From an optimization exercise on the open Yosys and OpenROAD flow, aimed at small area; shortcuts taken in it are not production practice.
RTL that was checked went through simulation tests only; none was proved equivalent to the original.
Some runs may be left out. An edit can pass the tests and still lose a function that they never use.
The RTL of run 5 was laid out without a check of its function.
The clock cells of runs 6 to 8 come from the design's own scripts or RTL, not from TritonCTS.
The clock input has no modelled driver; a real chip could not lean on it and would need a root buffer or a full tree.
Power figures rest on the tool's default switching activity, not on a simulated workload.

Run 1, placement by cell class:
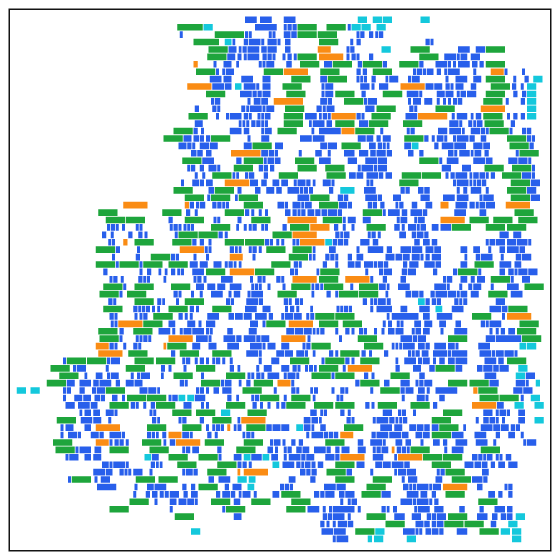
Run 1, metal 2:
Bar = 50 um.
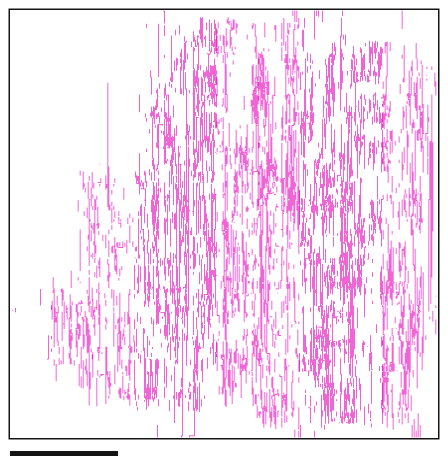
Run 1, flops by top-level scope:
Other sequential cells in the stronger gray, the rest of the logic in the fainter gray.
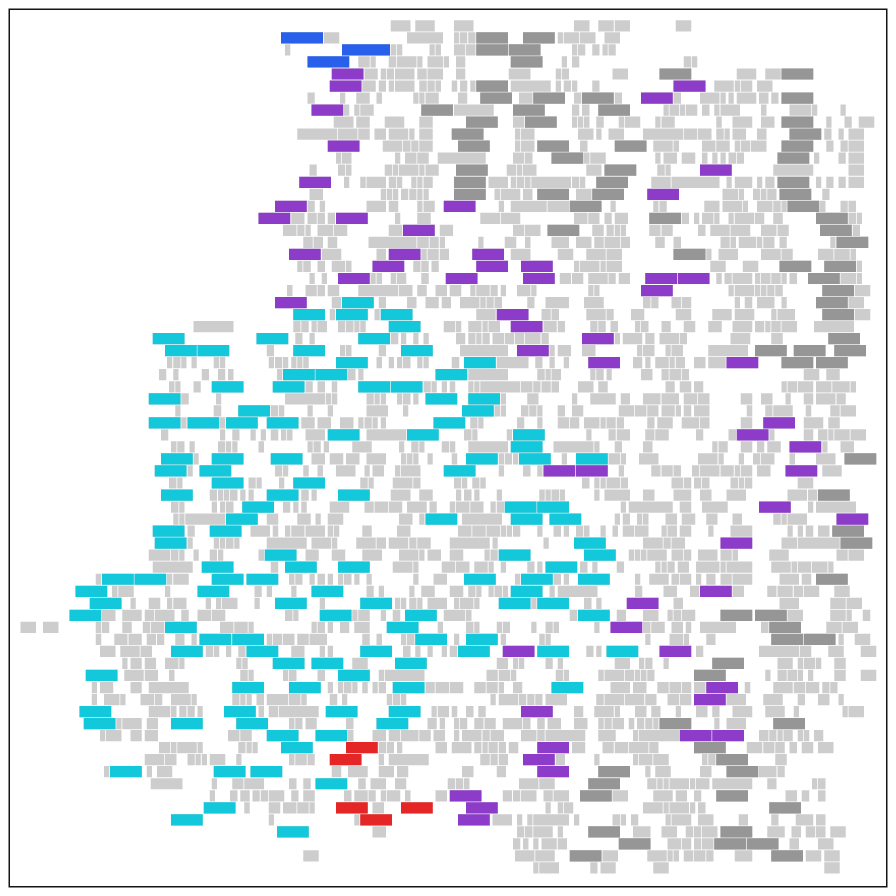
Run 1, wires at chosen ports, followed through buffers:
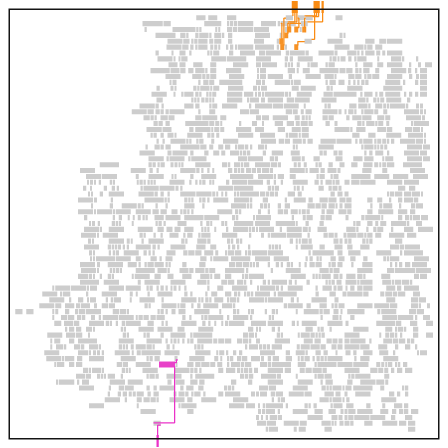
===== design/flow/design.v =====
module sync_reset(input        clk,     
		  input        key,     
		  output logic reset);  
   logic [1:2] reset_s;  
   always_ff @(posedge clk or negedge key)
     if(!key)
       {reset_s,reset}<='1;
     else
       {reset_s,reset}<={1'b0,reset_s};
endmodule
module clk_en #(parameter integer DIV=24)    
  (input        reset,    
   input        clk,      
   output logic clk_en);  
   logic [$clog2(DIV)-1:0] count_10ms;  
   always_ff @(posedge clk)
     if(reset)
       count_10ms<='0;
     else if(clk_en)
       count_10ms<='0;
     else
       count_10ms<=count_10ms+1'b1;
   always_comb
     clk_en=(count_10ms==DIV-1);
endmodule
module dcf77(input               reset,        
	     input               clk,          
	     input               clk_en,       
	     input               rx,           
	     output logic [58:0] data_hold,    
	     output logic        error,        
	     output logic        sync,         
	     output logic [7:0]  minute,       
	     output logic [7:0]  hour,         
	     output logic [7:0]  day,          
	     output logic [2:0]  day_of_week,  
	     output logic [7:0]  month,        
	     output logic [7:0]  year);        
   logic [58:0] data_shift;            
   logic        valid,data_valid;      
   always_comb
     begin:intrface
	minute     ={1'b0,data_hold[27:21]};
	hour       ={2'b0,data_hold[34:29]};
	day        ={2'b0,data_hold[41:36]};
	day_of_week=      data_hold[44:42];
	month      ={3'b0,data_hold[49:45]};
	year       =      data_hold[57:50];
     end:intrface
   logic [0:3]  rx_s;                 
   logic [0:1]  rx_d;                 
   logic [4:0]  counter_pulse;        
   logic        d;                    
   logic        shift_en;             
   logic [7:0]  counter_start1;       
   logic [7:0]  counter_start2;
   logic        start;                
   always_ff @(posedge clk)
     begin:main
	if(reset)
	  begin
	     rx_s            <='0;
	     rx_d            <='0;
	     counter_pulse   <='0;
	     d               <='0;
	     shift_en        <='0;
	     counter_start1  <='0;
	     counter_start2  <='0;
	     start           <='0;
	     data_shift      <='0;
	     data_hold       <='0;
	     error           <='1;
	     data_valid      <='0;
	  end
	else if(clk_en)
	  begin
	     rx_s<={rx,rx_s[0:2]};
	     rx_d[0]<=(rx_s[1] && rx_s[2]) || (rx_s[2] && rx_s[3]) || (rx_s[1] && rx_s[3]);
	     rx_d[1]<=rx_d[0];
	     shift_en<=1'b0;
	     if(rx_d==2'b11)  
	       counter_pulse<=counter_pulse+5'd1;
	     else if(rx_d==2'b01)  
	       begin
		  d<=(counter_pulse<5'd15)?1'b0:1'b1;  
		  shift_en<=1'b1;
		  counter_pulse<=5'd0;
	       end
	     counter_start1<=counter_start1+8'd1;
	     start<=1'b0;
	     if(rx_d==2'b10)  
	       begin
		  start<=(counter_start1-counter_start2)>8'd150;  
		  counter_start2<=counter_start1;
	       end
	     if(shift_en)
	       data_shift<={d,data_shift[58:1]};
	     data_valid<=1'b0;
	     if(start)
	       begin
		  data_hold<=data_shift;
		  error<=!valid;
		  data_valid<=valid;
	       end
	  end
     end:main
   always_comb sync=data_valid & clk_en;
   logic p1,p2,p3;                    
   logic start_of_minute,             
	 start_of_encoding_times,
	 minutes,hours,day_of_month,
	 day_of_week_ok,month_ok,year_ok;
   always_comb
     begin:validy_check
	p1=~^data_shift[28:21];  
	p2=~^data_shift[35:29];  
	p3=~^data_shift[58:36];  
	start_of_minute=!data_shift[0];
	start_of_encoding_times=data_shift[20];
	minutes       =(data_shift[27:25]<6 && data_shift[24:21]<10);
	hours         =(data_shift[34:33]<3 && data_shift[32:29]<10 && !(data_shift[34:33]==2 && data_shift[32:29]>3));
	day_of_month  =(data_shift[39:36]<10 && !(data_shift[41:40]==3 && data_shift[39:36]>1));
	day_of_week_ok=(data_shift[44:42]>0 && {1'b0,data_shift[44:42]}<8);
	month_ok      =(data_shift[48:45]<10 && !(data_shift[49]==1 && data_shift[48:45]>2));
	year_ok       =(data_shift[57:54]<10 && data_shift[53:50]<10);
	valid=(p1 && p2 && p3 &&
	       start_of_minute && start_of_encoding_times &&
	       minutes && hours &&
	       day_of_month && day_of_week_ok &&
	       month_ok && year_ok);
     end:validy_check
endmodule
module clock(input        reset,       
	     input        clk,         
	     input        clk_en,      
	     input        dcf77_sync,  
	     input  [1:0][3:0]  dcf77_year,
	     input  [1:0][3:0]  dcf77_month,
	     input  [1:0][3:0]  dcf77_day,
	     input  [2:0]       dcf77_day_of_week,
	     input  [1:0][3:0]  dcf77_hour,
	     input  [1:0][3:0]  dcf77_minute,
	     output logic [1:0][3:0] year,
	     output logic [1:0][3:0] month,
	     output logic [1:0][3:0] day,
	     output logic [1:0][3:0] hour,
	     output logic [1:0][3:0] minute,
	     output logic [1:0][3:0] second,
	     output logic [2:0]      day_of_week);
   logic [6:0] counter;
   logic january,february,march,april,may,june,july,august,september,october,november,december,
	leap_year,month_has_28_days,month_has_29_days,month_has_30_days,month_has_31_days,
	last_tick,last_second,last_minute,last_hour,last_day,last_month,last_year;
   always_comb
     begin:flags
		  january  =month[1]==4'd0 && month[0]==4'd1;
		  february =month[1]==4'd0 && month[0]==4'd2;
		  march    =month[1]==4'd0 && month[0]==4'd3;
		  april    =month[1]==4'd0 && month[0]==4'd4;
		  may      =month[1]==4'd0 && month[0]==4'd5;
		  june     =month[1]==4'd0 && month[0]==4'd6;
		  july     =month[1]==4'd0 && month[0]==4'd7;
		  august   =month[1]==4'd0 && month[0]==4'd8;
		  september=month[1]==4'd0 && month[0]==4'd9;
		  october  =month[1]==4'd1 && month[0]==4'd0;
		  november =month[1]==4'd1 && month[0]==4'd1;
		  december =month[1]==4'd1 && month[0]==4'd2;
		  leap_year=(year[1]==4'd0 && year[0]==4'd4) ||
			    (year[1]==4'd0 && year[0]==4'd8) ||
			    (year[1]==4'd1 && year[0]==4'd2) ||
			    (year[1]==4'd1 && year[0]==4'd6) ||
			    (year[1]==4'd2 && year[0]==4'd0) ||
			    (year[1]==4'd2 && year[0]==4'd4) ||
			    (year[1]==4'd2 && year[0]==4'd8) ||
			    (year[1]==4'd3 && year[0]==4'd2) ||
			    (year[1]==4'd3 && year[0]==4'd6) ||
			    (year[1]==4'd4 && year[0]==4'd0) ||
			    (year[1]==4'd4 && year[0]==4'd4) ||
			    (year[1]==4'd4 && year[0]==4'd8) ||
			    (year[1]==4'd5 && year[0]==4'd2) ||
			    (year[1]==4'd5 && year[0]==4'd6) ||
			    (year[1]==4'd6 && year[0]==4'd0) ||
			    (year[1]==4'd6 && year[0]==4'd4) ||
			    (year[1]==4'd6 && year[0]==4'd8) ||
			    (year[1]==4'd7 && year[0]==4'd2) ||
			    (year[1]==4'd7 && year[0]==4'd6) ||
			    (year[1]==4'd8 && year[0]==4'd0) ||
			    (year[1]==4'd8 && year[0]==4'd4) ||
			    (year[1]==4'd8 && year[0]==4'd8) ||
			    (year[1]==4'd9 && year[0]==4'd2) ||
			    (year[1]==4'd9 && year[0]==4'd6);
		  month_has_28_days=february && !leap_year;
		  month_has_29_days=february && leap_year;
		  month_has_30_days=april || june || september || november;
		  month_has_31_days=january || march || may || july || august || october || december;
		  last_tick  =counter==7'd99;
		  last_second=second[1]==4'd5 && second[0]==4'd9;
		  last_minute=minute[1]==4'd5 && minute[0]==4'd9;
		  last_hour  =  hour[1]==4'd2 && hour[0]==4'd3;
		  last_day   =(month_has_28_days && day[1]==4'd2 && day[0]==4'd8) ||
			      (month_has_29_days && day[1]==4'd2 && day[0]==4'd9) ||
			      (month_has_30_days && day[1]==4'd3 && day[0]==4'd0) ||
			      (month_has_31_days && day[1]==4'd3 && day[0]==4'd1);
		  last_month = month[1]==4'd1 && month[0]==4'd2;
		  last_year  =  year[1]==4'd9 &&  year[0]==4'd9;
     end:flags
   always_ff @(posedge clk)
     begin:main
	if(reset)
	  begin
	     counter    <='0;
	     year       <='0;
	     month      <={4'd0,4'd1};
	     day        <={4'd0,4'd1};
	     day_of_week<=3'd1;
	     hour       <='0;
	     minute     <='0;
	     second     <='0;
	  end
	else if(clk_en)
	  begin
	     if(dcf77_sync)
	       begin
		  counter    <=7'd7;  
		  year       <=dcf77_year;
		  month      <=dcf77_month;
		  day        <=dcf77_day;
		  day_of_week<=dcf77_day_of_week;
		  hour       <=dcf77_hour;
		  minute     <=dcf77_minute;
		  second     <='0;
	       end
	     else
	       begin
		  if(last_tick)
		    counter<=7'd0;
		  else
		    counter<=counter+7'd1;
		  if(last_tick)
		    begin:count_seconds
		       second[0]<=second[0]+4'd1;
		       if(second[0]==4'd9)
			 begin
			    second[0]<=4'd0;
			    second[1]<=second[1]+4'd1;
			 end
		       if(last_second)
			 second[1]<=4'd0;
		       if(last_second)
			 begin:count_minutes
			    minute[0]<=minute[0]+4'd1;
			    if(minute[0]==4'd9)
			      begin
				 minute[0]<=4'd0;
				 minute[1]<=minute[1]+4'd1;
			      end
			    if(last_minute)
			      minute[1]<=4'd0;
			 end:count_minutes
		       if(last_minute && last_second)
			 begin:count_hours
			    hour[0]<=hour[0]+4'd1;
			    if(hour[0]==4'd9)
			      begin
				 hour[0]<=4'd0;
				 hour[1]<=hour[1]+4'd1;
			      end
			    if(last_hour)
			      begin
				 hour[0]<=4'd0;
				 hour[1]<=4'd0;
			      end
			 end:count_hours
		       if(last_hour && last_minute && last_second)
			 begin:count_days
			    day_of_week<=day_of_week+3'd1;
			    day[0]<=day[0]+4'd1;
			    if(day_of_week==3'd7)
			      day_of_week<=3'd1;
			    if(day[0]==4'd9)
			      begin
				 day[0]<=4'd0;
				 day[1]<=day[1]+4'd1;
			      end
			    if(last_day)
			      begin
				 day[0]<=4'd1;
				 day[1]<=4'd0;
			      end
			 end:count_days
		       if(last_day && last_hour && last_minute && last_second)
			 begin:count_months
			    month[0]<=month[0]+4'd1;
			    if(month[0]==4'd9)
			      begin
				 month[0]<=4'd0;
				 month[1]<=month[1]+4'd1;
			      end
			    if(last_month)
			      begin
				 month[0]<=4'd1;
				 month[1]<=4'd0;
			      end
			 end:count_months
		       if(last_month && last_day && last_hour && last_minute && last_second)
			 begin:count_years
			    year[0]<=year[0]+4'd1;
			    if(year[0]==4'd9)
			      begin
				 year[0]<=4'd0;
				 year[1]<=year[1]+4'd1;
			      end
			    if(last_year)
			      year[1]<=4'd0;
			 end:count_years
		    end:count_seconds
	       end
	  end
     end:main
endmodule
module display_decoder(input        [2:0]       SW,           
		       input        [1:0][3:0]  year,
		       input        [1:0][3:0]  month,
		       input        [1:0][3:0]  day,
		       input        [1:0][3:0]  hour,
		       input        [1:0][3:0]  minute,
		       input        [1:0][3:0]  second,
		       input        [2:0]       day_of_week,
		       output logic [6:0]  HEX0,   
		       output logic [6:0]  HEX1,   
		       output logic [6:0]  HEX2,   
		       output logic [6:0]  HEX3);  
   always_comb
     if(SW[0])
       begin
	  HEX3=~7'b0;
	  HEX2=~7'b0;
	  HEX1=bcd_digit(second[1]);
	  HEX0=bcd_digit(second[0]);
       end
     else if(SW[1])
       begin
	  {HEX3,HEX2}=week_day_chars(day_of_week);
	  HEX1=bcd_digit(day[1]);
	  HEX0=bcd_digit(day[0]);
       end
     else if(SW[2])
       begin
	  HEX3=bcd_digit(year[1]);
	  HEX2=bcd_digit(year[0]);
	  HEX1=bcd_digit(month[1]);
	  HEX0=bcd_digit(month[0]);
       end
     else
       begin
	  HEX3=bcd_digit(hour[1]);
	  HEX2=bcd_digit(hour[0]);
	  HEX1=bcd_digit(minute[1]);
	  HEX0=bcd_digit(minute[0]);
       end
   function [6:0] bcd_digit(input [3:0] i);
      case(i)               
	4'h0:    bcd_digit=~7'b0111111;   
	4'h1:    bcd_digit=~7'b0000110;   
	4'h2:    bcd_digit=~7'b1011011;   
	4'h3:    bcd_digit=~7'b1001111;   
	4'h4:    bcd_digit=~7'b1100110;   
	4'h5:    bcd_digit=~7'b1101101;   
	4'h6:    bcd_digit=~7'b1111101;   
	4'h7:    bcd_digit=~7'b0000111;   
	4'h8:    bcd_digit=~7'b1111111;   
	4'h9:    bcd_digit=~7'b1101111;   
	4'ha:    bcd_digit=~7'b1110111;   
	4'hb:    bcd_digit=~7'b1111100;   
	4'hc:    bcd_digit=~7'b0111001;   
	4'hd:    bcd_digit=~7'b1011110;   
	4'he:    bcd_digit=~7'b1111001;   
	default: bcd_digit=~7'b1110001;   
      endcase
   endfunction
   function [13:0] week_day_chars(input [2:0] i);
      case(i)               
	3'd0:    week_day_chars=~14'b1000000_1000000;   
	3'd1:    week_day_chars=~14'b0110111_1011100;   
	3'd2:    week_day_chars=~14'b1111000_0011100;   
	3'd3:    week_day_chars=~14'b0111110_1111001;   
	3'd4:    week_day_chars=~14'b1111000_1110100;   
	3'd5:    week_day_chars=~14'b1110001_1010000;   
	3'd6:    week_day_chars=~14'b1101101_1110111;   
	default: week_day_chars=~14'b1101101_1011100;   
      endcase
   endfunction
endmodule
module dcf77_clock_top(input        clk,       
		       input        key_n,     
		       input        rx,        
		       input  [2:0] sw_disp,   
		       input        sw_fast,   
		       input        sw_sync,   
		       output [6:0] hex0,      
		       output [6:0] hex1,      
		       output [6:0] hex2,      
		       output [6:0] hex3,      
		       output       led_error, 
		       output       led_rx);   
   wire reset;
   wire clk_en_10ms;
   wire dcf77_error;
   wire dcf77_sync;
   logic clock_clk_en;
   logic clock_dcf77_sync;
   wire [1:0][3:0] dcf77_year,dcf77_month,dcf77_day,dcf77_hour,dcf77_minute;
   wire [2:0]      dcf77_day_of_week;
   wire [1:0][3:0] clock_year,clock_month,clock_day,clock_hour,clock_minute,clock_second;
   wire [2:0]      clock_day_of_week;
   assign led_error=dcf77_error;
   assign led_rx   =rx;
   sync_reset sync_reset(.clk(clk),.key(key_n),.reset(reset));
   clk_en clk_en(.reset(reset),.clk(clk),.clk_en(clk_en_10ms));
   dcf77 dcf77(.reset(reset),.clk(clk),.clk_en(clk_en_10ms),
	       .rx(rx),
	       .data_hold( ),
	       .error(dcf77_error),.sync(dcf77_sync),
	       .minute(dcf77_minute),.hour(dcf77_hour),.day(dcf77_day),
	       .day_of_week(dcf77_day_of_week),.month(dcf77_month),.year(dcf77_year));
   clock clock(.reset(reset),.clk(clk),.clk_en(clock_clk_en),
	       .dcf77_sync(clock_dcf77_sync),
	       .dcf77_year(dcf77_year),.dcf77_month(dcf77_month),.dcf77_day(dcf77_day),
	       .dcf77_day_of_week(dcf77_day_of_week),.dcf77_hour(dcf77_hour),.dcf77_minute(dcf77_minute),
	       .year(clock_year),.month(clock_month),.day(clock_day),.hour(clock_hour),
	       .minute(clock_minute),.second(clock_second),.day_of_week(clock_day_of_week));
   display_decoder display_decoder(.SW(sw_disp),
				   .year(clock_year),.month(clock_month),.day(clock_day),
				   .hour(clock_hour),.minute(clock_minute),.second(clock_second),
				   .day_of_week(clock_day_of_week),
				   .HEX0(hex0),.HEX1(hex1),.HEX2(hex2),.HEX3(hex3));
   always_comb
     begin
	clock_clk_en     = clk_en_10ms | sw_fast;
	clock_dcf77_sync = dcf77_sync  & sw_sync;
     end
endmodule

===== design/flow/run.sh =====
#!/bin/bash
# synth_recipe.tcl (not shown) runs the flow's synth.tcl, then flattens the netlist and writes it again
# the make line also repeats each setting of config.mk as NAME=value (left out here)
make -C /OpenROAD-flow-scripts/flow DESIGN_CONFIG=/design/flow/config.mk WORK_HOME=/design/flow/orfs CLKGATE_MAP_FILE= SYNTH_SCRIPT=/design/flow/synth_recipe.tcl finish

===== design/flow/config.mk =====
export PLATFORM = sky130hd
export DESIGN_NAME = dcf77_clock_top
export DESIGN_NICKNAME = dcf77_clock_top
export VERILOG_FILES = /design/flow/design.v
export SDC_FILE = /design/flow/constraint.sdc
export NUM_CORES = 4
export LEC_CHECK = 0
export CAP_MARGIN = 20
export CORE_MARGIN = 2
export CORE_UTILIZATION = 40
export SLEW_MARGIN = 20

===== design/flow/constraint.sdc =====
create_clock -name core_clock -period 10.0 [get_ports {clk}]
set_input_delay 2.0000 -clock core_clock [delete_from_list [all_inputs] [get_ports {clk}]]
set_output_delay 2.0000 -clock core_clock [all_outputs]
set_load 0.01 [all_outputs]

==> notes.md, run 1 <==
Setup Skew 16.06 ps; reg-to-reg setup timing slack 4980 ps; Worst setup SP type input pin; DIE AREA 39230 sq um; Mapped Area 15070 sq um; Top power group clock; DIE WIDTH 198.1 um; cts hold-fix bufs 0; Comb group 66.7 uW; clock network power share 0.503; initial antenna violation count 0; CP endpoint kind output port; vias in the first global route 11516; hpwl dp 24.54 mm; Root Buffer clkbuf_16; Top FF cell, synth dfxtp_1; Resized cells post-CTS 0; CP Max Fanout 50; Hold Crit Class reg -> reg; register area share after synthesis 0.3680; Initial Util 0.4028; WHS 355.8 ps; status complete, no violations; largest cells by area after synthesis dfxtp_1, ha_1, nand2_1; largest net degree at the start of global routing 79; worst hold start sync_reset.reset_s[2]$_DFF_PN1_; drt pass-1 iters 5; post-CTS repair timing setup buffer count 0
## Picture notes: 'placement by cell class'
Key: blue = all other logic [cells 1443]; cyan = other buffers and delay cells [cells 54]; orange = clock drivers and dummy loads [cells 54]; green = flops [cells 276]
Core Box Area: 37400 sq um
# rows: 71
design area: 16920 sq um
final core occ: 0.4523

## Picture notes: 'metal 2'
1458 nets have wire on it. The layer holds 47% of the routed length. The wires run mostly vertical.
met2 Use GR: 0.3058
vias post-DR: 12251
Routed WL: 35.09 mm

## Picture notes: 'flops by top-level scope'
Key: purple = clock [placed flops 58]; blue = sync_reset [placed flops 3]; red = clk_en [placed flops 5, where bottom middle]; cyan = dcf77 [placed flops 126]
Another 84 sequential cells are not colored.

## Picture notes: 'wires at chosen ports, followed through buffers'
Key: orange = hex0 [bits 7, direction output, edge top, end cells 7, wire 106 um]; magenta = led_error [bits 1, direction output, edge bottom, end cells 1, wire 45.6 um]
I/O pin count: 38
port bufs: 37

==> run 1: cell usage in the layout (no fill, tap or decap), types with 6 or more instances in the layout <==
| master | instances |
|---|---|
| inv_1 | 95 |
| a21oi_1 | 168 |
| mux2_2 | 12 |
| o211ai_1 | 11 |
| buf_4 | 16 |
| nor2b_1 | 12 |
| mux2i_1 | 62 |
| nand4_1 | 11 |
| or2_2 | 6 |
| clkbuf_8 | 9 |
| dfxtp_1 | 273 |
| o21a_1 | 6 |
| or3_1 | 16 |
| a22o_1 | 8 |
| nand2b_1 | 19 |
| nand3_1 | 33 |
| xor2_1 | 26 |
| ha_1 | 123 |
| a21o_1 | 13 |
| xnor2_1 | 41 |
| clkbuf_16 | 31 |
| nor3_1 | 32 |
| nand2_1 | 303 |
| o22ai_1 | 24 |
| nor2_1 | 126 |
| nand3b_1 | 8 |
| a22oi_1 | 13 |
| a31oi_1 | 9 |
| a221oi_1 | 7 |
| and3_1 | 8 |
| o31ai_1 | 13 |
| o21ai_0 | 71 |
| clkdlybuf4s50_1 | 35 |
| nor4_1 | 6 |
| a211oi_1 | 32 |
| and2_1 | 15 |
| nor3b_1 | 12 |
==> run 1: per-layer routing <==
layer  global-route usage  part of all wire
met5                    0                 0
met4              0.04623             0.018
met1               0.2385              0.48
met2               0.3058              0.47
met3              0.01857             0.033
==> run 1: cells by family (layout without fill, tap and decap cells) <==
kind of cell             count (synthesis)  after routing  synth area share
adder cells (fa/ha/maj)                124            124            0.1035
XOR/XNOR                                67             67           0.03895
flip-flops                             276            276            0.3680
buffers and inverters                  195            206           0.05024
AND/OR/NAND/NOR                        638            638            0.1955
multiplexers                            80             80           0.05880
other                                    1              1         0.0002489
AO/OA/AOI/OAI                          435            435            0.1848
==> run 1: critical path: stages <==
cell	delay, ps
buf_2	660
o21ai_0	530
nor4b_1	390
o21bai_1	100
clkdlybuf4s50_1	490
==> run 1: through the flow <==
stage,cell area (sq um),setup WS (ps),cells,util
after detailed placement,15810,3537,2283,0.4228
after floorplan,15070,4625,1816,-
after global routing,16920,3642,2338,0.4523
final,16920,3830,2338,0.4523
after global placement,15810,3656,2283,0.4228
after CTS,16900,3827,2337,0.4518
==> run 1: cell type report <==
type	count	area share
clock buffer	44	0.05406
clock inverter	10	0.009984
inverter	98	0.02182
multi-input combinational	1345	0.5191
sequential	276	0.3279
tap	511	0.03779
timing repair buffer	54	0.02929
## Run 2: files that changed since run 1, shown whole
==> design/flow/design.v <==
module sync_reset(input        clk,     
		  input        key,     
		  output logic reset);  
   logic [1:2] reset_s;  
   always_ff @(posedge clk or negedge key)
     if(!key)
       {reset_s,reset}<='1;
     else
       {reset_s,reset}<={1'b0,reset_s};
endmodule
module clk_en
  (input        reset,    
   input        clk,      
   output logic clk_en);  
   logic [4:0] lfsr_10ms;  
   always_ff @(posedge clk)
     if(reset || clk_en)
       lfsr_10ms<='0;
     else
       lfsr_10ms<={lfsr_10ms[3:0],~(lfsr_10ms[4]^lfsr_10ms[2])};
   always_comb
     clk_en=(lfsr_10ms==5'b11010);
endmodule
module dcf77(input               reset,        
	     input               clk,          
	     input               clk_en,       
	     input               rx,           
	     output logic [58:0] data_shift,   
	     output logic        error,        
	     output logic        sync);        
   logic [0:3]  rx_s;            
   logic [0:2]  rx_d;            
   logic [4:0]  counter_pulse;   
   logic [7:0]  counter_start;   
   logic        data_valid;      
   logic        valid;
   logic        rise,fall,start,d;
   always_comb
     begin
	rise =rx_d[1] && !rx_d[2];   
	fall =!rx_d[1] && rx_d[2];   
	start=rise && (counter_start>8'd151 || counter_start==8'd0);
	d    =counter_pulse>=5'd15;  
     end
   always_ff @(posedge clk)
     if(reset)
       begin
	  rx_s              <='0;
	  rx_d              <='0;
	  counter_start     <='0;
	  data_shift[58:20] <='0;
	  error             <='1;
	  data_valid        <='0;
       end
     else if(clk_en)
       begin
	  rx_s<={rx,rx_s[0:2]};
	  rx_d[0]<=(rx_s[1] && rx_s[2]) || (rx_s[2] && rx_s[3]) || (rx_s[1] && rx_s[3]);
	  rx_d[1:2]<=rx_d[0:1];
	  if(rise)
	    counter_start<=8'd2;
	  else
	    counter_start<=counter_start+8'd1;
	  if(fall)
	    data_shift[58:20]<={d,data_shift[58:21]};
	  data_valid<=start && valid;
	  if(start)
	    error<=!valid;
       end
   always_ff @(posedge clk)
     if(clk_en)
       begin
	  if(rx_d[0:1]==2'b10)  
	    counter_pulse<=5'd0;
	  else if(rx_d[0:1]==2'b11)  
	    counter_pulse<=counter_pulse+5'd1;
	  if(fall)
	    data_shift[19:0]<=data_shift[20:1];
       end
   always_comb sync=data_valid & clk_en;
   logic p1,p2,p3;                    
   logic start_of_minute,             
	 start_of_encoding_times,
	 minutes,hours,day_of_month,
	 day_of_week_ok,month_ok,year_ok;
   always_comb
     begin:validy_check
	p1=~^data_shift[28:21];  
	p2=~^data_shift[35:29];  
	p3=~^data_shift[58:36];  
	start_of_minute=!data_shift[0];
	start_of_encoding_times=data_shift[20];
	minutes       =(data_shift[27:25]<6 && data_shift[24:21]<10);
	hours         =(data_shift[34:33]<3 && data_shift[32:29]<10 && !(data_shift[34:33]==2 && data_shift[32:29]>3));
	day_of_month  =(data_shift[39:36]<10 && !(data_shift[41:40]==3 && data_shift[39:36]>1));
	day_of_week_ok=(data_shift[44:42]>0);
	month_ok      =(data_shift[48:45]<10 && !(data_shift[49]==1 && data_shift[48:45]>2));
	year_ok       =(data_shift[57:54]<10 && data_shift[53:50]<10);
	valid=(p1 && p2 && p3 &&
	       start_of_minute && start_of_encoding_times &&
	       minutes && hours &&
	       day_of_month && day_of_week_ok &&
	       month_ok && year_ok);
     end:validy_check
endmodule
module clock(input        reset,       
	     input        clk,         
	     input        clk_en,      
	     input        dcf77_sync,  
	     input  [58:0] dcf77_data,  
	     output logic [3:0] year1,year0,
	     output logic       month1,
	     output logic [3:0] month0,
	     output logic [3:0] day1,day0,
	     output logic [1:0] hour1,
	     output logic [3:0] hour0,
	     output logic [2:0] minute1,
	     output logic [3:0] minute0,
	     output logic [2:0] second1,
	     output logic [3:0] second0,
	     output logic [2:0] day_of_week);
   logic [6:0] counter;
   logic leap_year,february,month_has_30_days,month_has_31_days,
	 last_tick,last_second,last_minute,last_hour,last_day,last_month,last_year,
	 s0_9,m0_9,h0_9,d0_9,mo0_9,y0_9;
   function automatic [3:0] bcd_inc(input [3:0] q);
      bcd_inc={q[3] ? !q[0] : q[2]&q[1]&q[0],
	       q[2]^(q[1]&q[0]),
	       !q[3]&(q[1]^q[0]),
	       !q[0]};
   endfunction
   always_comb
     begin:flags
	s0_9 =second0[3]&second0[0];
	m0_9 =minute0[3]&minute0[0];
	h0_9 =hour0[3]&hour0[0];
	d0_9 =day0[3]&day0[0];
	mo0_9=month0[3]&month0[0];
	y0_9 =year0[3]&year0[0];
	february         =!month1 && month0==4'd2;
	month_has_30_days=(!month1 && (month0==4'd4 || month0==4'd6 || month0==4'd9)) ||
			  (month1 && month0[0]);
	month_has_31_days=(!month1 && (month0==4'd1 || month0==4'd3 || month0==4'd5 ||
				       month0==4'd7 || month0==4'd8)) ||
			  (month1 && !month0[0]);
	leap_year=!year0[0] && (year0[1]==year1[0]) && (year0!=4'd0 || year1!=4'd0);
	last_tick  =counter==7'b1001011;
	last_second=second1[2]&second1[0]&s0_9;
	last_minute=minute1[2]&minute1[0]&m0_9;
	last_hour  =hour1[1]&hour0[1]&hour0[0];
	last_day   =(february && !leap_year && day1==4'd2 && day0[3] && !day0[0]) ||
		    (february && leap_year && day1==4'd2 && d0_9) ||
		    (month_has_30_days && day1==4'd3 && day0==4'd0) ||
		    (month_has_31_days && day1==4'd3 && day0==4'd1);
	last_month =month1 && month0[1];
	last_year  =year1[3]&year1[0]&y0_9;
     end:flags
   always_ff @(posedge clk)
     begin:main
	if(reset)
	  begin
	     counter    <='0;
	     year1      <='0;
	     year0      <='0;
	     month1     <='0;
	     month0     <=4'd1;
	     day1       <='0;
	     day0       <=4'd1;
	     day_of_week<=3'd1;
	     hour1      <='0;
	     hour0      <='0;
	     minute1    <='0;
	     minute0    <='0;
	     second1    <='0;
	     second0    <='0;
	  end
	else if(clk_en)
	  begin
	     if(dcf77_sync)
	       begin
		  counter    <=7'b1111110;  
		  year1      <=dcf77_data[57:54];
		  year0      <=dcf77_data[53:50];
		  month1     <=dcf77_data[49];
		  month0     <=dcf77_data[48:45];
		  day_of_week<=dcf77_data[44:42];
		  day1       <={2'b0,dcf77_data[41:40]};
		  day0       <=dcf77_data[39:36];
		  hour1      <=dcf77_data[34:33];
		  hour0      <=dcf77_data[32:29];
		  minute1    <=dcf77_data[27:25];
		  minute0    <=dcf77_data[24:21];
		  second1    <='0;
		  second0    <='0;
	       end
	     else
	       begin
		  if(last_tick)
		    counter<=7'd0;
		  else
		    counter<={counter[5:0],~(counter[6]^counter[5])};
		  if(last_tick)
		    begin:count_seconds
		       second0<=bcd_inc(second0);
		       if(s0_9)
			 second1<=last_second ? 3'd0 : second1+3'd1;
		       if(last_second)
			 begin:count_minutes
			    minute0<=bcd_inc(minute0);
			    if(m0_9)
			      minute1<=last_minute ? 3'd0 : minute1+3'd1;
			 end:count_minutes
		       if(last_minute && last_second)
			 begin:count_hours
			    if(last_hour)
			      begin
				 hour0<=4'd0;
				 hour1<=2'd0;
			      end
			    else
			      begin
				 hour0<=bcd_inc(hour0);
				 if(h0_9)
				   hour1<=hour1+2'd1;
			      end
			 end:count_hours
		       if(last_hour && last_minute && last_second)
			 begin:count_days
			    day_of_week<=(day_of_week==3'd7) ? 3'd1 : day_of_week+3'd1;
			    if(last_day)
			      begin
				 day0<=4'd1;
				 day1<=4'd0;
			      end
			    else
			      begin
				 day0<=bcd_inc(day0);
				 if(d0_9)
				   day1<=day1+4'd1;
			      end
			 end:count_days
		       if(last_day && last_hour && last_minute && last_second)
			 begin:count_months
			    if(last_month)
			      begin
				 month0<=4'd1;
				 month1<=1'b0;
			      end
			    else
			      begin
				 month0<=bcd_inc(month0);
				 if(mo0_9)
				   month1<=1'b1;
			      end
			 end:count_months
		       if(last_month && last_day && last_hour && last_minute && last_second)
			 begin:count_years
			    year0<=bcd_inc(year0);
			    if(y0_9)
			      year1<=last_year ? 4'd0 : year1+4'd1;
			 end:count_years
		    end:count_seconds
	       end
	  end
     end:main
endmodule
module display_decoder(input        [2:0] SW,           
		       input        [3:0] year1,year0,
		       input              month1,
		       input        [3:0] month0,
		       input        [3:0] day1,day0,
		       input        [1:0] hour1,
		       input        [3:0] hour0,
		       input        [2:0] minute1,
		       input        [3:0] minute0,
		       input        [2:0] second1,
		       input        [3:0] second0,
		       input        [2:0] day_of_week,
		       output logic [6:0] HEX0,   
		       output logic [6:0] HEX1,   
		       output logic [6:0] HEX2,   
		       output logic [6:0] HEX3);  
   logic [3:0] digit0,digit1,digit2,digit3;
   always_comb
     begin
	if(SW[0])
	  begin
	     digit0=second0;
	     digit1={1'b0,second1};
	  end
	else if(SW[1])
	  begin
	     digit0=day0;
	     digit1=day1;
	  end
	else if(SW[2])
	  begin
	     digit0=month0;
	     digit1={3'b0,month1};
	  end
	else
	  begin
	     digit0=minute0;
	     digit1={1'b0,minute1};
	  end
	digit2=SW[2] ? year0 : hour0;
	digit3=SW[2] ? year1 : {2'b0,hour1};
	HEX0=dec_digit(digit0);
	HEX1=hex_digit(digit1);
	if(SW[0])
	  begin
	     HEX3=~7'b0;
	     HEX2=~7'b0;
	  end
	else if(SW[1])
	  {HEX3,HEX2}=week_day_chars(day_of_week);
	else
	  begin
	     HEX3=dec_digit(digit3);
	     HEX2=dec_digit(digit2);
	  end
     end
   function [6:0] hex_digit(input [3:0] i);
      case(i)               
	4'h0:    hex_digit=~7'b0111111;   
	4'h1:    hex_digit=~7'b0000110;   
	4'h2:    hex_digit=~7'b1011011;   
	4'h3:    hex_digit=~7'b1001111;   
	4'h4:    hex_digit=~7'b1100110;   
	4'h5:    hex_digit=~7'b1101101;   
	4'h6:    hex_digit=~7'b1111101;   
	4'h7:    hex_digit=~7'b0000111;   
	4'h8:    hex_digit=~7'b1111111;   
	4'h9:    hex_digit=~7'b1101111;   
	4'ha:    hex_digit=~7'b1110111;   
	4'hb:    hex_digit=~7'b1111100;   
	4'hc:    hex_digit=~7'b0111001;   
	4'hd:    hex_digit=~7'b1011110;   
	4'he:    hex_digit=~7'b1111001;   
	default: hex_digit=~7'b1110001;   
      endcase
   endfunction
   function [6:0] dec_digit(input [3:0] i);
      dec_digit=hex_digit(i);
   endfunction
   function [13:0] week_day_chars(input [2:0] i);
      case(i)               
	3'd1:    week_day_chars=~14'b0110111_1011100;   
	3'd2:    week_day_chars=~14'b1111000_0011100;   
	3'd3:    week_day_chars=~14'b0111110_1111001;   
	3'd4:    week_day_chars=~14'b1111000_1110100;   
	3'd5:    week_day_chars=~14'b1110001_1010000;   
	3'd6:    week_day_chars=~14'b1101101_1110111;   
	default: week_day_chars=~14'b1101101_1011100;   
      endcase
   endfunction
endmodule
module dcf77_clock_top(input        clk,       
		       input        key_n,     
		       input        rx,        
		       input  [2:0] sw_disp,   
		       input        sw_fast,   
		       input        sw_sync,   
		       output [6:0] hex0,      
		       output [6:0] hex1,      
		       output [6:0] hex2,      
		       output [6:0] hex3,      
		       output       led_error, 
		       output       led_rx);   
   wire reset;
   wire clk_en_10ms;
   wire dcf77_error;
   wire dcf77_sync;
   logic clock_clk_en;
   logic clock_dcf77_sync;
   wire [58:0] dcf77_data;
   wire [3:0]  year1,year0,month0,day1,day0,hour0,minute0,second0;
   wire        month1;
   wire [1:0]  hour1;
   wire [2:0]  minute1,second1,day_of_week;
   assign led_error=dcf77_error;
   assign led_rx   =rx;
   sync_reset sync_reset(.clk(clk),.key(key_n),.reset(reset));
   clk_en clk_en(.reset(reset),.clk(clk),.clk_en(clk_en_10ms));
   dcf77 dcf77(.reset(reset),.clk(clk),.clk_en(clk_en_10ms),
	       .rx(rx),
	       .data_shift(dcf77_data),
	       .error(dcf77_error),.sync(dcf77_sync));
   clock clock(.reset(reset),.clk(clk),.clk_en(clock_clk_en),
	       .dcf77_sync(clock_dcf77_sync),.dcf77_data(dcf77_data),
	       .year1(year1),.year0(year0),.month1(month1),.month0(month0),
	       .day1(day1),.day0(day0),.hour1(hour1),.hour0(hour0),
	       .minute1(minute1),.minute0(minute0),.second1(second1),.second0(second0),
	       .day_of_week(day_of_week));
   display_decoder display_decoder(.SW(sw_disp),
				   .year1(year1),.year0(year0),.month1(month1),.month0(month0),
				   .day1(day1),.day0(day0),.hour1(hour1),.hour0(hour0),
				   .minute1(minute1),.minute0(minute0),.second1(second1),.second0(second0),
				   .day_of_week(day_of_week),
				   .HEX0(hex0),.HEX1(hex1),.HEX2(hex2),.HEX3(hex3));
   always_comb
     begin
	clock_clk_en     = clk_en_10ms | sw_fast;
	clock_dcf77_sync = dcf77_sync  & sw_sync;
     end
endmodule
==> design/flow/config.mk <==
export PLATFORM = sky130hd
export DESIGN_NAME = dcf77_clock_top
export DESIGN_NICKNAME = dcf77_clock_top
export VERILOG_FILES = /design/flow/design.v
export SDC_FILE = /design/flow/constraint.sdc
export NUM_CORES = 4
export LEC_CHECK = 0
export ABC_AREA = 1
export CAP_MARGIN = 20
export CORE_MARGIN = 2
export CORE_UTILIZATION = 40
export CTS_BUF_LIST = sky130_fd_sc_hd__clkbuf_8
export SLEW_MARGIN = 20
==> run 2 against run 1 <==
Die area fell by 44%. Clock skew fell by 0.83 ps. Via count fell by 42%. Combinational power rose by 19%. Clock-buffer cell count fell by 26.
==> notes.md, run 2 <==
Setup Skew 15.23 ps (-0.8345 ps); Worst path slowest cell clkdlybuf4s50_1; largest cells by area after synthesis dfxtp_1, ha_1, o21ai_0; DR WL met3 723 um (-38%); M1 WL 9.790 mm (-42%); # rows 52 (-27%); Core Box Area 20300 sq um (-46%); vias in the first global route 6555 (-43%); hpwl dp 13.59 mm (-45%); post-CTS repair timing setup buffer count 0 (unchanged); met2 wire len 8.460 mm (-48%); Largest stage delay, worst path 870 ps (+210 ps); design area 9213 sq um (-46%); status complete, no violations; max layer used met4; CP endpoint kind output port; register area share after synthesis 0.3711 (+0.003077); Hold Crit Class reg -> reg; Top FF cell, synth dfxtp_1; DIE WIDTH 147.9 um (-25%); most frequent cells in the layout nand2_1, o21ai_0, inv_1, dfxtp_1, a21oi_1; CP delay by family, top buffers and inverters; Initial Util 0.4078 (+0.004961); I/O pin count 38 (unchanged); Resized cells post-CTS 0 (unchanged)
==> run 2: worst paths after layout <==
path / start / endpoint / slack [ps] / cells past startpoint
min in group asynchronous: key_n / sync_reset.reset$_DFF_PN1_ / 1910 / 1
setup / recovery: sw_disp[1] / hex1[1] / 2790 / 11
setup reg to reg: clk_en.lfsr_10ms[1]$_SDFF_PP0_ / clock.year1[3]$_SDFFE_PP0P_ / 7220 / 9
hold reg to reg: sync_reset.reset_s[1]$_DFF_PN1_ / sync_reset.reset_s[2]$_DFF_PN1_ / 360 / 0
hold / removal: sync_reset.reset_s[1]$_DFF_PN1_ / sync_reset.reset_s[2]$_DFF_PN1_ / 360 / 0
max in group asynchronous: key_n / sync_reset.reset_s[1]$_DFF_PN1_ / 8070 / 1
==> run 2: where the power goes <==
| part | internal, mW | leakage, nW | total, mW | switching [mW] |
|---|---|---|---|---|
| logic | 0.0336 | 2.51 | 0.0791 | 0.0454 |
| registers | 0.575 | 1.16 | 0.578 | 0.00322 |
| clock network | 0.188 | 0.196 | 0.443 | 0.255 |
| total | 0.797 | 3.86 | 1.10 | 0.303 |
==> run 2: stage by stage <==
step / utilization / setup WS (ps) / cells / hold slack [ps] / total power, mW
after detailed placement: 0.4356 / 2789 / 1383 / 348.2 / 0.6702
final: 0.4538 / 2788 / 1415 / 360.1 / 1.100
after global routing: 0.4538 / 2472 / 1415 / 365.7 / 1.148
after CTS: 0.4538 / 2780 / 1415 / 362.2 / 1.113
after floorplan: - / 4455 / 1110 / 345.2 / 0.6391
after global placement: 0.4356 / 2799 / 1383 / 345.9 / 0.6700
==> run 2: cell families after synthesis <==
kind of cell,share of synthesized area
and+or+nand+nor,0.1965
buffers and inverters,0.08600
AOI/OAI and AO/OA,0.2078
DFF,0.3711
adders and majority gates,0.1043
other,0.0004530
xor gates and xnor gates,0.03386
==> run 2: area by class of cell <==
type / instances / area [sq um]
Fill cell: 2104 / 11090
Tap cell: 270 / 337.8
Clock buffer: 18 / 247.7
Sequential cell: 140 / 3072
Clock inverter: 14 / 122.6
Timing Repair Buffer: 40 / 392.9
Inverter: 145 / 545.5
Multi-Input combinational cell: 788 / 4494
==> run 2: metal layers <==
metal / GRT usage / vias up
met5: 0 / -
met4: 0.04429 / 0
met3: 0.03364 / 19
met2: 0.2865 / 138
met1: 0.2581 / 3219
li1: - / 3744
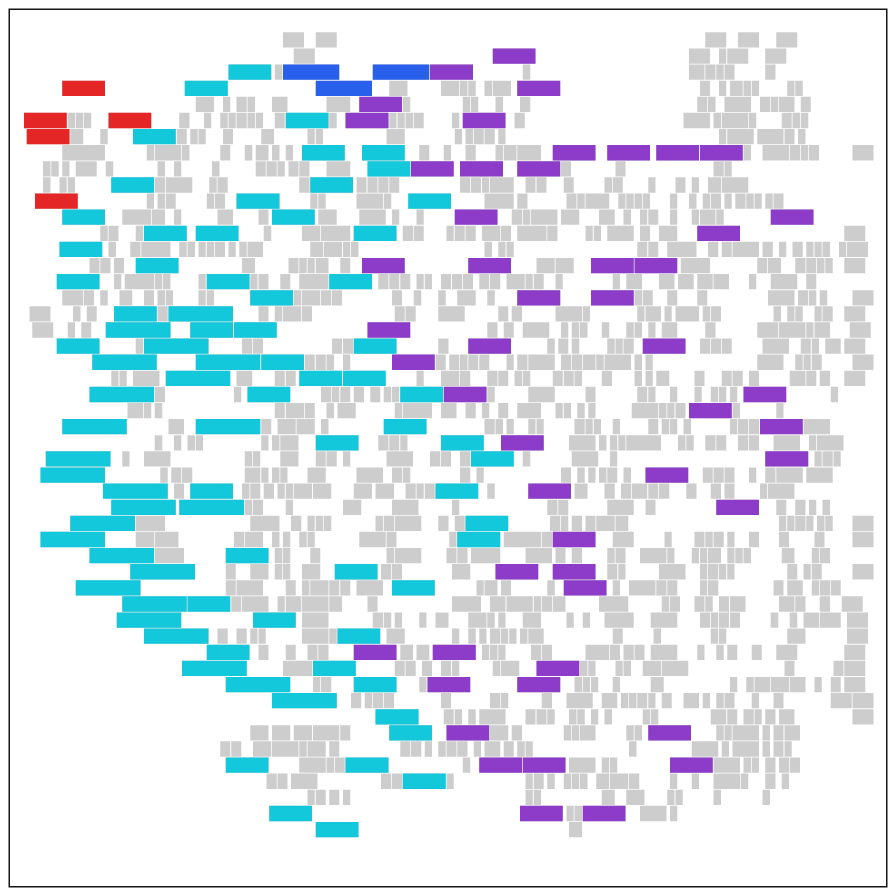
Run 2: flops by top-level scope
Other cells in gray.
Key: cyan = dcf77 [placed flops 81]; purple = clock [placed flops 51]; blue = sync_reset [placed flops 3]; red = clk_en [placed flops 5, where top left]
DIE AREA: 21860 sq um
Post-Layout Cell Count: 1415
final core occ: 0.4538

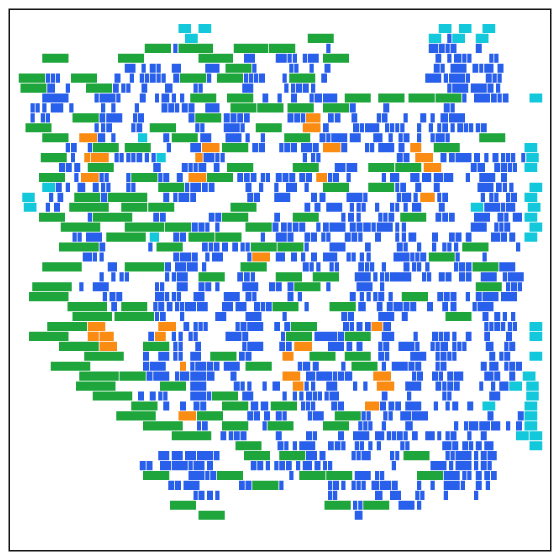
Run 2: placement by cell class
Key: blue = all other logic [cells 933]; orange = clock drivers and dummy loads [cells 32]; green = flops [cells 140]; cyan = other buffers and delay cells [cells 40]

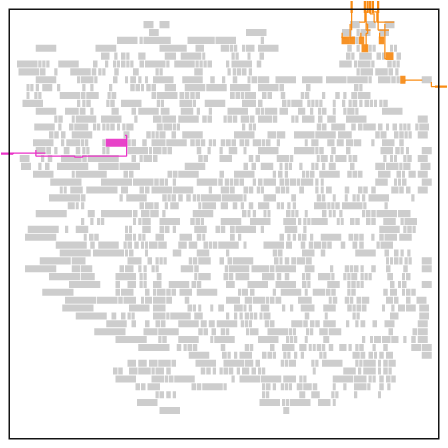
Run 2: wires at chosen ports, followed through buffers
Key: orange = hex0 [bits 7, direction output, edge 6 top, 1 right, end cells 7, wire 95.8 um]; magenta = led_error [bits 1, direction output, edge left, end cells 1, wire 53.5 um]

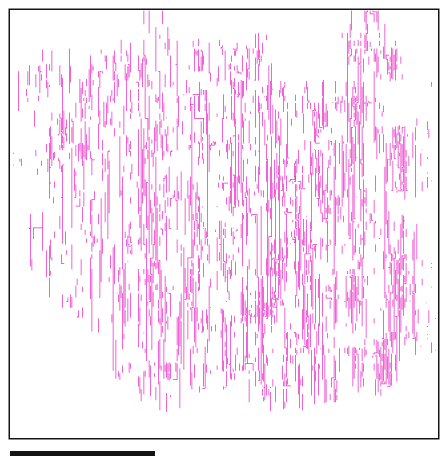
Run 2: metal 2
Bar = 50 um.
The wires run mostly vertical. The layer carries 8460 um of wire. The layer holds 44% of the routed length.
Routed WL: 19.22 mm
vias post-DR: 7120
met2 Use GR: 0.2865

--- run 3 (diff from run 2) ---
--- a/design/flow/config.mk
+++ b/design/flow/config.mk
@@ -9,5 +9,4 @@
 export CAP_MARGIN = 20
 export CORE_MARGIN = 2
 export CORE_UTILIZATION = 40
-export CTS_BUF_LIST = sky130_fd_sc_hd__clkbuf_8
 export SLEW_MARGIN = 20
==> run 3 against run 2 <==
Final area grew 2.1%. Sequential power is essentially flat. Synthesized area is the same. Critical path type unchanged.
==> notes.md, run 3 <==
status complete, no violations; Comb pwr share 0.062 (-0.010); register area share after synthesis 0.3711 (unchanged); Top FF cell, synth dfxtp_1; Setup Skew 8.758 ps (-6.467 ps); DIE AREA 21860 sq um (unchanged); fill cell count 2084 (-0.95%); Pint 942.8 uW (+18%); largest cells by area after synthesis dfxtp_1, ha_1, o21ai_0; reg2reg start clk_en.lfsr_10ms[0]$_SDFF_PP0_; clock network power share 0.480 (+0.077); # rows 52 (unchanged); Resized cells post-CTS 0 (unchanged); worst r2r dst clock.year1[3]$_SDFFE_PP0P_; Multi-input gate area 4494 sq um (unchanged); reg-to-reg setup timing slack 7220 ps (about the same); sequential share of power 0.458 (-0.067); most frequent cells in the layout nand2_1, o21ai_0, inv_1, dfxtp_1, a21oi_1; vias in the first global route 6554 (-0.015%); CP delay by family, top buffers and inverters; Core Box Area 20300 sq um (unchanged); post-CTS repair timing setup buffer count 0 (unchanged); R2R cell count 10 (+1); CP endpoint kind output port; DIE WIDTH 147.9 um (unchanged); Worst path slowest cell clkdlybuf4s50_1; Post-Layout Cell Count 1415 (unchanged); Switch Pwr 322.2 uW (+6.2%); WHS 356.6 ps (-3.454 ps); WHS Endpoint sync_reset.reset_s[2]$_DFF_PN1_; worst hold start sync_reset.reset_s[1]$_DFF_PN1_; I/O pin count 38 (unchanged); Largest stage delay, worst path 860 ps (about the same)
## run 3: cells by family (layout without fill, tap and decap cells)
group,count (synthesis),after routing,synth area share
fa+ha+maj,69,69,0.1043
flops,140,140,0.3711
simple gates,373,373,0.1965
compound gates,313,313,0.2078
xor+xnor,32,32,0.03386
other cells,1,1,0.0004530
buf+inv,182,217,0.08600
## run 3: metal layers
layer | vias to the layer above | GRT usage | routed length, um
met3 | 24 | 0.03457 | 708
met1 | 3247 | 0.2583 | 9812
met5 | - | 0 | 0
met4 | 0 | 0.04571 | 244
li1 | 3745 | - | -
met2 | 132 | 0.2888 | 8597
## run 3: area by class of cell
| type | count | area share |
|---|---|---|
| timing repair buffer | 40 | 0.04178 |
| inverter | 145 | 0.05801 |
| tap | 270 | 0.03592 |
| multi-input combinational | 788 | 0.4779 |
| sequential | 140 | 0.3266 |
| clock buffer | 18 | 0.04670 |
| clock inverter | 14 | 0.01304 |
## run 3: how the worst max path moves through the flow
stage                     from  endpoint  slack (ps)  depth (start not counted)
CTS                 sw_disp[1]   hex1[1]        2780                         11
floorplan           sw_disp[1]   hex0[1]        4460                         10
global route        sw_disp[1]   hex1[1]        2470                         11
finish              sw_disp[1]   hex1[1]        2790                         11
global placement    sw_disp[1]   hex1[1]        2800                         11
detailed placement  sw_disp[1]   hex1[1]        2790                         11
## run 3: power by group through the flow
| stage | registers (mW) | logic [mW] | clock network (mW) |
|---|---|---|---|
| floorplan | 0.589 | 0.0499 | 0 |
| global placement | 0.591 | 0.0787 | 0 |
| detailed placement | 0.591 | 0.0789 | 0 |
| CTS | 0.579 | 0.0791 | 0.622 |
| global route | 0.579 | 0.0890 | 0.644 |
| finish | 0.579 | 0.0788 | 0.607 |
## run 3: per-stage QoR
stage,area [sq um],setup WS [ps]
detailed placement,8842,2789
CTS,9404,2780
finish,9404,2791
floorplan,8278,4455
global placement,8842,2799
global route,9404,2472
## run 3: worst reg2reg max path: stages, from the launching register on
cell,delay (ps)
dfxtp_1,300
inv_1,80
nand3_2,110
nor2_8,250
nand2_4,350
nand2_2,190
nand2_4,110
o21ai_2,600
nand4_2,410
nor2_1,210
nor2_1,60
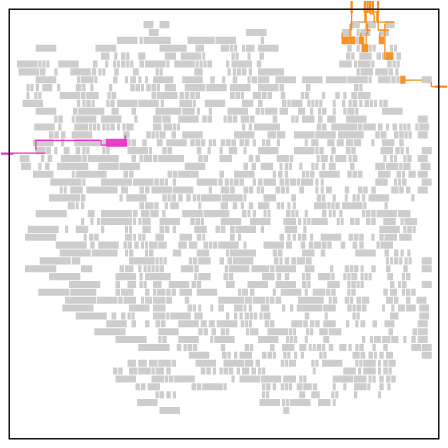
Run 3: wires at chosen ports, followed through buffers
Key: magenta = led_error [bits 1, direction output, edge left, end cells 1, wire 51.7 um]; orange = hex0 [bits 7, direction output, edge 6 top, 1 right, end cells 7, wire 95.8 um]

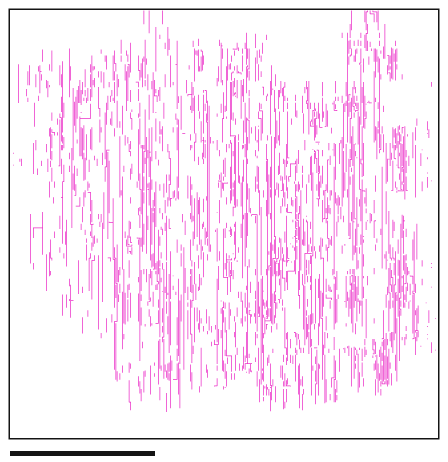
Run 3: metal 2
Bar = 50 um.
The longest straight run is 64.6 um. The layer carries 8600 um of wire. The layer holds 44% of the routed length. 873 nets have wire on it.
met2 Use GR: 0.2888
Routed WL: 19.36 mm
vias post-DR: 7148

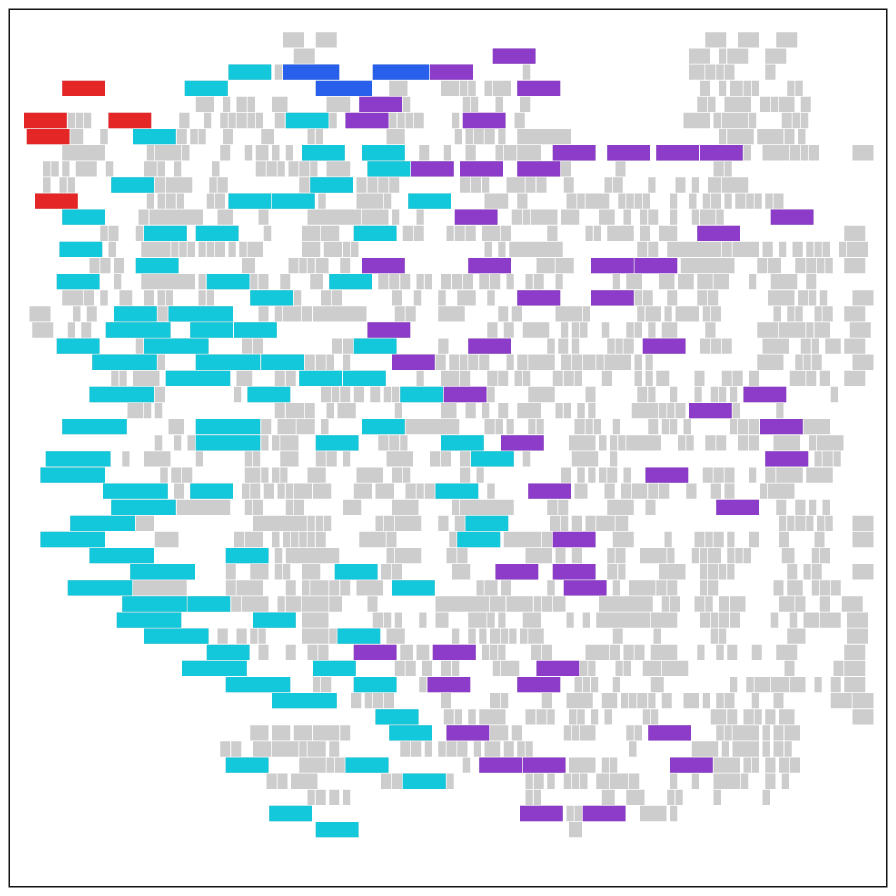
Run 3: flops by top-level scope
Other cells in gray.
Key: red = clk_en [placed flops 5, where top left]; purple = clock [placed flops 51]; cyan = dcf77 [placed flops 81]; blue = sync_reset [placed flops 3]
final core occ: 0.4633

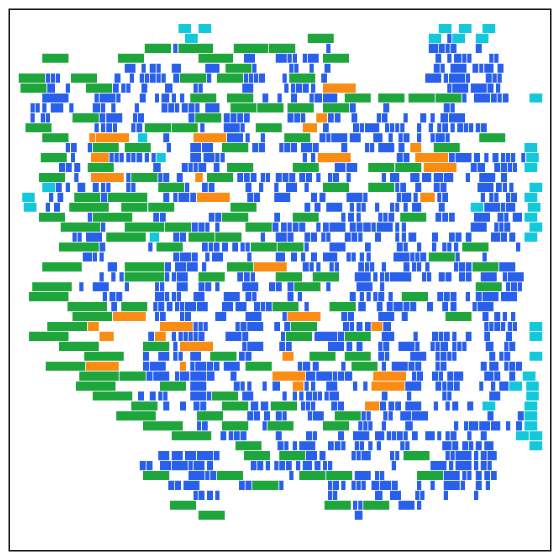
Run 3: placement by cell class
Key: orange = clock drivers and dummy loads [cells 32]; cyan = other buffers and delay cells [cells 40]; blue = all other logic [cells 933]; green = flops [cells 140]

--- run 4 (diff from run 3) ---
--- a/design/flow/design.v
+++ b/design/flow/design.v
@@ -1,12 +1,13 @@
 module sync_reset(input        clk,     
 		  input        key,     
 		  output logic reset);  
-   logic [1:2] reset_s;  
+   logic [1:0] reset_s;  
    always_ff @(posedge clk or negedge key)
      if(!key)
-       {reset_s,reset}<='1;
+       reset_s<=2'b11;
      else
-       {reset_s,reset}<={1'b0,reset_s};
+       reset_s<={reset_s[1]&reset_s[0],!reset_s[1]};
+   always_comb reset=reset_s[1] | !reset_s[0];
 endmodule
 module clk_en
   (input        reset,    
@@ -35,6 +36,7 @@
    logic        data_valid;      
    logic        valid;
    logic        rise,fall,start,d;
+   logic        par1,par2,par3;  
    always_comb
      begin
 	rise =rx_d[1] && !rx_d[2];   
@@ -49,6 +51,7 @@
 	  rx_d              <='0;
 	  counter_start     <='0;
 	  data_shift[58:20] <='0;
+	  {par1,par2,par3}  <='0;
 	  error             <='1;
 	  data_valid        <='0;
        end
@@ -62,7 +65,12 @@
 	  else
 	    counter_start<=counter_start+8'd1;
 	  if(fall)
-	    data_shift[58:20]<={d,data_shift[58:21]};
+	    begin
+	       data_shift[58:20]<={d,data_shift[58:21]};
+	       par1<=par1^data_shift[29]^data_shift[21];
+	       par2<=par2^data_shift[36]^data_shift[29];
+	       par3<=par3^d^data_shift[36];
+	    end
 	  data_valid<=start && valid;
 	  if(start)
 	    error<=!valid;
@@ -85,9 +93,9 @@
 	 day_of_week_ok,month_ok,year_ok;
    always_comb
      begin:validy_check
-	p1=~^data_shift[28:21];  
-	p2=~^data_shift[35:29];  
-	p3=~^data_shift[58:36];  
+	p1=!par1;  
+	p2=!par2;  
+	p3=!par3;  
 	start_of_minute=!data_shift[0];
 	start_of_encoding_times=data_shift[20];
 	minutes       =(data_shift[27:25]<6 && data_shift[24:21]<10);
@@ -341,7 +349,7 @@
       endcase
    endfunction
    function [6:0] dec_digit(input [3:0] i);
-      dec_digit=hex_digit(i);
+      dec_digit=hex_digit(i[3] ? {3'b100,i[0]} : i);
    endfunction
    function [13:0] week_day_chars(input [2:0] i);
       case(i)               
==> design/flow/flow/run.sh (new file) <==
#!/bin/bash
# Layout flow: the standard synthesis, then its combinational logic
# re-mapped for area by ABC (the registers, their names and cells are kept as
# the standard synthesis made them), then the standard layout steps with
# buf_1 port buffers and clkbuf_8 clock buffers without dummy loads.
# Each tool's output goes to its own log file in the work folder.
set -euo pipefail
R=orfs/results/sky130hd/dcf77_clock_top/base

bash standard.sh synth > 1_standard_synth.log 2>&1
cp "$R/1_2_yosys.v" standard_synth.v

# re-map, and use the result only if it is proven equivalent
if yosys -c flow/resyn.tcl > 2_resyn.log 2>&1 &&
   yosys -c flow/equiv.tcl > 3_equiv.log 2>&1; then
  # the re-mapped netlist replaces the synthesis result; make rebuilds from it
  cp resyn.v "$R/1_2_yosys.v"
else
  echo "re-mapping not used" > 3_equiv_failed.txt
fi

bash standard.sh finish \
  BUFFER_PORTS_ARGS="-buffer_cell sky130_fd_sc_hd__buf_1" \
  CTS_ARGS="-sink_clustering_enable -repair_clock_nets -buf_list sky130_fd_sc_hd__clkbuf_8 -dont_use_dummy_load" \
  > 4_standard_layout.log 2>&1
==> design/flow/flow/conb.v (new file) <==
module sky130_fd_sc_hd__conb_1(output HI, output LO);
  assign HI = 1'b1;
  assign LO = 1'b0;
endmodule
==> design/flow/flow/equiv.tcl (new file) <==
# Prove that the re-mapped netlist (resyn.v) computes what the standard
# synthesis netlist (standard_synth.v) computes: the register cells are cut
# into inputs (their outputs) and outputs (their inputs), matched by instance
# name, and a SAT miter checks every output and register input.
yosys -import
set lib $::env(FLOW_HOME)/platforms/sky130hd/lib/sky130_fd_sc_hd__tt_025C_1v80.lib
read_liberty -ignore_miss_func $lib
set fh [open $lib]
set text [read $fh]
close $fh
foreach {all cell} [regexp -all -inline {cell\s*\(\s*"?(sky130_fd_sc_hd__\w+)"?\s*\)} $text] {
  if { [regexp {__(df|edf|sdf|sedf|dl[rx]|dlclkp|sdlclkp)} $cell] } {
    blackbox $cell
  }
}
read_verilog -overwrite flow/conb.v
read_verilog standard_synth.v
yosys rename $::env(FLOW_TOP) gold
read_verilog resyn.v
yosys rename $::env(FLOW_TOP) gate
hierarchy -check
yosys cd gate
check -assert
yosys cd
flatten gold gate
opt_clean
yosys cd gold
yosys rename -hide w:* x:* %d
yosys cd gate
yosys rename -hide w:* x:* %d
yosys cd
expose -evert gold gate
opt_clean
miter -equiv -flatten -make_outputs -ignore_gold_x gold gate miter
hierarchy -top miter
sat -verify -prove trigger 0 miter
==> design/flow/flow/resyn.abc (new file) <==
strash
&get -n
&deepsyn -T 20
&put
dch -f
amap
==> design/flow/flow/resyn.tcl (new file) <==
# Re-map the combinational logic of the standard synthesis netlist for area.
# Sequential cells are read as black boxes, so every register instance keeps
# its name, its cell and its connections; everything else is flattened into
# logic and mapped again by ABC with flow/resyn.abc.
yosys -import
set lib $::env(FLOW_HOME)/platforms/sky130hd/lib/sky130_fd_sc_hd__tt_025C_1v80.lib

read_liberty -ignore_miss_func $lib
set fh [open $lib]
set text [read $fh]
close $fh
foreach {all cell} [regexp -all -inline {cell\s*\(\s*"?(sky130_fd_sc_hd__\w+)"?\s*\)} $text] {
  if { [regexp {__(df|edf|sdf|sedf|dl[rx]|dlclkp|sdlclkp)} $cell] } {
    blackbox $cell
  }
}

# the tie cell has no logic function in the library
read_verilog -overwrite flow/conb.v
read_verilog standard_synth.v
hierarchy -top $::env(FLOW_TOP)
tee -o resyn_before.txt stat -liberty $lib
flatten
opt_clean
synth -run fine:
abc -liberty $lib -dont_use *lpflow* -dont_use *probe* -script [pwd]/flow/resyn.abc
opt_clean -purge
setundef -zero
hilomap -singleton -hicell sky130_fd_sc_hd__conb_1 HI -locell sky130_fd_sc_hd__conb_1 LO
insbuf -buf sky130_fd_sc_hd__buf_1 A X
splitnets
opt_clean -purge
# (check runs in flow/equiv.tcl on the written netlist)
tee -o resyn_after.txt stat -liberty $lib
write_verilog -noattr -nohex -nodec resyn.v
==> design/flow/standard.sh (new file) <==
#!/bin/bash
# synth_recipe.tcl (not shown) runs the flow's synth.tcl, then flattens the netlist and writes it again
# the make line also repeats each setting of config.mk as NAME=value (left out here)
make -C /OpenROAD-flow-scripts/flow DESIGN_CONFIG=/design/flow/config.mk WORK_HOME=/design/flow/orfs CLKGATE_MAP_FILE= SYNTH_SCRIPT=/design/flow/synth_recipe.tcl "${@:-finish}"
removed: design/flow/run.sh
==> run 4 against run 3 <==
First-iteration DRC count down 32%. Hold slack better by 54 ps. Final cell count down 32%. Largest power group is now sequential cells. Sequential power up 2%. Still clean. Sequential share of layout area up 14 points. Synthesized cell count down 35%. Die area down 27%. Clock skew up 12 ps. Register-to-register slack worse by 2100 ps. Combinational power down 52%. Clock-buffer cell count down 1. Power down 25%. Critical path type unchanged.
==> notes.md, run 4 <==
Routed Antenna Nets 0; Critical Path Sink hex0[2]; reg2reg start clk_en.lfsr_10ms[1]$_SDFF_PP0_; vias post-DR 5337 (-25%); worst r2r dst clock.year1[2]$_SDFFE_PP0P_; R2R cell count 23 (+13); Post-Synthesis Cells 723; Ant. Diodes 0; CP endpoint kind output port; cts hold-fix bufs 0; I/O pin count 38 (unchanged); Largest regs dcf77.data_shift x59, dcf77.counter_start x8, clock.counter x7; WHS 410.8 ps (+54.20 ps); reg-to-reg setup timing slack 5070 ps (-2150 ps); hpwl dp 10.84 mm; Slew @ Worst Pin 791.7 ps; DIE AREA 16060 sq um (-27%); worst hold start dcf77.data_shift[12]$_DFFE_PP_; Routed WL 14.52 mm (-25%); Resized cells post-CTS 0 (unchanged); post-CTS repair timing setup buffer count 0 (unchanged); gpl congestion 0.8517; Setup Skew 20.37 ps (+11.61 ps); RSZ-0062 raised after global routing false; Largest stage delay, worst path 410 ps (-450 ps); commonest non-fill, non-tap cell in the layout clkinv_1; status complete, no violations; Static Leakage 2.120 nW; Via density 5.531; most frequent cells in the layout clkinv_1, nor2_1, dfxtp_1, o22ai_1, o21ai_0; vias in the first global route 4900 (-25%); launch point of the worst path sw_disp[1]; Worst path slowest cell nor2_1; DIE WIDTH 126.7 um (-14%); CP cell instances buf_1 > clkinv_1 > nor2_1 > clkinv_1 > o22a_1 > o221ai_1 > clkinv_1 > o21ai_0 > nor2_1 > nor2_1 > o21ai_0 > o21ai_0 > nor3_1 > buf_1; CTS H-tree depth 4; drt pass-1 iters 5
==> run 4: cell types whose count changed in the layout (fill, tap and decap cells not counted), moves of 37 or more <==
cell / change
buf_1: +37
inv_1: -134
o21ai_0: -100
ha_1: -69
clkdlybuf4s50_1: -37
clkinv_1: +129
a21oi_1: -74
nand2_1: -137
o22ai_1: +49
==> run 4: cell type report <==
type | instances | area, sq um
clock buffer | 17 | 234.0
timing repair buffer | 42 | 176.4
sequential | 142 | 3105
inverter | 132 | 495.5
fill | 1440 | 7981
tap | 184 | 230.2
multi-input combinational | 448 | 2421
==> run 4: stage by stage <==
stage,worst slack (ps),util,cells,power (mW),area [sq um]
global placement,3578,0.4390,948,0.6381,6429
floorplan,3954,-,723,0.6276,6026
global route,2926,0.4550,965,0.9924,6663
detailed placement,3366,0.4390,948,0.6400,6429
finish,3295,0.4550,965,0.9536,6663
CTS,3369,0.4550,965,0.9641,6663
==> run 4: worst min-delay path by stage <==
stage | end | slack, ps | cells after the start
after floorplan | dcf77.data_shift[0]$_DFFE_PP_ | 400 | 0
after global placement | dcf77.data_shift[11]$_DFFE_PP_ | 410 | 0
after detailed placement | dcf77.data_shift[5]$_DFFE_PP_ | 410 | 0
after CTS | dcf77.data_shift[11]$_DFFE_PP_ | 410 | 0
after global routing | dcf77.data_shift[8]$_DFFE_PP_ | 420 | 0
final | dcf77.data_shift[11]$_DFFE_PP_ | 410 | 0
==> run 4: where the power goes <==
group	leakage [nW]	internal (mW)	total, mW	switching, mW
sequential	1.10	0.586	0.591	0.00416
clock	0.122	0.149	0.326	0.176
combinational	0.900	0.0129	0.0375	0.0245
total	2.12	0.749	0.954	0.205
==> run 4: layer usage <==
metal	track usage	wire [um]
met4	0.06529	201
met3	0.04049	709
met5	0	0
met2	0.3103	6756
met1	0.2460	6847
==> run 4: worst max-delay path: cells and delay by family <==
kind            cells  cell delay [ps]
simple gates        4              680
buf+inv             5              990
compound gates      5             1040
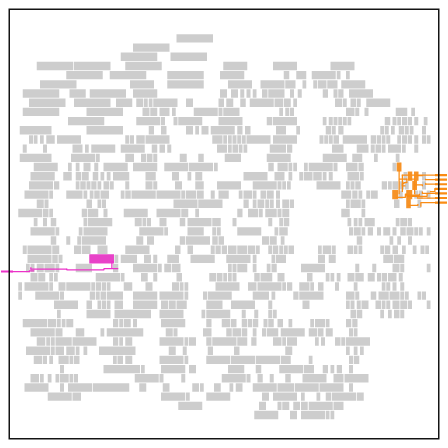
Run 4: wires at chosen ports, followed through buffers
Key: orange = hex0 [bits 7, direction output, edge right, end cells 7, wire 84.8 um]; magenta = led_error [bits 1, direction output, edge left, end cells 1, wire 36.1 um]

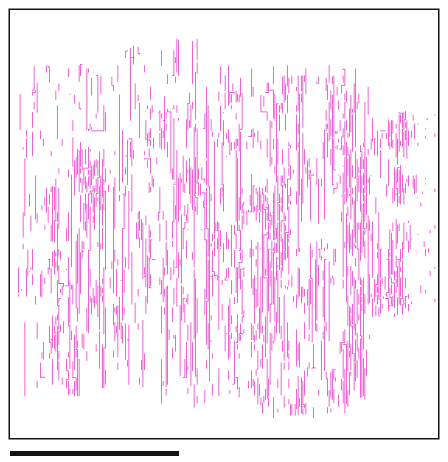
Run 4: metal 2
Bar = 50 um.
671 nets have wire on it. The wires run mostly vertical.

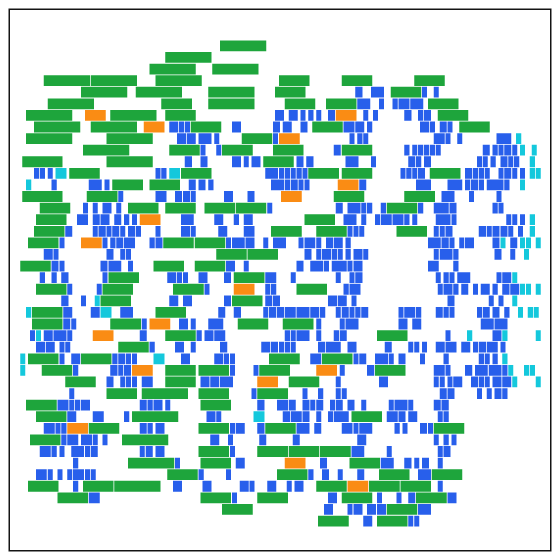
Run 4: placement by cell class
Key: orange = cells driving clock nets [cells 17]; cyan = other buffers and delay cells [cells 42]; green = flops [cells 142]; blue = all other logic [cells 580]
# rows: 44
design area: 6663 sq um
Core Box Area: 14640 sq um

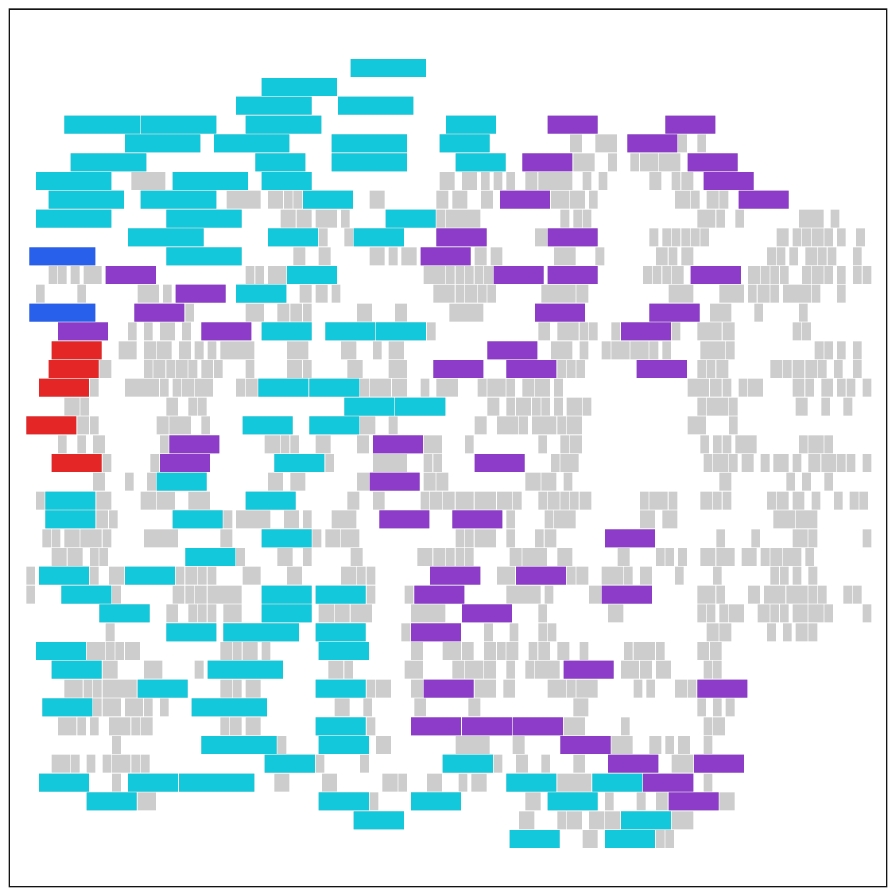
Run 4: flops by top-level scope
Other cells in gray.
Key: red = clk_en [placed flops 5, where left middle]; blue = sync_reset [placed flops 2]; cyan = dcf77 [placed flops 84]; purple = clock [placed flops 51]

--- run 5 (diff from run 4) ---
--- a/design/flow/design.v
+++ b/design/flow/design.v
@@ -291,75 +291,105 @@
    logic [3:0] digit0,digit1,digit2,digit3;
    always_comb
      begin
-	if(SW[0])
-	  begin
-	     digit0=second0;
-	     digit1={1'b0,second1};
-	  end
-	else if(SW[1])
-	  begin
-	     digit0=day0;
-	     digit1=day1;
-	  end
-	else if(SW[2])
-	  begin
-	     digit0=month0;
-	     digit1={3'b0,month1};
-	  end
-	else
-	  begin
-	     digit0=minute0;
-	     digit1={1'b0,minute1};
-	  end
-	digit2=SW[2] ? year0 : hour0;
-	digit3=SW[2] ? year1 : {2'b0,hour1};
+	if(SW[0]) begin digit0=second0; digit1={1'b0,second1}; end
+	else if(SW[1]) begin digit0=day0; digit1=day1; end
+	else if(SW[2]) begin digit0=month0; digit1={3'b0,month1}; end
+	else begin digit0=minute0; digit1={1'b0,minute1}; end
+	digit2=SW[1] ? code2(day_of_week) : SW[2] ? year0 : hour0;
+	digit3=SW[1] ? code3(day_of_week) : SW[2] ? year1 : {2'b0,hour1};
 	HEX0=dec_digit(digit0);
 	HEX1=hex_digit(digit1);
-	if(SW[0])
-	  begin
-	     HEX3=~7'b0;
-	     HEX2=~7'b0;
-	  end
-	else if(SW[1])
-	  {HEX3,HEX2}=week_day_chars(day_of_week);
-	else
-	  begin
-	     HEX3=dec_digit(digit3);
-	     HEX2=dec_digit(digit2);
-	  end
+	HEX2=SW[0] ? ~7'b0 : seg2(digit2);
+	HEX3=SW[0] ? ~7'b0 : seg3(digit3);
      end
    function [6:0] hex_digit(input [3:0] i);
-      case(i)               
-	4'h0:    hex_digit=~7'b0111111;   
-	4'h1:    hex_digit=~7'b0000110;   
-	4'h2:    hex_digit=~7'b1011011;   
-	4'h3:    hex_digit=~7'b1001111;   
-	4'h4:    hex_digit=~7'b1100110;   
-	4'h5:    hex_digit=~7'b1101101;   
-	4'h6:    hex_digit=~7'b1111101;   
-	4'h7:    hex_digit=~7'b0000111;   
-	4'h8:    hex_digit=~7'b1111111;   
-	4'h9:    hex_digit=~7'b1101111;   
-	4'ha:    hex_digit=~7'b1110111;   
-	4'hb:    hex_digit=~7'b1111100;   
-	4'hc:    hex_digit=~7'b0111001;   
-	4'hd:    hex_digit=~7'b1011110;   
-	4'he:    hex_digit=~7'b1111001;   
-	default: hex_digit=~7'b1110001;   
+      case(i)
+	4'h0: hex_digit=~7'b0111111;
+	4'h1: hex_digit=~7'b0000110;
+	4'h2: hex_digit=~7'b1011011;
+	4'h3: hex_digit=~7'b1001111;
+	4'h4: hex_digit=~7'b1100110;
+	4'h5: hex_digit=~7'b1101101;
+	4'h6: hex_digit=~7'b1111101;
+	4'h7: hex_digit=~7'b0000111;
+	4'h8: hex_digit=~7'b1111111;
+	4'h9: hex_digit=~7'b1101111;
+	4'ha: hex_digit=~7'b1110111;
+	4'hb: hex_digit=~7'b1111100;
+	4'hc: hex_digit=~7'b0111001;
+	4'hd: hex_digit=~7'b1011110;
+	4'he: hex_digit=~7'b1111001;
+	4'hf: hex_digit=~7'b1110001;
+	default: hex_digit='0;
       endcase
    endfunction
    function [6:0] dec_digit(input [3:0] i);
       dec_digit=hex_digit(i[3] ? {3'b100,i[0]} : i);
    endfunction
-   function [13:0] week_day_chars(input [2:0] i);
-      case(i)               
-	3'd1:    week_day_chars=~14'b0110111_1011100;   
-	3'd2:    week_day_chars=~14'b1111000_0011100;   
-	3'd3:    week_day_chars=~14'b0111110_1111001;   
-	3'd4:    week_day_chars=~14'b1111000_1110100;   
-	3'd5:    week_day_chars=~14'b1110001_1010000;   
-	3'd6:    week_day_chars=~14'b1101101_1110111;   
-	default: week_day_chars=~14'b1101101_1011100;   
+   function [6:0] seg2(input [3:0] i);
+      case(i)
+	4'h0: seg2=~7'b0111111;
+	4'h1: seg2=~7'b0000110;
+	4'h2: seg2=~7'b1011011;
+	4'h3: seg2=~7'b1001111;
+	4'h4: seg2=~7'b1100110;
+	4'h5: seg2=~7'b1101101;
+	4'h6: seg2=~7'b1111101;
+	4'h7: seg2=~7'b0000111;
+	4'h8: seg2=~7'b1111111;
+	4'h9: seg2=~7'b1101111;
+	4'ha: seg2=~7'b1011100;
+	4'hb: seg2=~7'b1110100;
+	4'hc: seg2=~7'b1111001;
+	4'hd: seg2=~7'b1010000;
+	4'he: seg2=~7'b1110111;
+	4'hf: seg2=~7'b0011100;
+	default: seg2='0;
+      endcase
+   endfunction
+   function [6:0] seg3(input [3:0] i);
+      case(i)
+	4'h0: seg3=~7'b0111111;
+	4'h1: seg3=~7'b0000110;
+	4'h2: seg3=~7'b1011011;
+	4'h3: seg3=~7'b1001111;
+	4'h4: seg3=~7'b1100110;
+	4'h5: seg3=~7'b1101101;
+	4'h6: seg3=~7'b1111101;
+	4'h7: seg3=~7'b0000111;
+	4'h8: seg3=~7'b1111111;
+	4'h9: seg3=~7'b1101111;
+	4'ha: seg3=~7'b1111000;
+	4'hb: seg3=~7'b1110001;
+	4'hc: seg3=~7'b0110111;
+	4'hd: seg3=~7'b1011110;
+	4'he: seg3=~7'b0111110;
+	4'hf: seg3=~7'b1110001;
+	default: seg3='0;
+      endcase
+   endfunction
+   function [3:0] code2(input [2:0] i);
+      case(i)
+	3'd1: code2=4'd10;
+	3'd2: code2=4'd15;
+	3'd3: code2=4'd12;
+	3'd4: code2=4'd11;
+	3'd5: code2=4'd13;
+	3'd6: code2=4'd14;
+	3'd7: code2=4'd10;
+	default: code2=4'd10;
+      endcase
+   endfunction
+   function [3:0] code3(input [2:0] i);
+      case(i)
+	3'd1: code3=4'd12;
+	3'd2: code3=4'd10;
+	3'd3: code3=4'd14;
+	3'd4: code3=4'd10;
+	3'd5: code3=4'd11;
+	3'd6: code3=4'd5;
+	3'd7: code3=4'd5;
+	default: code3=4'd12;
       endcase
    endfunction
 endmodule
==> run 5 against run 4 <==
Routed wire length up 3.0%. Combinational power increased by 55%. Die area up 1.8%. Final cell count up 2.7%. Largest power group unchanged.
==> notes.md, run 5 <==
commonest non-fill, non-tap cell in the layout clkinv_1; status complete, no violations; placed cell count 974 (+2.7%); I/O pin count 38 (unchanged); Final Total Pwr 978.5 uW (+2.6%); DIE AREA 16350 sq um (+1.8%); Static Leakage 2.134 nW (+0.64%); area post-placement 6536 sq um (+1.7%); Routed Antenna Nets 0 (unchanged); gpl congestion 0.9594 (+13%); hpwl dp 11.24 mm (+3.7%); Largest regs dcf77.data_shift x59, dcf77.counter_start x8, clock.counter x7; Via density 5.538 (+0.13%); Core Box Area 15090 sq um (+3.0%); Post-Synthesis Cells 746 (+3.2%); gr ovfl total 0; CTS H-tree depth 4 (unchanged); most frequent cells in the layout clkinv_1, nor2_1, dfxtp_1, o22ai_1, o21ai_0; Slew @ Worst Pin 987.0 ps (+195.3 ps); Setup Skew 29.88 ps (+9.503 ps); # rows 45 (+2.3%); vias in the first global route 5106 (+4.2%); Resized cells post-CTS 0 (unchanged); Ant. Diodes 0 (unchanged); WHS 408.1 ps (-2.772 ps); PD cells 144.5 nW/um^2; drt pass-1 iters 5 (unchanged); CP endpoint kind output port
==> run 5: changes by cell type in the layout (fill, tap and decap cells not counted), moves of 5 or more <==
cell	change
a21oi_1	+17
o21ai_0	-9
nor2_1	+7
o221ai_1	-6
o22ai_1	+6
a221oi_1	+5
o32ai_1	+5
==> run 5: final timing paths <==
kind                                                start                               to  slack [ps]  cells after the start
setup reg to reg           clk_en.lfsr_10ms[4]$_SDFF_PP0_      clock.year1[2]$_SDFFE_PP0P_        4840                     26
min in group asynchronous                           key_n  sync_reset.reset_s[1]$_DFF_PN1_        1520                      1
max in group asynchronous                           key_n  sync_reset.reset_s[0]$_DFF_PN1_        8460                      1
hold / removal              dcf77.data_shift[7]$_DFFE_PP_    dcf77.data_shift[6]$_DFFE_PP_         410                      0
hold reg to reg             dcf77.data_shift[7]$_DFFE_PP_    dcf77.data_shift[6]$_DFFE_PP_         410                      0
setup / recovery                               sw_disp[1]                          hex2[4]        3370                     12
==> run 5: where the power goes <==
part	internal, mW	switching [mW]	leakage [nW]
combinational	0.0200	0.0380	0.914
clock	0.149	0.175	0.122
sequential	0.589	0.00656	1.10
total	0.758	0.220	2.13
==> run 5: area by class of cell <==
| cell class | instances | area, sq um |
|---|---|---|
| fill | 1482 | 8319 |
| tap | 188 | 235.2 |
| multi-input combinational | 468 | 2520 |
| inverter | 135 | 506.7 |
| timing repair buffer | 41 | 168.9 |
| sequential | 142 | 3105 |
| clock buffer | 17 | 234.0 |
==> run 5: routing by layer <==
layer / up-vias / GRT usage / part of all wire
met4: 0 / 0.09373 / 0.029
met1: 2516 / 0.2518 / 0.47
li1: 2776 / - / -
met2: 163 / 0.3029 / 0.45
met5: - / 0 / 0
met3: 33 / 0.04215 / 0.047
==> run 5: through the flow <==
step             util  worst slack [ps]
2_1_floorplan       -              4189
3_3_place_gp   0.4332              3609
3_5_place_dp   0.4332              3398
4_1_cts        0.4487              3405
5_1_grt        0.4487              2949
6_report       0.4487              3370
==> run 5: critical path, cell delays in order <==
cell,delay (ps)
buf_1,440
clkinv_1,260
nor2_1,190
o21ai_0,170
nor2_1,180
o22ai_1,100
a21oi_1,290
clkinv_1,240
nor2_1,220
nor3_1,70
or3_1,340
buf_1,130
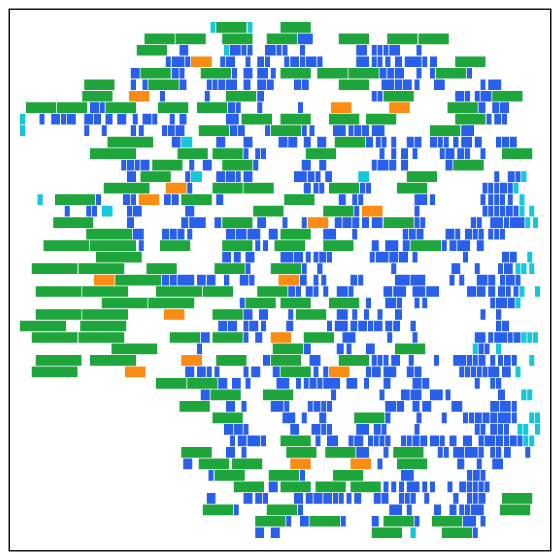
Run 5: placement by cell class
Key: orange = cells driving clock nets [cells 17]; green = flops [cells 142]; cyan = other buffers and delay cells [cells 41]; blue = all other logic [cells 603]
design area: 6770 sq um
sequential cell area share: 0.4587

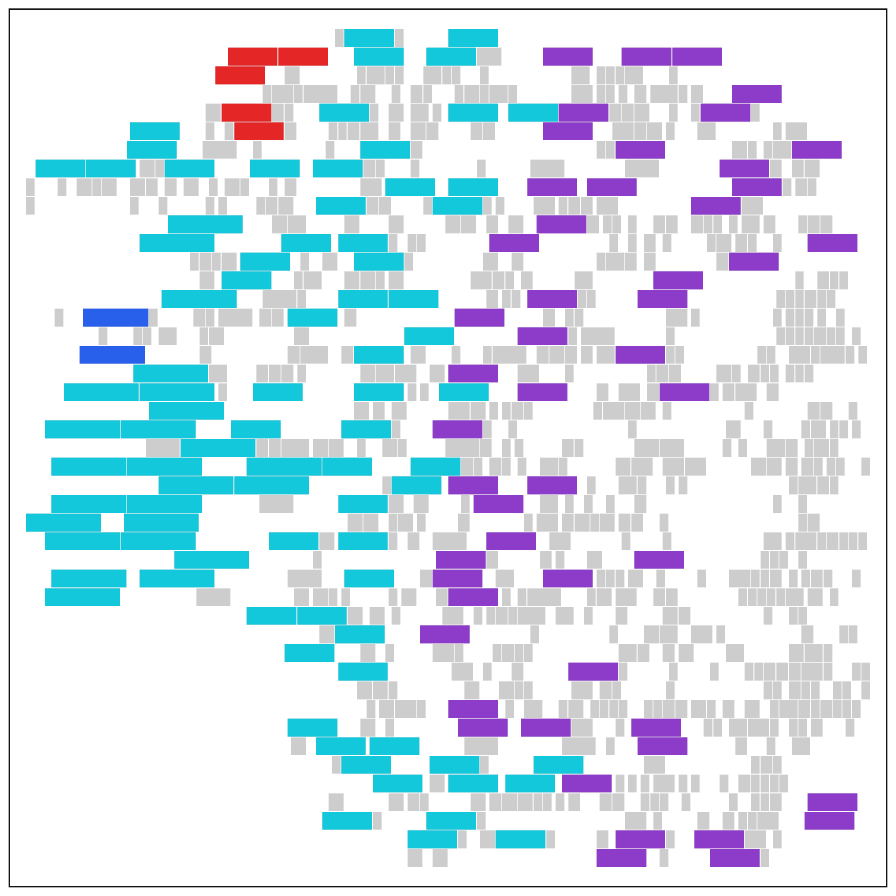
Run 5: flops by top-level scope
Other cells in gray.
Key: blue = sync_reset [placed flops 2]; cyan = dcf77 [placed flops 84]; red = clk_en [placed flops 5, where top left]; purple = clock [placed flops 51]

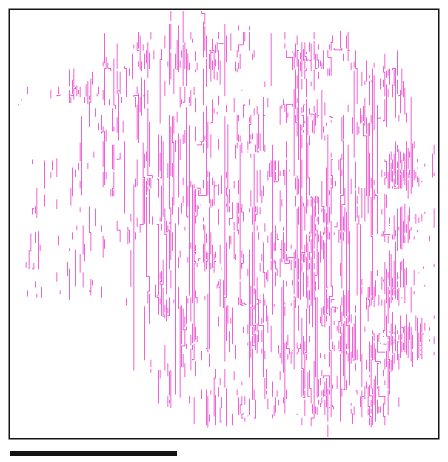
Run 5: metal 2
Bar = 50 um.
The layer holds 45% of the routed length. The longest straight run is 55.4 um. 699 nets have wire on it.
Routed WL: 14.96 mm
vias post-DR: 5488
met2 Use GR: 0.3029

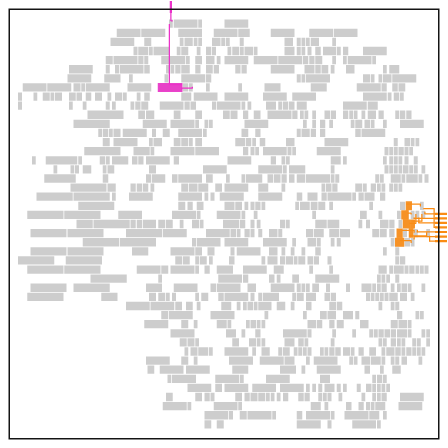
Run 5: wires at chosen ports, followed through buffers
Key: orange = hex0 [bits 7, direction output, edge right, end cells 7, wire 74.3 um]; magenta = led_error [bits 1, direction output, edge top, end cells 1, wire 29.0 um]

--- run 6 (diff from run 5) ---
--- a/design/flow/design.v
+++ b/design/flow/design.v
@@ -291,105 +291,75 @@
    logic [3:0] digit0,digit1,digit2,digit3;
    always_comb
      begin
-	if(SW[0]) begin digit0=second0; digit1={1'b0,second1}; end
-	else if(SW[1]) begin digit0=day0; digit1=day1; end
-	else if(SW[2]) begin digit0=month0; digit1={3'b0,month1}; end
-	else begin digit0=minute0; digit1={1'b0,minute1}; end
-	digit2=SW[1] ? code2(day_of_week) : SW[2] ? year0 : hour0;
-	digit3=SW[1] ? code3(day_of_week) : SW[2] ? year1 : {2'b0,hour1};
+	if(SW[0])
+	  begin
+	     digit0=second0;
+	     digit1={1'b0,second1};
+	  end
+	else if(SW[1])
+	  begin
+	     digit0=day0;
+	     digit1=day1;
+	  end
+	else if(SW[2])
+	  begin
+	     digit0=month0;
+	     digit1={3'b0,month1};
+	  end
+	else
+	  begin
+	     digit0=minute0;
+	     digit1={1'b0,minute1};
+	  end
+	digit2=SW[2] ? year0 : hour0;
+	digit3=SW[2] ? year1 : {2'b0,hour1};
 	HEX0=dec_digit(digit0);
 	HEX1=hex_digit(digit1);
-	HEX2=SW[0] ? ~7'b0 : seg2(digit2);
-	HEX3=SW[0] ? ~7'b0 : seg3(digit3);
+	if(SW[0])
+	  begin
+	     HEX3=~7'b0;
+	     HEX2=~7'b0;
+	  end
+	else if(SW[1])
+	  {HEX3,HEX2}=week_day_chars(day_of_week);
+	else
+	  begin
+	     HEX3=dec_digit(digit3);
+	     HEX2=dec_digit(digit2);
+	  end
      end
    function [6:0] hex_digit(input [3:0] i);
-      case(i)
-	4'h0: hex_digit=~7'b0111111;
-	4'h1: hex_digit=~7'b0000110;
-	4'h2: hex_digit=~7'b1011011;
-	4'h3: hex_digit=~7'b1001111;
-	4'h4: hex_digit=~7'b1100110;
-	4'h5: hex_digit=~7'b1101101;
-	4'h6: hex_digit=~7'b1111101;
-	4'h7: hex_digit=~7'b0000111;
-	4'h8: hex_digit=~7'b1111111;
-	4'h9: hex_digit=~7'b1101111;
-	4'ha: hex_digit=~7'b1110111;
-	4'hb: hex_digit=~7'b1111100;
-	4'hc: hex_digit=~7'b0111001;
-	4'hd: hex_digit=~7'b1011110;
-	4'he: hex_digit=~7'b1111001;
-	4'hf: hex_digit=~7'b1110001;
-	default: hex_digit='0;
+      case(i)               
+	4'h0:    hex_digit=~7'b0111111;   
+	4'h1:    hex_digit=~7'b0000110;   
+	4'h2:    hex_digit=~7'b1011011;   
+	4'h3:    hex_digit=~7'b1001111;   
+	4'h4:    hex_digit=~7'b1100110;   
+	4'h5:    hex_digit=~7'b1101101;   
+	4'h6:    hex_digit=~7'b1111101;   
+	4'h7:    hex_digit=~7'b0000111;   
+	4'h8:    hex_digit=~7'b1111111;   
+	4'h9:    hex_digit=~7'b1101111;   
+	4'ha:    hex_digit=~7'b1110111;   
+	4'hb:    hex_digit=~7'b1111100;   
+	4'hc:    hex_digit=~7'b0111001;   
+	4'hd:    hex_digit=~7'b1011110;   
+	4'he:    hex_digit=~7'b1111001;   
+	default: hex_digit=~7'b1110001;   
       endcase
    endfunction
    function [6:0] dec_digit(input [3:0] i);
       dec_digit=hex_digit(i[3] ? {3'b100,i[0]} : i);
    endfunction
-   function [6:0] seg2(input [3:0] i);
-      case(i)
-	4'h0: seg2=~7'b0111111;
-	4'h1: seg2=~7'b0000110;
-	4'h2: seg2=~7'b1011011;
-	4'h3: seg2=~7'b1001111;
-	4'h4: seg2=~7'b1100110;
-	4'h5: seg2=~7'b1101101;
-	4'h6: seg2=~7'b1111101;
-	4'h7: seg2=~7'b0000111;
-	4'h8: seg2=~7'b1111111;
-	4'h9: seg2=~7'b1101111;
-	4'ha: seg2=~7'b1011100;
-	4'hb: seg2=~7'b1110100;
-	4'hc: seg2=~7'b1111001;
-	4'hd: seg2=~7'b1010000;
-	4'he: seg2=~7'b1110111;
-	4'hf: seg2=~7'b0011100;
-	default: seg2='0;
-      endcase
-   endfunction
-   function [6:0] seg3(input [3:0] i);
-      case(i)
-	4'h0: seg3=~7'b0111111;
-	4'h1: seg3=~7'b0000110;
-	4'h2: seg3=~7'b1011011;
-	4'h3: seg3=~7'b1001111;
-	4'h4: seg3=~7'b1100110;
-	4'h5: seg3=~7'b1101101;
-	4'h6: seg3=~7'b1111101;
-	4'h7: seg3=~7'b0000111;
-	4'h8: seg3=~7'b1111111;
-	4'h9: seg3=~7'b1101111;
-	4'ha: seg3=~7'b1111000;
-	4'hb: seg3=~7'b1110001;
-	4'hc: seg3=~7'b0110111;
-	4'hd: seg3=~7'b1011110;
-	4'he: seg3=~7'b0111110;
-	4'hf: seg3=~7'b1110001;
-	default: seg3='0;
-      endcase
-   endfunction
-   function [3:0] code2(input [2:0] i);
-      case(i)
-	3'd1: code2=4'd10;
-	3'd2: code2=4'd15;
-	3'd3: code2=4'd12;
-	3'd4: code2=4'd11;
-	3'd5: code2=4'd13;
-	3'd6: code2=4'd14;
-	3'd7: code2=4'd10;
-	default: code2=4'd10;
-      endcase
-   endfunction
-   function [3:0] code3(input [2:0] i);
-      case(i)
-	3'd1: code3=4'd12;
-	3'd2: code3=4'd10;
-	3'd3: code3=4'd14;
-	3'd4: code3=4'd10;
-	3'd5: code3=4'd11;
-	3'd6: code3=4'd5;
-	3'd7: code3=4'd5;
-	default: code3=4'd12;
+   function [13:0] week_day_chars(input [2:0] i);
+      case(i)               
+	3'd1:    week_day_chars=~14'b0110111_1011100;   
+	3'd2:    week_day_chars=~14'b1111000_0011100;   
+	3'd3:    week_day_chars=~14'b0111110_1111001;   
+	3'd4:    week_day_chars=~14'b1111000_1110100;   
+	3'd5:    week_day_chars=~14'b1110001_1010000;   
+	3'd6:    week_day_chars=~14'b1101101_1110111;   
+	default: week_day_chars=~14'b1101101_1011100;   
       endcase
    endfunction
 endmodule
--- a/design/flow/flow/run.sh
+++ b/design/flow/flow/run.sh
@@ -2,7 +2,7 @@
 # Layout flow: the standard synthesis, then its combinational logic
 # re-mapped for area by ABC (the registers, their names and cells are kept as
 # the standard synthesis made them), then the standard layout steps with
-# buf_1 port buffers and clkbuf_8 clock buffers without dummy loads.
+# buf_1 port buffers and a clock tree made by flow/manual_cts.tcl.
 # Each tool's output goes to its own log file in the work folder.
 set -euo pipefail
 R=orfs/results/sky130hd/dcf77_clock_top/base
@@ -21,5 +21,5 @@
 
 bash standard.sh finish \
   BUFFER_PORTS_ARGS="-buffer_cell sky130_fd_sc_hd__buf_1" \
-  CTS_ARGS="-sink_clustering_enable -repair_clock_nets -buf_list sky130_fd_sc_hd__clkbuf_8 -dont_use_dummy_load" \
+  PRE_CTS_TCL="$PWD/flow/manual_cts.tcl" \
   > 4_standard_layout.log 2>&1
==> design/flow/flow/manual_cts.tcl (new file) <==
# Clock tree made by hand, sourced before ORFS's CTS step (PRE_CTS_TCL).
# The clock port drives one root buffer; the root drives NLEAF leaf buffers;
# the flip-flops are split into NLEAF groups of nearby cells (columns by x,
# then rows by y within each column), each driven by a leaf buffer placed at
# the group's centroid. All leaves are the same cell with about the same load,
# so every register's clock arrives at about the same time. ORFS's
# clock_tree_synthesis is then skipped; the rest of its CTS step (detailed
# placement, timing repair) runs as usual.
proc manual_cts { clk_port nbuf bufcell rootcell } {
  set block [ord::get_db_block]
  set db [ord::get_db]
  set master [$db findMaster $bufcell]
  set clknet [[$block findBTerm $clk_port] getNet]
  set sinks {}
  foreach it [$clknet getITerms] {
    set loc [[$it getInst] getLocation]
    lappend sinks [list $it [lindex $loc 0] [lindex $loc 1]]
  }
  set n [llength $sinks]
  set ncol [expr {int(ceil(sqrt($nbuf)))}]
  while { $nbuf % $ncol != 0 } { incr ncol -1 }
  set nrow [expr {$nbuf / $ncol}]
  set sorted [lsort -integer -index 1 $sinks]
  set groups {}
  set per_col [expr {double($n) / $ncol}]
  for {set c 0} {$c < $ncol} {incr c} {
    set lo [expr {int(round($c * $per_col))}]
    set hi [expr {int(round(($c + 1) * $per_col)) - 1}]
    set col [lsort -integer -index 2 [lrange $sorted $lo $hi]]
    set m [llength $col]
    set per_row [expr {double($m) / $nrow}]
    for {set r 0} {$r < $nrow} {incr r} {
      set lo2 [expr {int(round($r * $per_row))}]
      set hi2 [expr {int(round(($r + 1) * $per_row)) - 1}]
      lappend groups [lrange $col $lo2 $hi2]
    }
  }
  # root buffer at the centroid of all sinks
  set rnet [odb::dbNet_create $block "clknet_root_$clk_port"]
  $rnet setSigType CLOCK
  set root [odb::dbInst_create $block [$db findMaster $rootcell] "clkbuf_root_$clk_port"]
  [$root findITerm A] connect $clknet
  [$root findITerm X] connect $rnet
  set sx 0; set sy 0
  foreach s $sinks { incr sx [lindex $s 1]; incr sy [lindex $s 2] }
  $root setLocation [expr {$sx / $n}] [expr {$sy / $n}]
  $root setPlacementStatus PLACED
  set i 0
  foreach g $groups {
    set net [odb::dbNet_create $block "clknet_leaf_${i}_$clk_port"]
    $net setSigType CLOCK
    set buf [odb::dbInst_create $block $master "clkbuf_leaf_${i}_$clk_port"]
    [$buf findITerm A] connect $rnet
    [$buf findITerm X] connect $net
    set sx 0; set sy 0
    foreach s $g {
      set it [lindex $s 0]
      $it disconnect
      $it connect $net
      incr sx [lindex $s 1]; incr sy [lindex $s 2]
    }
    set k [llength $g]
    $buf setLocation [expr {$sx / $k}] [expr {$sy / $k}]
    $buf setPlacementStatus PLACED
    incr i
  }
  puts "manual_cts: $n sinks, root $rootcell, $nbuf leaves $bufcell"
}

set clk_port [get_full_name [lindex [get_property [lindex [all_clocks] 0] sources] 0]]
manual_cts $clk_port 8 sky130_fd_sc_hd__clkbuf_8 sky130_fd_sc_hd__clkbuf_16
set_propagated_clock [all_clocks]
proc clock_tree_synthesis { args } {
  puts "clock_tree_synthesis skipped: the clock tree was made by flow/manual_cts.tcl"
}
==> run 6 against run 5 <==
Still clean on timing, DRC and antenna. Fmax down 1.0%. Combinational power shrank 36%. Global-route usage down 1.6 points. Die area down 1.7%. Final cell count shrank 3.4%. Register-to-register slack improved by 230 ps. Synthesized area shrank 1.8%. Clock power shrank 22%. Critical endpoint is now hex0[2]. Largest power group unchanged.
==> notes.md, run 6 <==
Ant. Diodes 0 (unchanged); Initial Util 0.4115; seq pwr 590 uW (-1%); PD cells 134.2 nW/um^2 (-7.1%); Routed Antenna Nets 0 (unchanged); Worst path slowest cell nor2_1; status complete, no violations; R2R cell count 23 (-12%); CP cell instances buf_1 > clkinv_1 > nor2_1 > clkinv_1 > o22a_1 > o221ai_1 > clkinv_1 > o21ai_0 > nor2_1 > nor2_1 > o21ai_0 > o21ai_0 > nor3_1 > buf_1; CP endpoint kind output port; CP Depth 14 (+2); most frequent cells in the layout clkinv_1, nor2_1, dfxtp_1, o22ai_1, o21ai_0; Worst Path Buf+Inv 5 (+1); worst r2r dst clock.year1[2]$_SDFFE_PP0P_; Slew @ Worst Pin 763.0 ps (-224.0 ps); reg2reg start clk_en.lfsr_10ms[1]$_SDFF_PP0_; vias post-DR 5235 (-4.6%); Detailed Route Iter0 Violations 279; Worst setup SP type input pin; Switch Pwr 190.9 uW (-13%); Setup Skew 18.07 ps (-11.81 ps); gpl congestion 0.8517 (-11%); vias in the first global route 4808 (-5.8%); Resized cells post-CTS 0 (unchanged); I/O pin count 38 (unchanged); Critical Path Sink hex0[2]; Comb group 37.4 uW (-36%); Via density 5.470 (-1.2%); Static Leakage 2.068 nW (-3.1%); clock network power share 0.288 (-0.044); P_clk 254 uW (-22%); fill cell count 1461 (-1.4%); Routed WL 14.31 mm (-4.3%); hpwl dp 10.84 mm (-3.6%); sequential share of power 0.670 (+0.061); Top power group sequential cells; Comb pwr share 0.042 (-0.017); Pint 690.2 uW (-9.0%); Largest stage delay, worst path 400 ps (-40 ps); # rows 44 (-2.2%); drt pass-1 iters 6 (+1); launch point of the worst path sw_disp[1]; CP delay by family, top compound AO/OA/AOI/OAI gates; gr ovfl total 0 (unchanged); DIE AREA 16060 sq um (-1.7%)
## run 6: changes by cell type in the layout (fill, tap and decap cells not counted), sizes merged, moves of 4 or more
cell    before  now
a21oi       41   24
o21ai       45   54
clkbuf      17    9
nor2       127  120
o221ai      11   17
o22ai       61   55
a221oi       5    0
o32ai       13    8
nand2       40   44
nor3        29   25
## run 6: metal layers
metal  vias up  part of all wire  global-route usage
met1      2419              0.49              0.2500
met3        20             0.038            0.009701
met4         0             0.018             0.02456
met2       121              0.46              0.3059
met5         -                 0                   0
li1       2675                 -                   -
## run 6: final cells by class
| type | instances | area (sq um) | share of cell area |
|---|---|---|---|
| multi-input combinational | 448 | 2421 | 0.3689 |
| buffer | 9 | 135.1 | 0.02059 |
| inverter | 132 | 495.5 | 0.07549 |
| timing repair buffer | 42 | 176.4 | 0.02688 |
| sequential | 142 | 3105 | 0.4731 |
| tap | 184 | 230.2 | 0.03507 |
## run 6: per-stage QoR
step           instance area [sq um]  hold WS (ps)  total power [mW]  worst slack (ps)  instances
3_5_place_dp                    6429         405.1            0.6400              3366        948
2_1_floorplan                   6026         400.3            0.6276              3954        723
3_3_place_gp                    6429         406.1            0.6381              3578        948
4_1_cts                         6564         425.9            0.8918              3369        957
5_1_grt                         6564         436.0            0.9159              2926        957
6_report                        6564         424.6            0.8810              3302        957
## run 6: worst min-delay path by stage
stage | slack (ps) | cells past startpoint | end | startpoint
after detailed placement | 410 | 0 | dcf77.data_shift[5]$_DFFE_PP_ | dcf77.data_shift[6]$_DFFE_PP_
after CTS | 430 | 2 | clk_en.lfsr_10ms[2]$_SDFF_PP0_ | clk_en.lfsr_10ms[1]$_SDFF_PP0_
after floorplan | 400 | 0 | dcf77.data_shift[0]$_DFFE_PP_ | dcf77.data_shift[1]$_DFFE_PP_
final | 420 | 2 | clk_en.lfsr_10ms[2]$_SDFF_PP0_ | clk_en.lfsr_10ms[1]$_SDFF_PP0_
after global routing | 440 | 0 | dcf77.data_shift[9]$_DFFE_PP_ | dcf77.data_shift[10]$_DFFE_PP_
after global placement | 410 | 0 | dcf77.data_shift[11]$_DFFE_PP_ | dcf77.data_shift[12]$_DFFE_PP_
## run 6: tightest hold or removal path, delay by kind of cell (launching register included)
| kind | cells | cell delay (ps) |
|---|---|---|
| DFF | 1 | 310 |
| buffers and inverters | 1 | 50 |
| and+or+nand+nor | 1 | 40 |
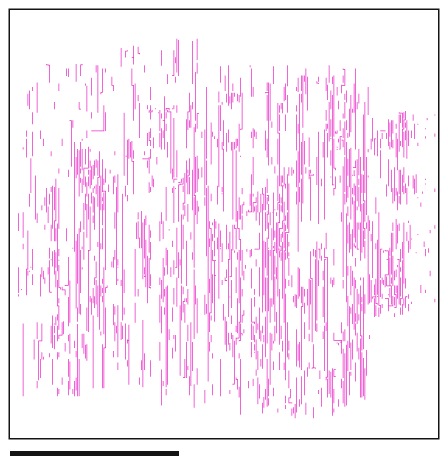
Run 6: metal 2
Bar = 50 um.
The wires run mostly vertical. The layer holds 46% of the routed length. 666 nets have wire on it.

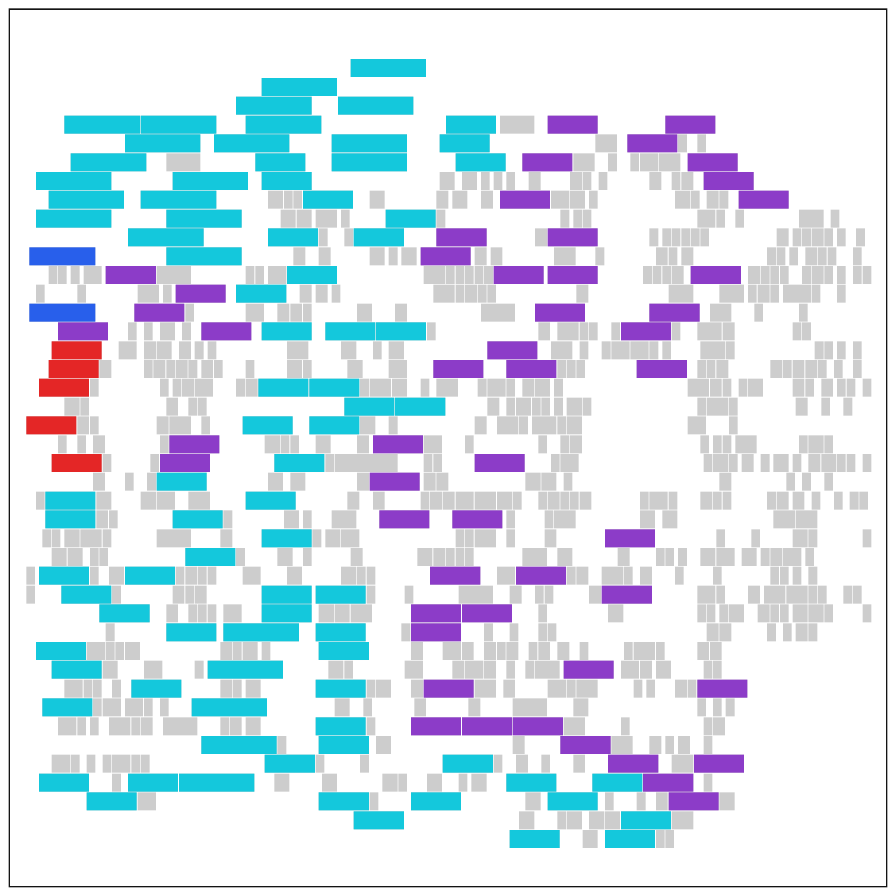
Run 6: flops by top-level scope
Other cells in gray.
Key: red = clk_en [placed flops 5, where left middle]; blue = sync_reset [placed flops 2]; cyan = dcf77 [placed flops 84]; purple = clock [placed flops 51]

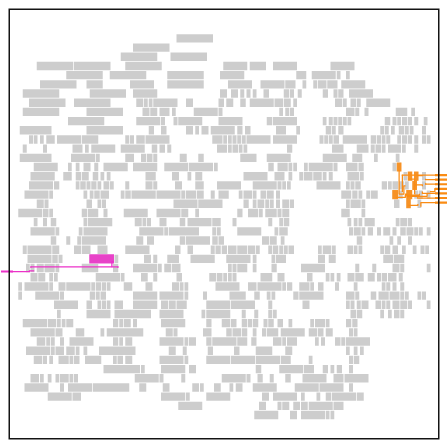
Run 6: wires at chosen ports, followed through buffers
Key: magenta = led_error [bits 1, direction output, edge left, end cells 1, wire 34.9 um]; orange = hex0 [bits 7, direction output, edge right, end cells 7, wire 82.4 um]

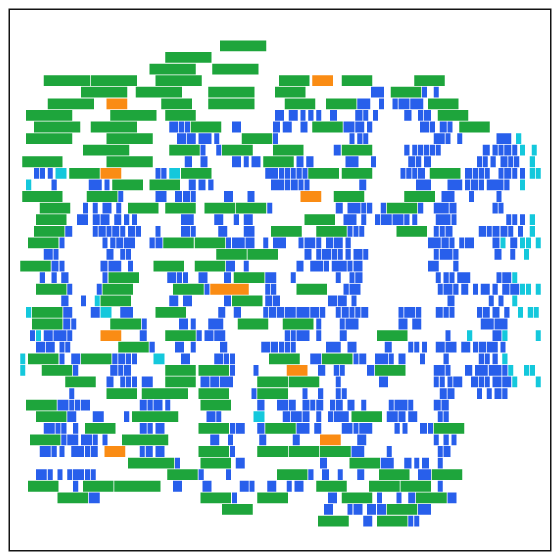
Run 6: placement by cell class
Key: blue = all other logic [cells 580]; cyan = other buffers and delay cells [cells 42]; orange = cells driving clock nets [cells 9]; green = flops [cells 142]
final core occ: 0.4482
design area: 6564 sq um
sequential cell area share: 0.4731

--- run 7 (diff from run 6) ---
--- a/design/flow/config.mk
+++ b/design/flow/config.mk
@@ -8,5 +8,5 @@
 export ABC_AREA = 1
 export CAP_MARGIN = 20
 export CORE_MARGIN = 2
-export CORE_UTILIZATION = 40
+export CORE_UTILIZATION = 75
 export SLEW_MARGIN = 20
==> run 7 against run 6 <==
Fmax hardly changed. Still clean. Global-route usage is 18 points higher. Synthesized cell count stayed put. Clock power hardly changed. Die area is 45% lower. Sequential power hardly changed. Critical path type unchanged. Flip-flop and latch count stayed put.
==> notes.md, run 7 <==
Switch Pwr 195.6 uW (+2.5%); Pint 690.3 uW (about the same); Via density 6.583 (+20%); Clock Latency Late Sink 350 ps; CTS clk-pin slew, worst paths 100 ps; Slew @ Worst Pin 793.4 ps (+30.37 ps); Setup Viol. Count Final 0; sequential share of power 0.667 (-0.003); Multi-input gate area 2426 sq um (+0.21%); syn nets 731; fill cell count 497 (-66%); I/O pin count 38 (unchanged); Worst setup SP type input pin; Hold Crit Class reg -> reg; CP endpoint kind output port; number of flip-flops under the largest register name 59; post-CTS repair timing setup buffer count 0; CP Max Fanout 8; Resized cells post-CTS 0 (unchanged); drt pass-1 iters 7 (+1); DR WL met3 1.212 mm (+130%); Initial Util 0.7758 (+0.3643); R2R cell count 23 (unchanged); Reg area 3105 sq um (unchanged); hold path depth 0 (-2); # rows 32 (-27%); initial antenna violation count 0; M1 WL 6.077 mm (-13%); clock network power share 0.288 (about the same); max layer used met4; met2 wire len 7.669 mm (+17%); Ys Warns 6; Max-cap violations 0; port bufs 37; fmax 149.2 MHz; Mapped Area 6026 sq um; Static Leakage 2.054 nW (-0.67%); wire per inst 17.98 um; final net count 780; vias in the first global route 5440 (+13%); Detailed Route Iter0 Violations 503 (+80%); first-pass GRT wire length 25.14 mm; largest net degree at the start of global routing 41; DIE HEIGHT 93.64 um; Comb pwr share 0.045 (+0.003); Setup Skew 12.73 ps (-5.339 ps); Routed Antenna Nets 0 (unchanged); hpwl dp 11.42 mm (+5.4%); commonest non-fill, non-tap cell in the layout clkinv_1; gr ovfl total 0 (unchanged); PD cells 137.5 nW/um^2 (+2.4%); Final Total Pwr 885.8 uW (+0.55%); gpl congestion 0.9048 (+6.2%); Largest regs dcf77.data_shift x59, dcf77.counter_start x8, clock.counter x7; status complete, no violations; Ant. Diodes 0 (unchanged); critical path type in -> out; most frequent cells in the layout clkinv_1, nor2_1, dfxtp_1, o22ai_1, o21ai_0
run 7: path summary, 6_finish.rpt:
check                                                   start                              end  slack [ps]
max in group asynchronous                               key_n  sync_reset.reset_s[0]$_DFF_PN1_        8360
min in group asynchronous                               key_n  sync_reset.reset_s[1]$_DFF_PN1_        1620
worst min register to register  dcf77.data_shift[6]$_DFFE_PP_    dcf77.data_shift[5]$_DFFE_PP_         430
worst min-delay path            dcf77.data_shift[6]$_DFFE_PP_    dcf77.data_shift[5]$_DFFE_PP_         430
worst max-delay path                               sw_disp[2]                          hex1[6]        3300
worst max register to register  clock.counter[6]$_SDFFE_PP0P_      clock.year1[2]$_SDFFE_PP0P_        4890
run 7: cell type report:
cell class / instances / share of cell area
Buffer: 9 / 0.02097
Inverter: 132 / 0.07689
Multi-Input combinational cell: 448 / 0.3765
Sequential cell: 142 / 0.4819
Tap cell: 102 / 0.01981
Timing Repair Buffer: 39 / 0.02388
run 7: per-layer routing:
| metal | track usage | vias to the layer above |
|---|---|---|
| met5 | 0 | - |
| met4 | 0.1570 | 0 |
| met3 | 0.03384 | 74 |
| met2 | 0.6343 | 360 |
| met1 | 0.4376 | 2635 |
| li1 | - | 2671 |
run 7: power groups by stage:
stage	clock network, mW	registers [mW]	logic, mW
6_report	0.255	0.591	0.0397
4_1_cts	0.254	0.590	0.0390
5_1_grt	0.272	0.591	0.0438
3_5_place_dp	0	0.603	0.0383
3_3_place_gp	0	0.602	0.0350
2_1_floorplan	0	0.602	0.0258
run 7: critical path: stages:
cell      delay [ps]
buf_1            280
clkinv_1         290
nand2_1          170
nor2_1           110
a222oi_1         540
clkinv_1         200
nor2_1           220
nand2_1          120
nand2_1          100
clkinv_1          80
nor3_1           260
a221o_1          190
buf_1            140
run 7: stage by stage:
stage | hold WS [ps] | instances | area (sq um) | setup WS, ps | util
floorplan | 400.3 | 723 | 6026 | 3954 | -
global placement | 406.4 | 863 | 6304 | 3588 | 0.8115
detailed placement | 407.2 | 863 | 6306 | 3398 | 0.8119
CTS | 434.1 | 872 | 6441 | 3381 | 0.8293
global route | 444.4 | 872 | 6444 | 3036 | 0.8296
finish | 434.8 | 872 | 6444 | 3299 | 0.8296
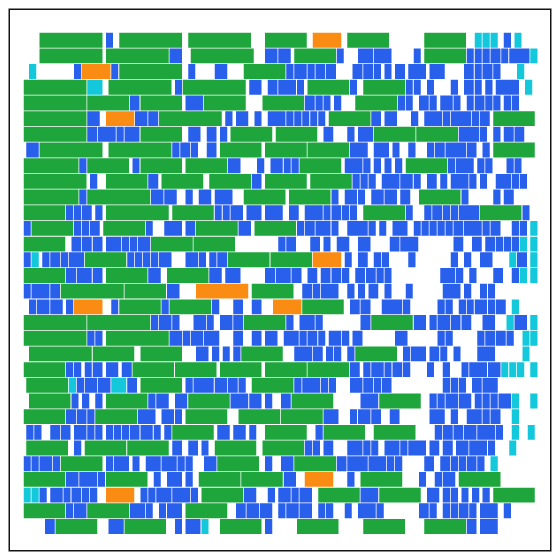
Run 7: placement by cell class
Key: green = flops [cells 142]; blue = all other logic [cells 580]; cyan = other buffers and delay cells [cells 39]; orange = cells driving clock nets [cells 9]
final core occ: 0.8296
design area: 6444 sq um

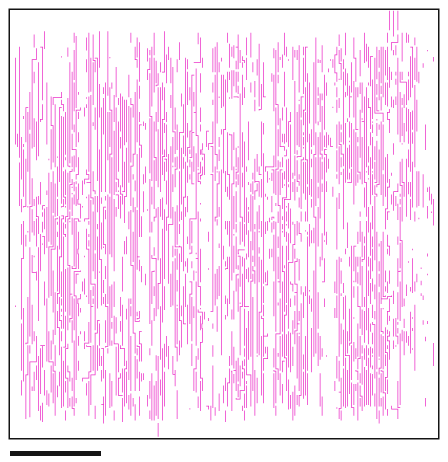
Run 7: metal 2
Bar = 20 um.
712 nets have wire on it. The layer holds 49% of the routed length. The longest straight run is 40.5 um. The wires run mostly vertical. The layer carries 7670 um of wire.
Routed WL: 15.68 mm
met2 Use GR: 0.6343
vias post-DR: 5740

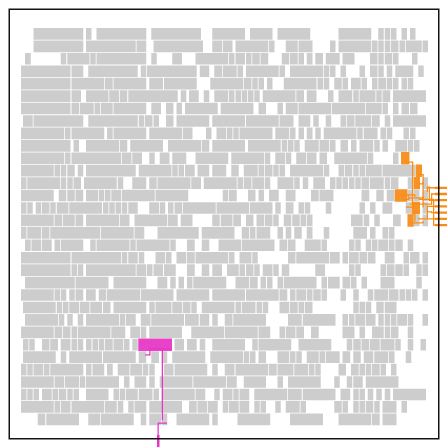
Run 7: wires at chosen ports, followed through buffers
Key: magenta = led_error [bits 1, direction output, edge bottom, end cells 1, wire 27.2 um]; orange = hex0 [bits 7, direction output, edge right, end cells 7, wire 73.0 um]

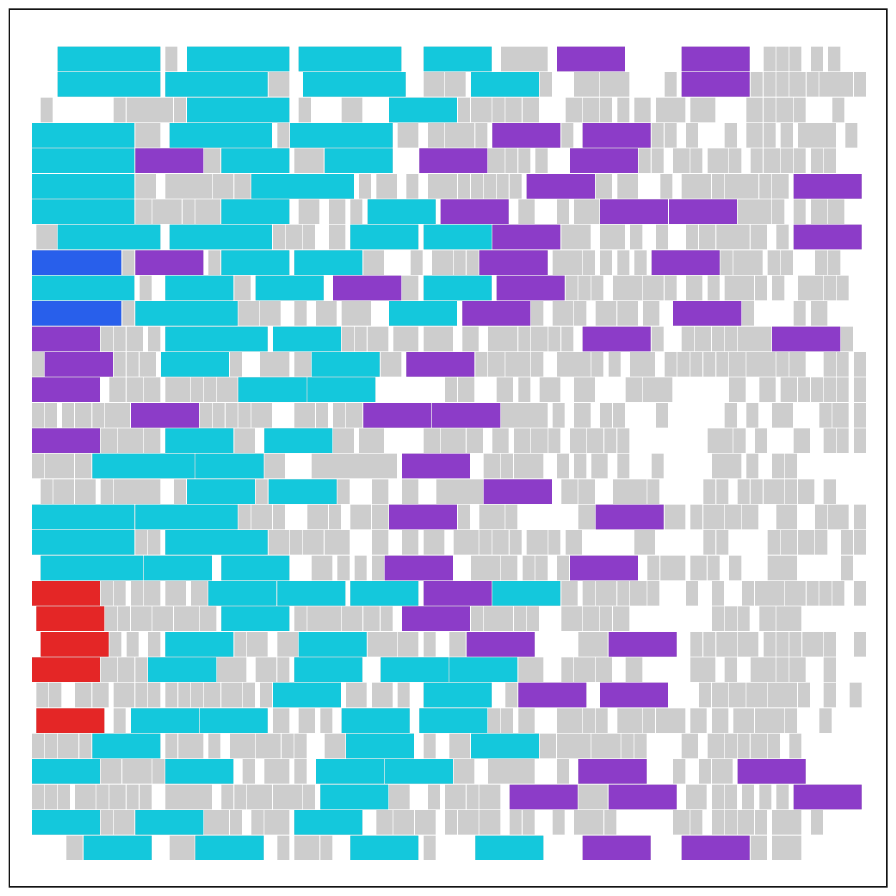
Run 7: flops by top-level scope
Other cells in gray.
Key: red = clk_en [placed flops 5, where bottom left]; purple = clock [placed flops 51, where all over the die]; cyan = dcf77 [placed flops 84]; blue = sync_reset [placed flops 2]
DIE AREA: 8768 sq um
Post-Layout Cell Count: 872

--- run 8 (diff from run 7) ---
--- a/design/flow/config.mk
+++ b/design/flow/config.mk
@@ -8,5 +8,5 @@
 export ABC_AREA = 1
 export CAP_MARGIN = 20
 export CORE_MARGIN = 2
-export CORE_UTILIZATION = 75
+export CORE_UTILIZATION = 60
 export SLEW_MARGIN = 20
==> run 8 against run 7 <==
Still clean. Register-to-register slack improved by 90 ps. Final area is 0.68% higher. Clock power decreased by 2%. Sequential share of layout area fell by 0.33 points. Global-route usage decreased by 10 points. Flip-flop and latch count unchanged. Setup slack improved by 57 ps. Combinational power down 6.0%. Utilization fell by 17 points. Power down 1.1%. Sequential power about the same. Critical path depth unchanged. Critical path type unchanged. Critical endpoint unchanged. Highest routed layer unchanged.
==> notes.md, run 8 <==
Setup WS pre-CTS 3412 ps (+14.17 ps); P_clk 249 uW (-2%); number of flip-flops under the largest register name 59 (unchanged); post-CTS repair timing setup buffer count 0 (unchanged); Detailed Route Iter0 Violations 350 (-30%); Worst path slowest cell a222oi_1; PD cells 135.1 nW/um^2 (-1.7%); I/O pin count 38 (unchanged); sequential share of power 0.673 (+0.006); Setup Viol. Count Final 0 (unchanged); Largest stage delay, worst path 510 ps (-30 ps); Initial Util 0.6165 (-0.1593); Worst Path Buf+Inv 5 (unchanged); wire per inst 15.33 um (-15%); syn nets 731 (unchanged); Max-cap violations 0 (unchanged); CP endpoint kind output port; Routed Antenna Nets 0 (unchanged); fill cell count 856 (+72%); Comb group 37.3 uW (-6.0%); gpl congestion 0.9228 (+2.0%); DIE HEIGHT 104.2 um (+11%); Hold Crit Class reg -> reg; gr ovfl total 0 (unchanged); Pint 690.0 uW (about the same); seq pwr 590 uW (about the same); Ys Warns 6 (unchanged); Mapped Area 6026 sq um (unchanged); critical path type in -> out; Static Leakage 2.060 nW (+0.29%); Comb pwr share 0.043 (-0.002); area post-placement 6352 sq um (+0.73%); fin worst setup slack 3356 ps (+56.92 ps); Routed WL 13.86 mm (-12%); vias post-DR 5244 (-8.6%); first-pass GRT wire length 23.12 mm (-8.0%); placed cell count 895 (+3.7%); Setup Skew 12.11 ps (-0.6122 ps); Resized cells post-CTS 0 (unchanged); CP Max Fanout 8 (unchanged); Switch Pwr 186.4 uW (-4.7%); Clock Latency Late Sink 340 ps (about the same); largest net degree at the start of global routing 41 (unchanged); initial antenna violation count 0 (unchanged); drt pass-1 iters 5 (-2); Worst setup SP type input pin; CP cell instances buf_1 > clkinv_1 > nand2_1 > nor2_1 > a222oi_1 > clkinv_1 > nor2_1 > nand2_1 > nand2_1 > clkinv_1 > nor3_1 > a221o_1 > buf_1; status complete, no violations; CP delay by family, top buffers and inverters
-- run 8: cell count changes in the layout (fill, tap and decap cells not counted), sizes merged --
cell / previous run / this run
buf: 39 / 40
-- run 8: path summary, 6_finish.rpt --
kind	start	endpoint	slack [ps]	depth (start not counted)
min in group asynchronous	key_n	sync_reset.reset_s[0]$_DFF_PN1_	1610	1
setup / recovery	sw_disp[2]	hex1[6]	3360	13
hold / removal	dcf77.data_shift[4]$_DFFE_PP_	dcf77.data_shift[3]$_DFFE_PP_	430	0
max in group asynchronous	key_n	sync_reset.reset_s[1]$_DFF_PN1_	8370	1
setup reg to reg	clk_en.lfsr_10ms[1]$_SDFF_PP0_	clock.year1[2]$_SDFFE_PP0P_	4980	23
hold reg to reg	dcf77.data_shift[4]$_DFFE_PP_	dcf77.data_shift[3]$_DFFE_PP_	430	0
-- run 8: worst register-to-register path, stage by stage (launching register included) --
cell	delay [ps]
dfxtp_1	330
clkinv_1	70
nor3_1	180
nand3_1	260
clkinv_1	240
o21ai_0	310
nor2_1	270
nand3_1	160
clkinv_1	80
nand3_1	130
nor2_1	200
nand2_1	110
nor2_1	290
nand3_1	190
nor2_1	380
nand2_1	120
nor3_1	550
nand2_1	200
nor2_1	200
nand2_1	110
clkinv_1	80
nor2_1	60
o21ai_0	240
o221ai_1	140
-- run 8: metal layers --
layer	wire length (um)	track usage
met4	508	0.08108
met2	6308	0.4352
met5	0	0
met1	6350	0.3397
met3	690	0.01880
-- run 8: layout make-up --
| class | instances | area, sq um | area share |
|---|---|---|---|
| Multi-Input combinational cell | 448 | 2424 | 0.3736 |
| Inverter | 132 | 495.5 | 0.07637 |
| Sequential cell | 142 | 3105 | 0.4787 |
| Timing Repair Buffer | 40 | 161.4 | 0.02488 |
| Tap cell | 133 | 166.4 | 0.02565 |
| Buffer | 9 | 135.1 | 0.02083 |
-- run 8: metrics by stage --
step / hold WS, ps / power [mW]
6_report: 429.3 / 0.8764
5_1_grt: 432.9 / 0.9047
4_1_cts: 430.3 / 0.8823
3_5_place_dp: 407.3 / 0.6401
3_3_place_gp: 405.0 / 0.6382
2_1_floorplan: 400.3 / 0.6276
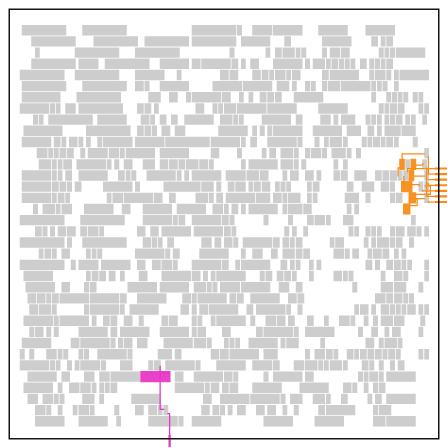
Run 8: wires at chosen ports, followed through buffers
Key: magenta = led_error [bits 1, direction output, edge bottom, end cells 1, wire 19.8 um]; orange = hex0 [bits 7, direction output, edge right, end cells 7, wire 66.2 um]

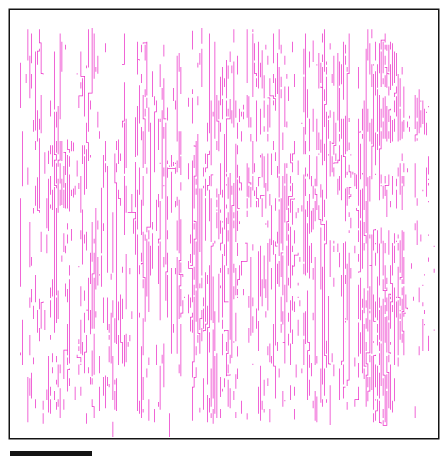
Run 8: metal 2
Bar = 20 um.
The layer holds 46% of the routed length. The wires run mostly vertical. 675 nets have wire on it. The longest straight run is 48.4 um.

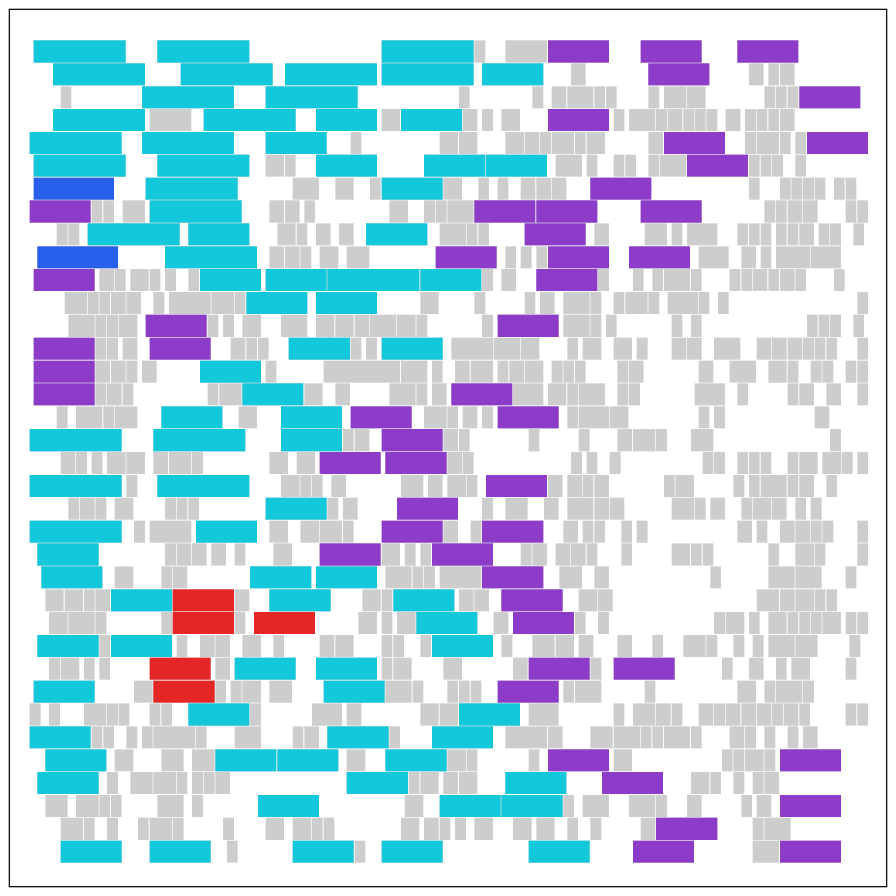
Run 8: flops by top-level scope
Other cells in gray.
Key: cyan = dcf77 [placed flops 84]; purple = clock [placed flops 51, where all over the die]; red = clk_en [placed flops 5]; blue = sync_reset [placed flops 2]
DIE AREA: 10860 sq um
Post-Layout Cell Count: 904
final core occ: 0.6637

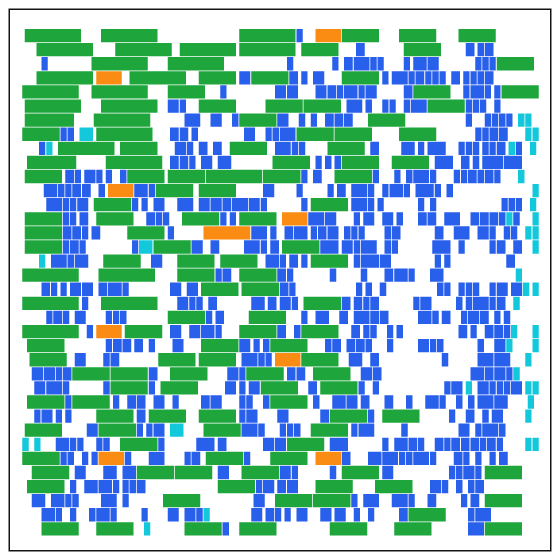
Run 8: placement by cell class
Key: green = flops [cells 142]; blue = all other logic [cells 580]; cyan = other buffers and delay cells [cells 40]; orange = cells driving clock nets [cells 9]
design area: 6487 sq um
# rows: 36
Core Box Area: 9774 sq um
sequential cell area share: 0.4787

afterwards: timing with drivers on the ports:
In the flow no input, the clock included, has a driving cell. The finished layouts below were timed again as built, in two steps. Step 1 assumes that a clkbuf_16 drives the clock port and a buf_2 every other input. Step 2 moves the port delays by t, midway between the first and last clock arrival at a register: inputs arrive t later, outputs are due t later. That takes back most of the time a late clock gives input paths. a / b / c = no drivers / after step 1 / after step 2; a / b = the first two.
run	shift t [ns]	slack for setup (ns)	worst setup path after step 2
run 1	0.612	3.830 / 3.806 / 3.511	input to register
run 2	0.486	2.788 / 2.761 / 2.761	input to output
run 3	0.467	2.791 / 2.764 / 2.764	input to output
run 4	0.467	3.295 / 3.269 / 3.269	input to output
run 5	0.459	3.370 / 3.346 / 3.346	input to output
run 6	0.383	3.302 / 3.276 / 3.276	input to output
run 7	0.377	3.299 / 3.276 / 3.276	input to output
run 8	0.373	3.356 / 3.316 / 3.316	input to output
After both steps setup and hold are still met in every run listed. The setup slack of run 1, which loses most, moves by -0.024 ns with the drivers and by -0.319 ns with both steps.
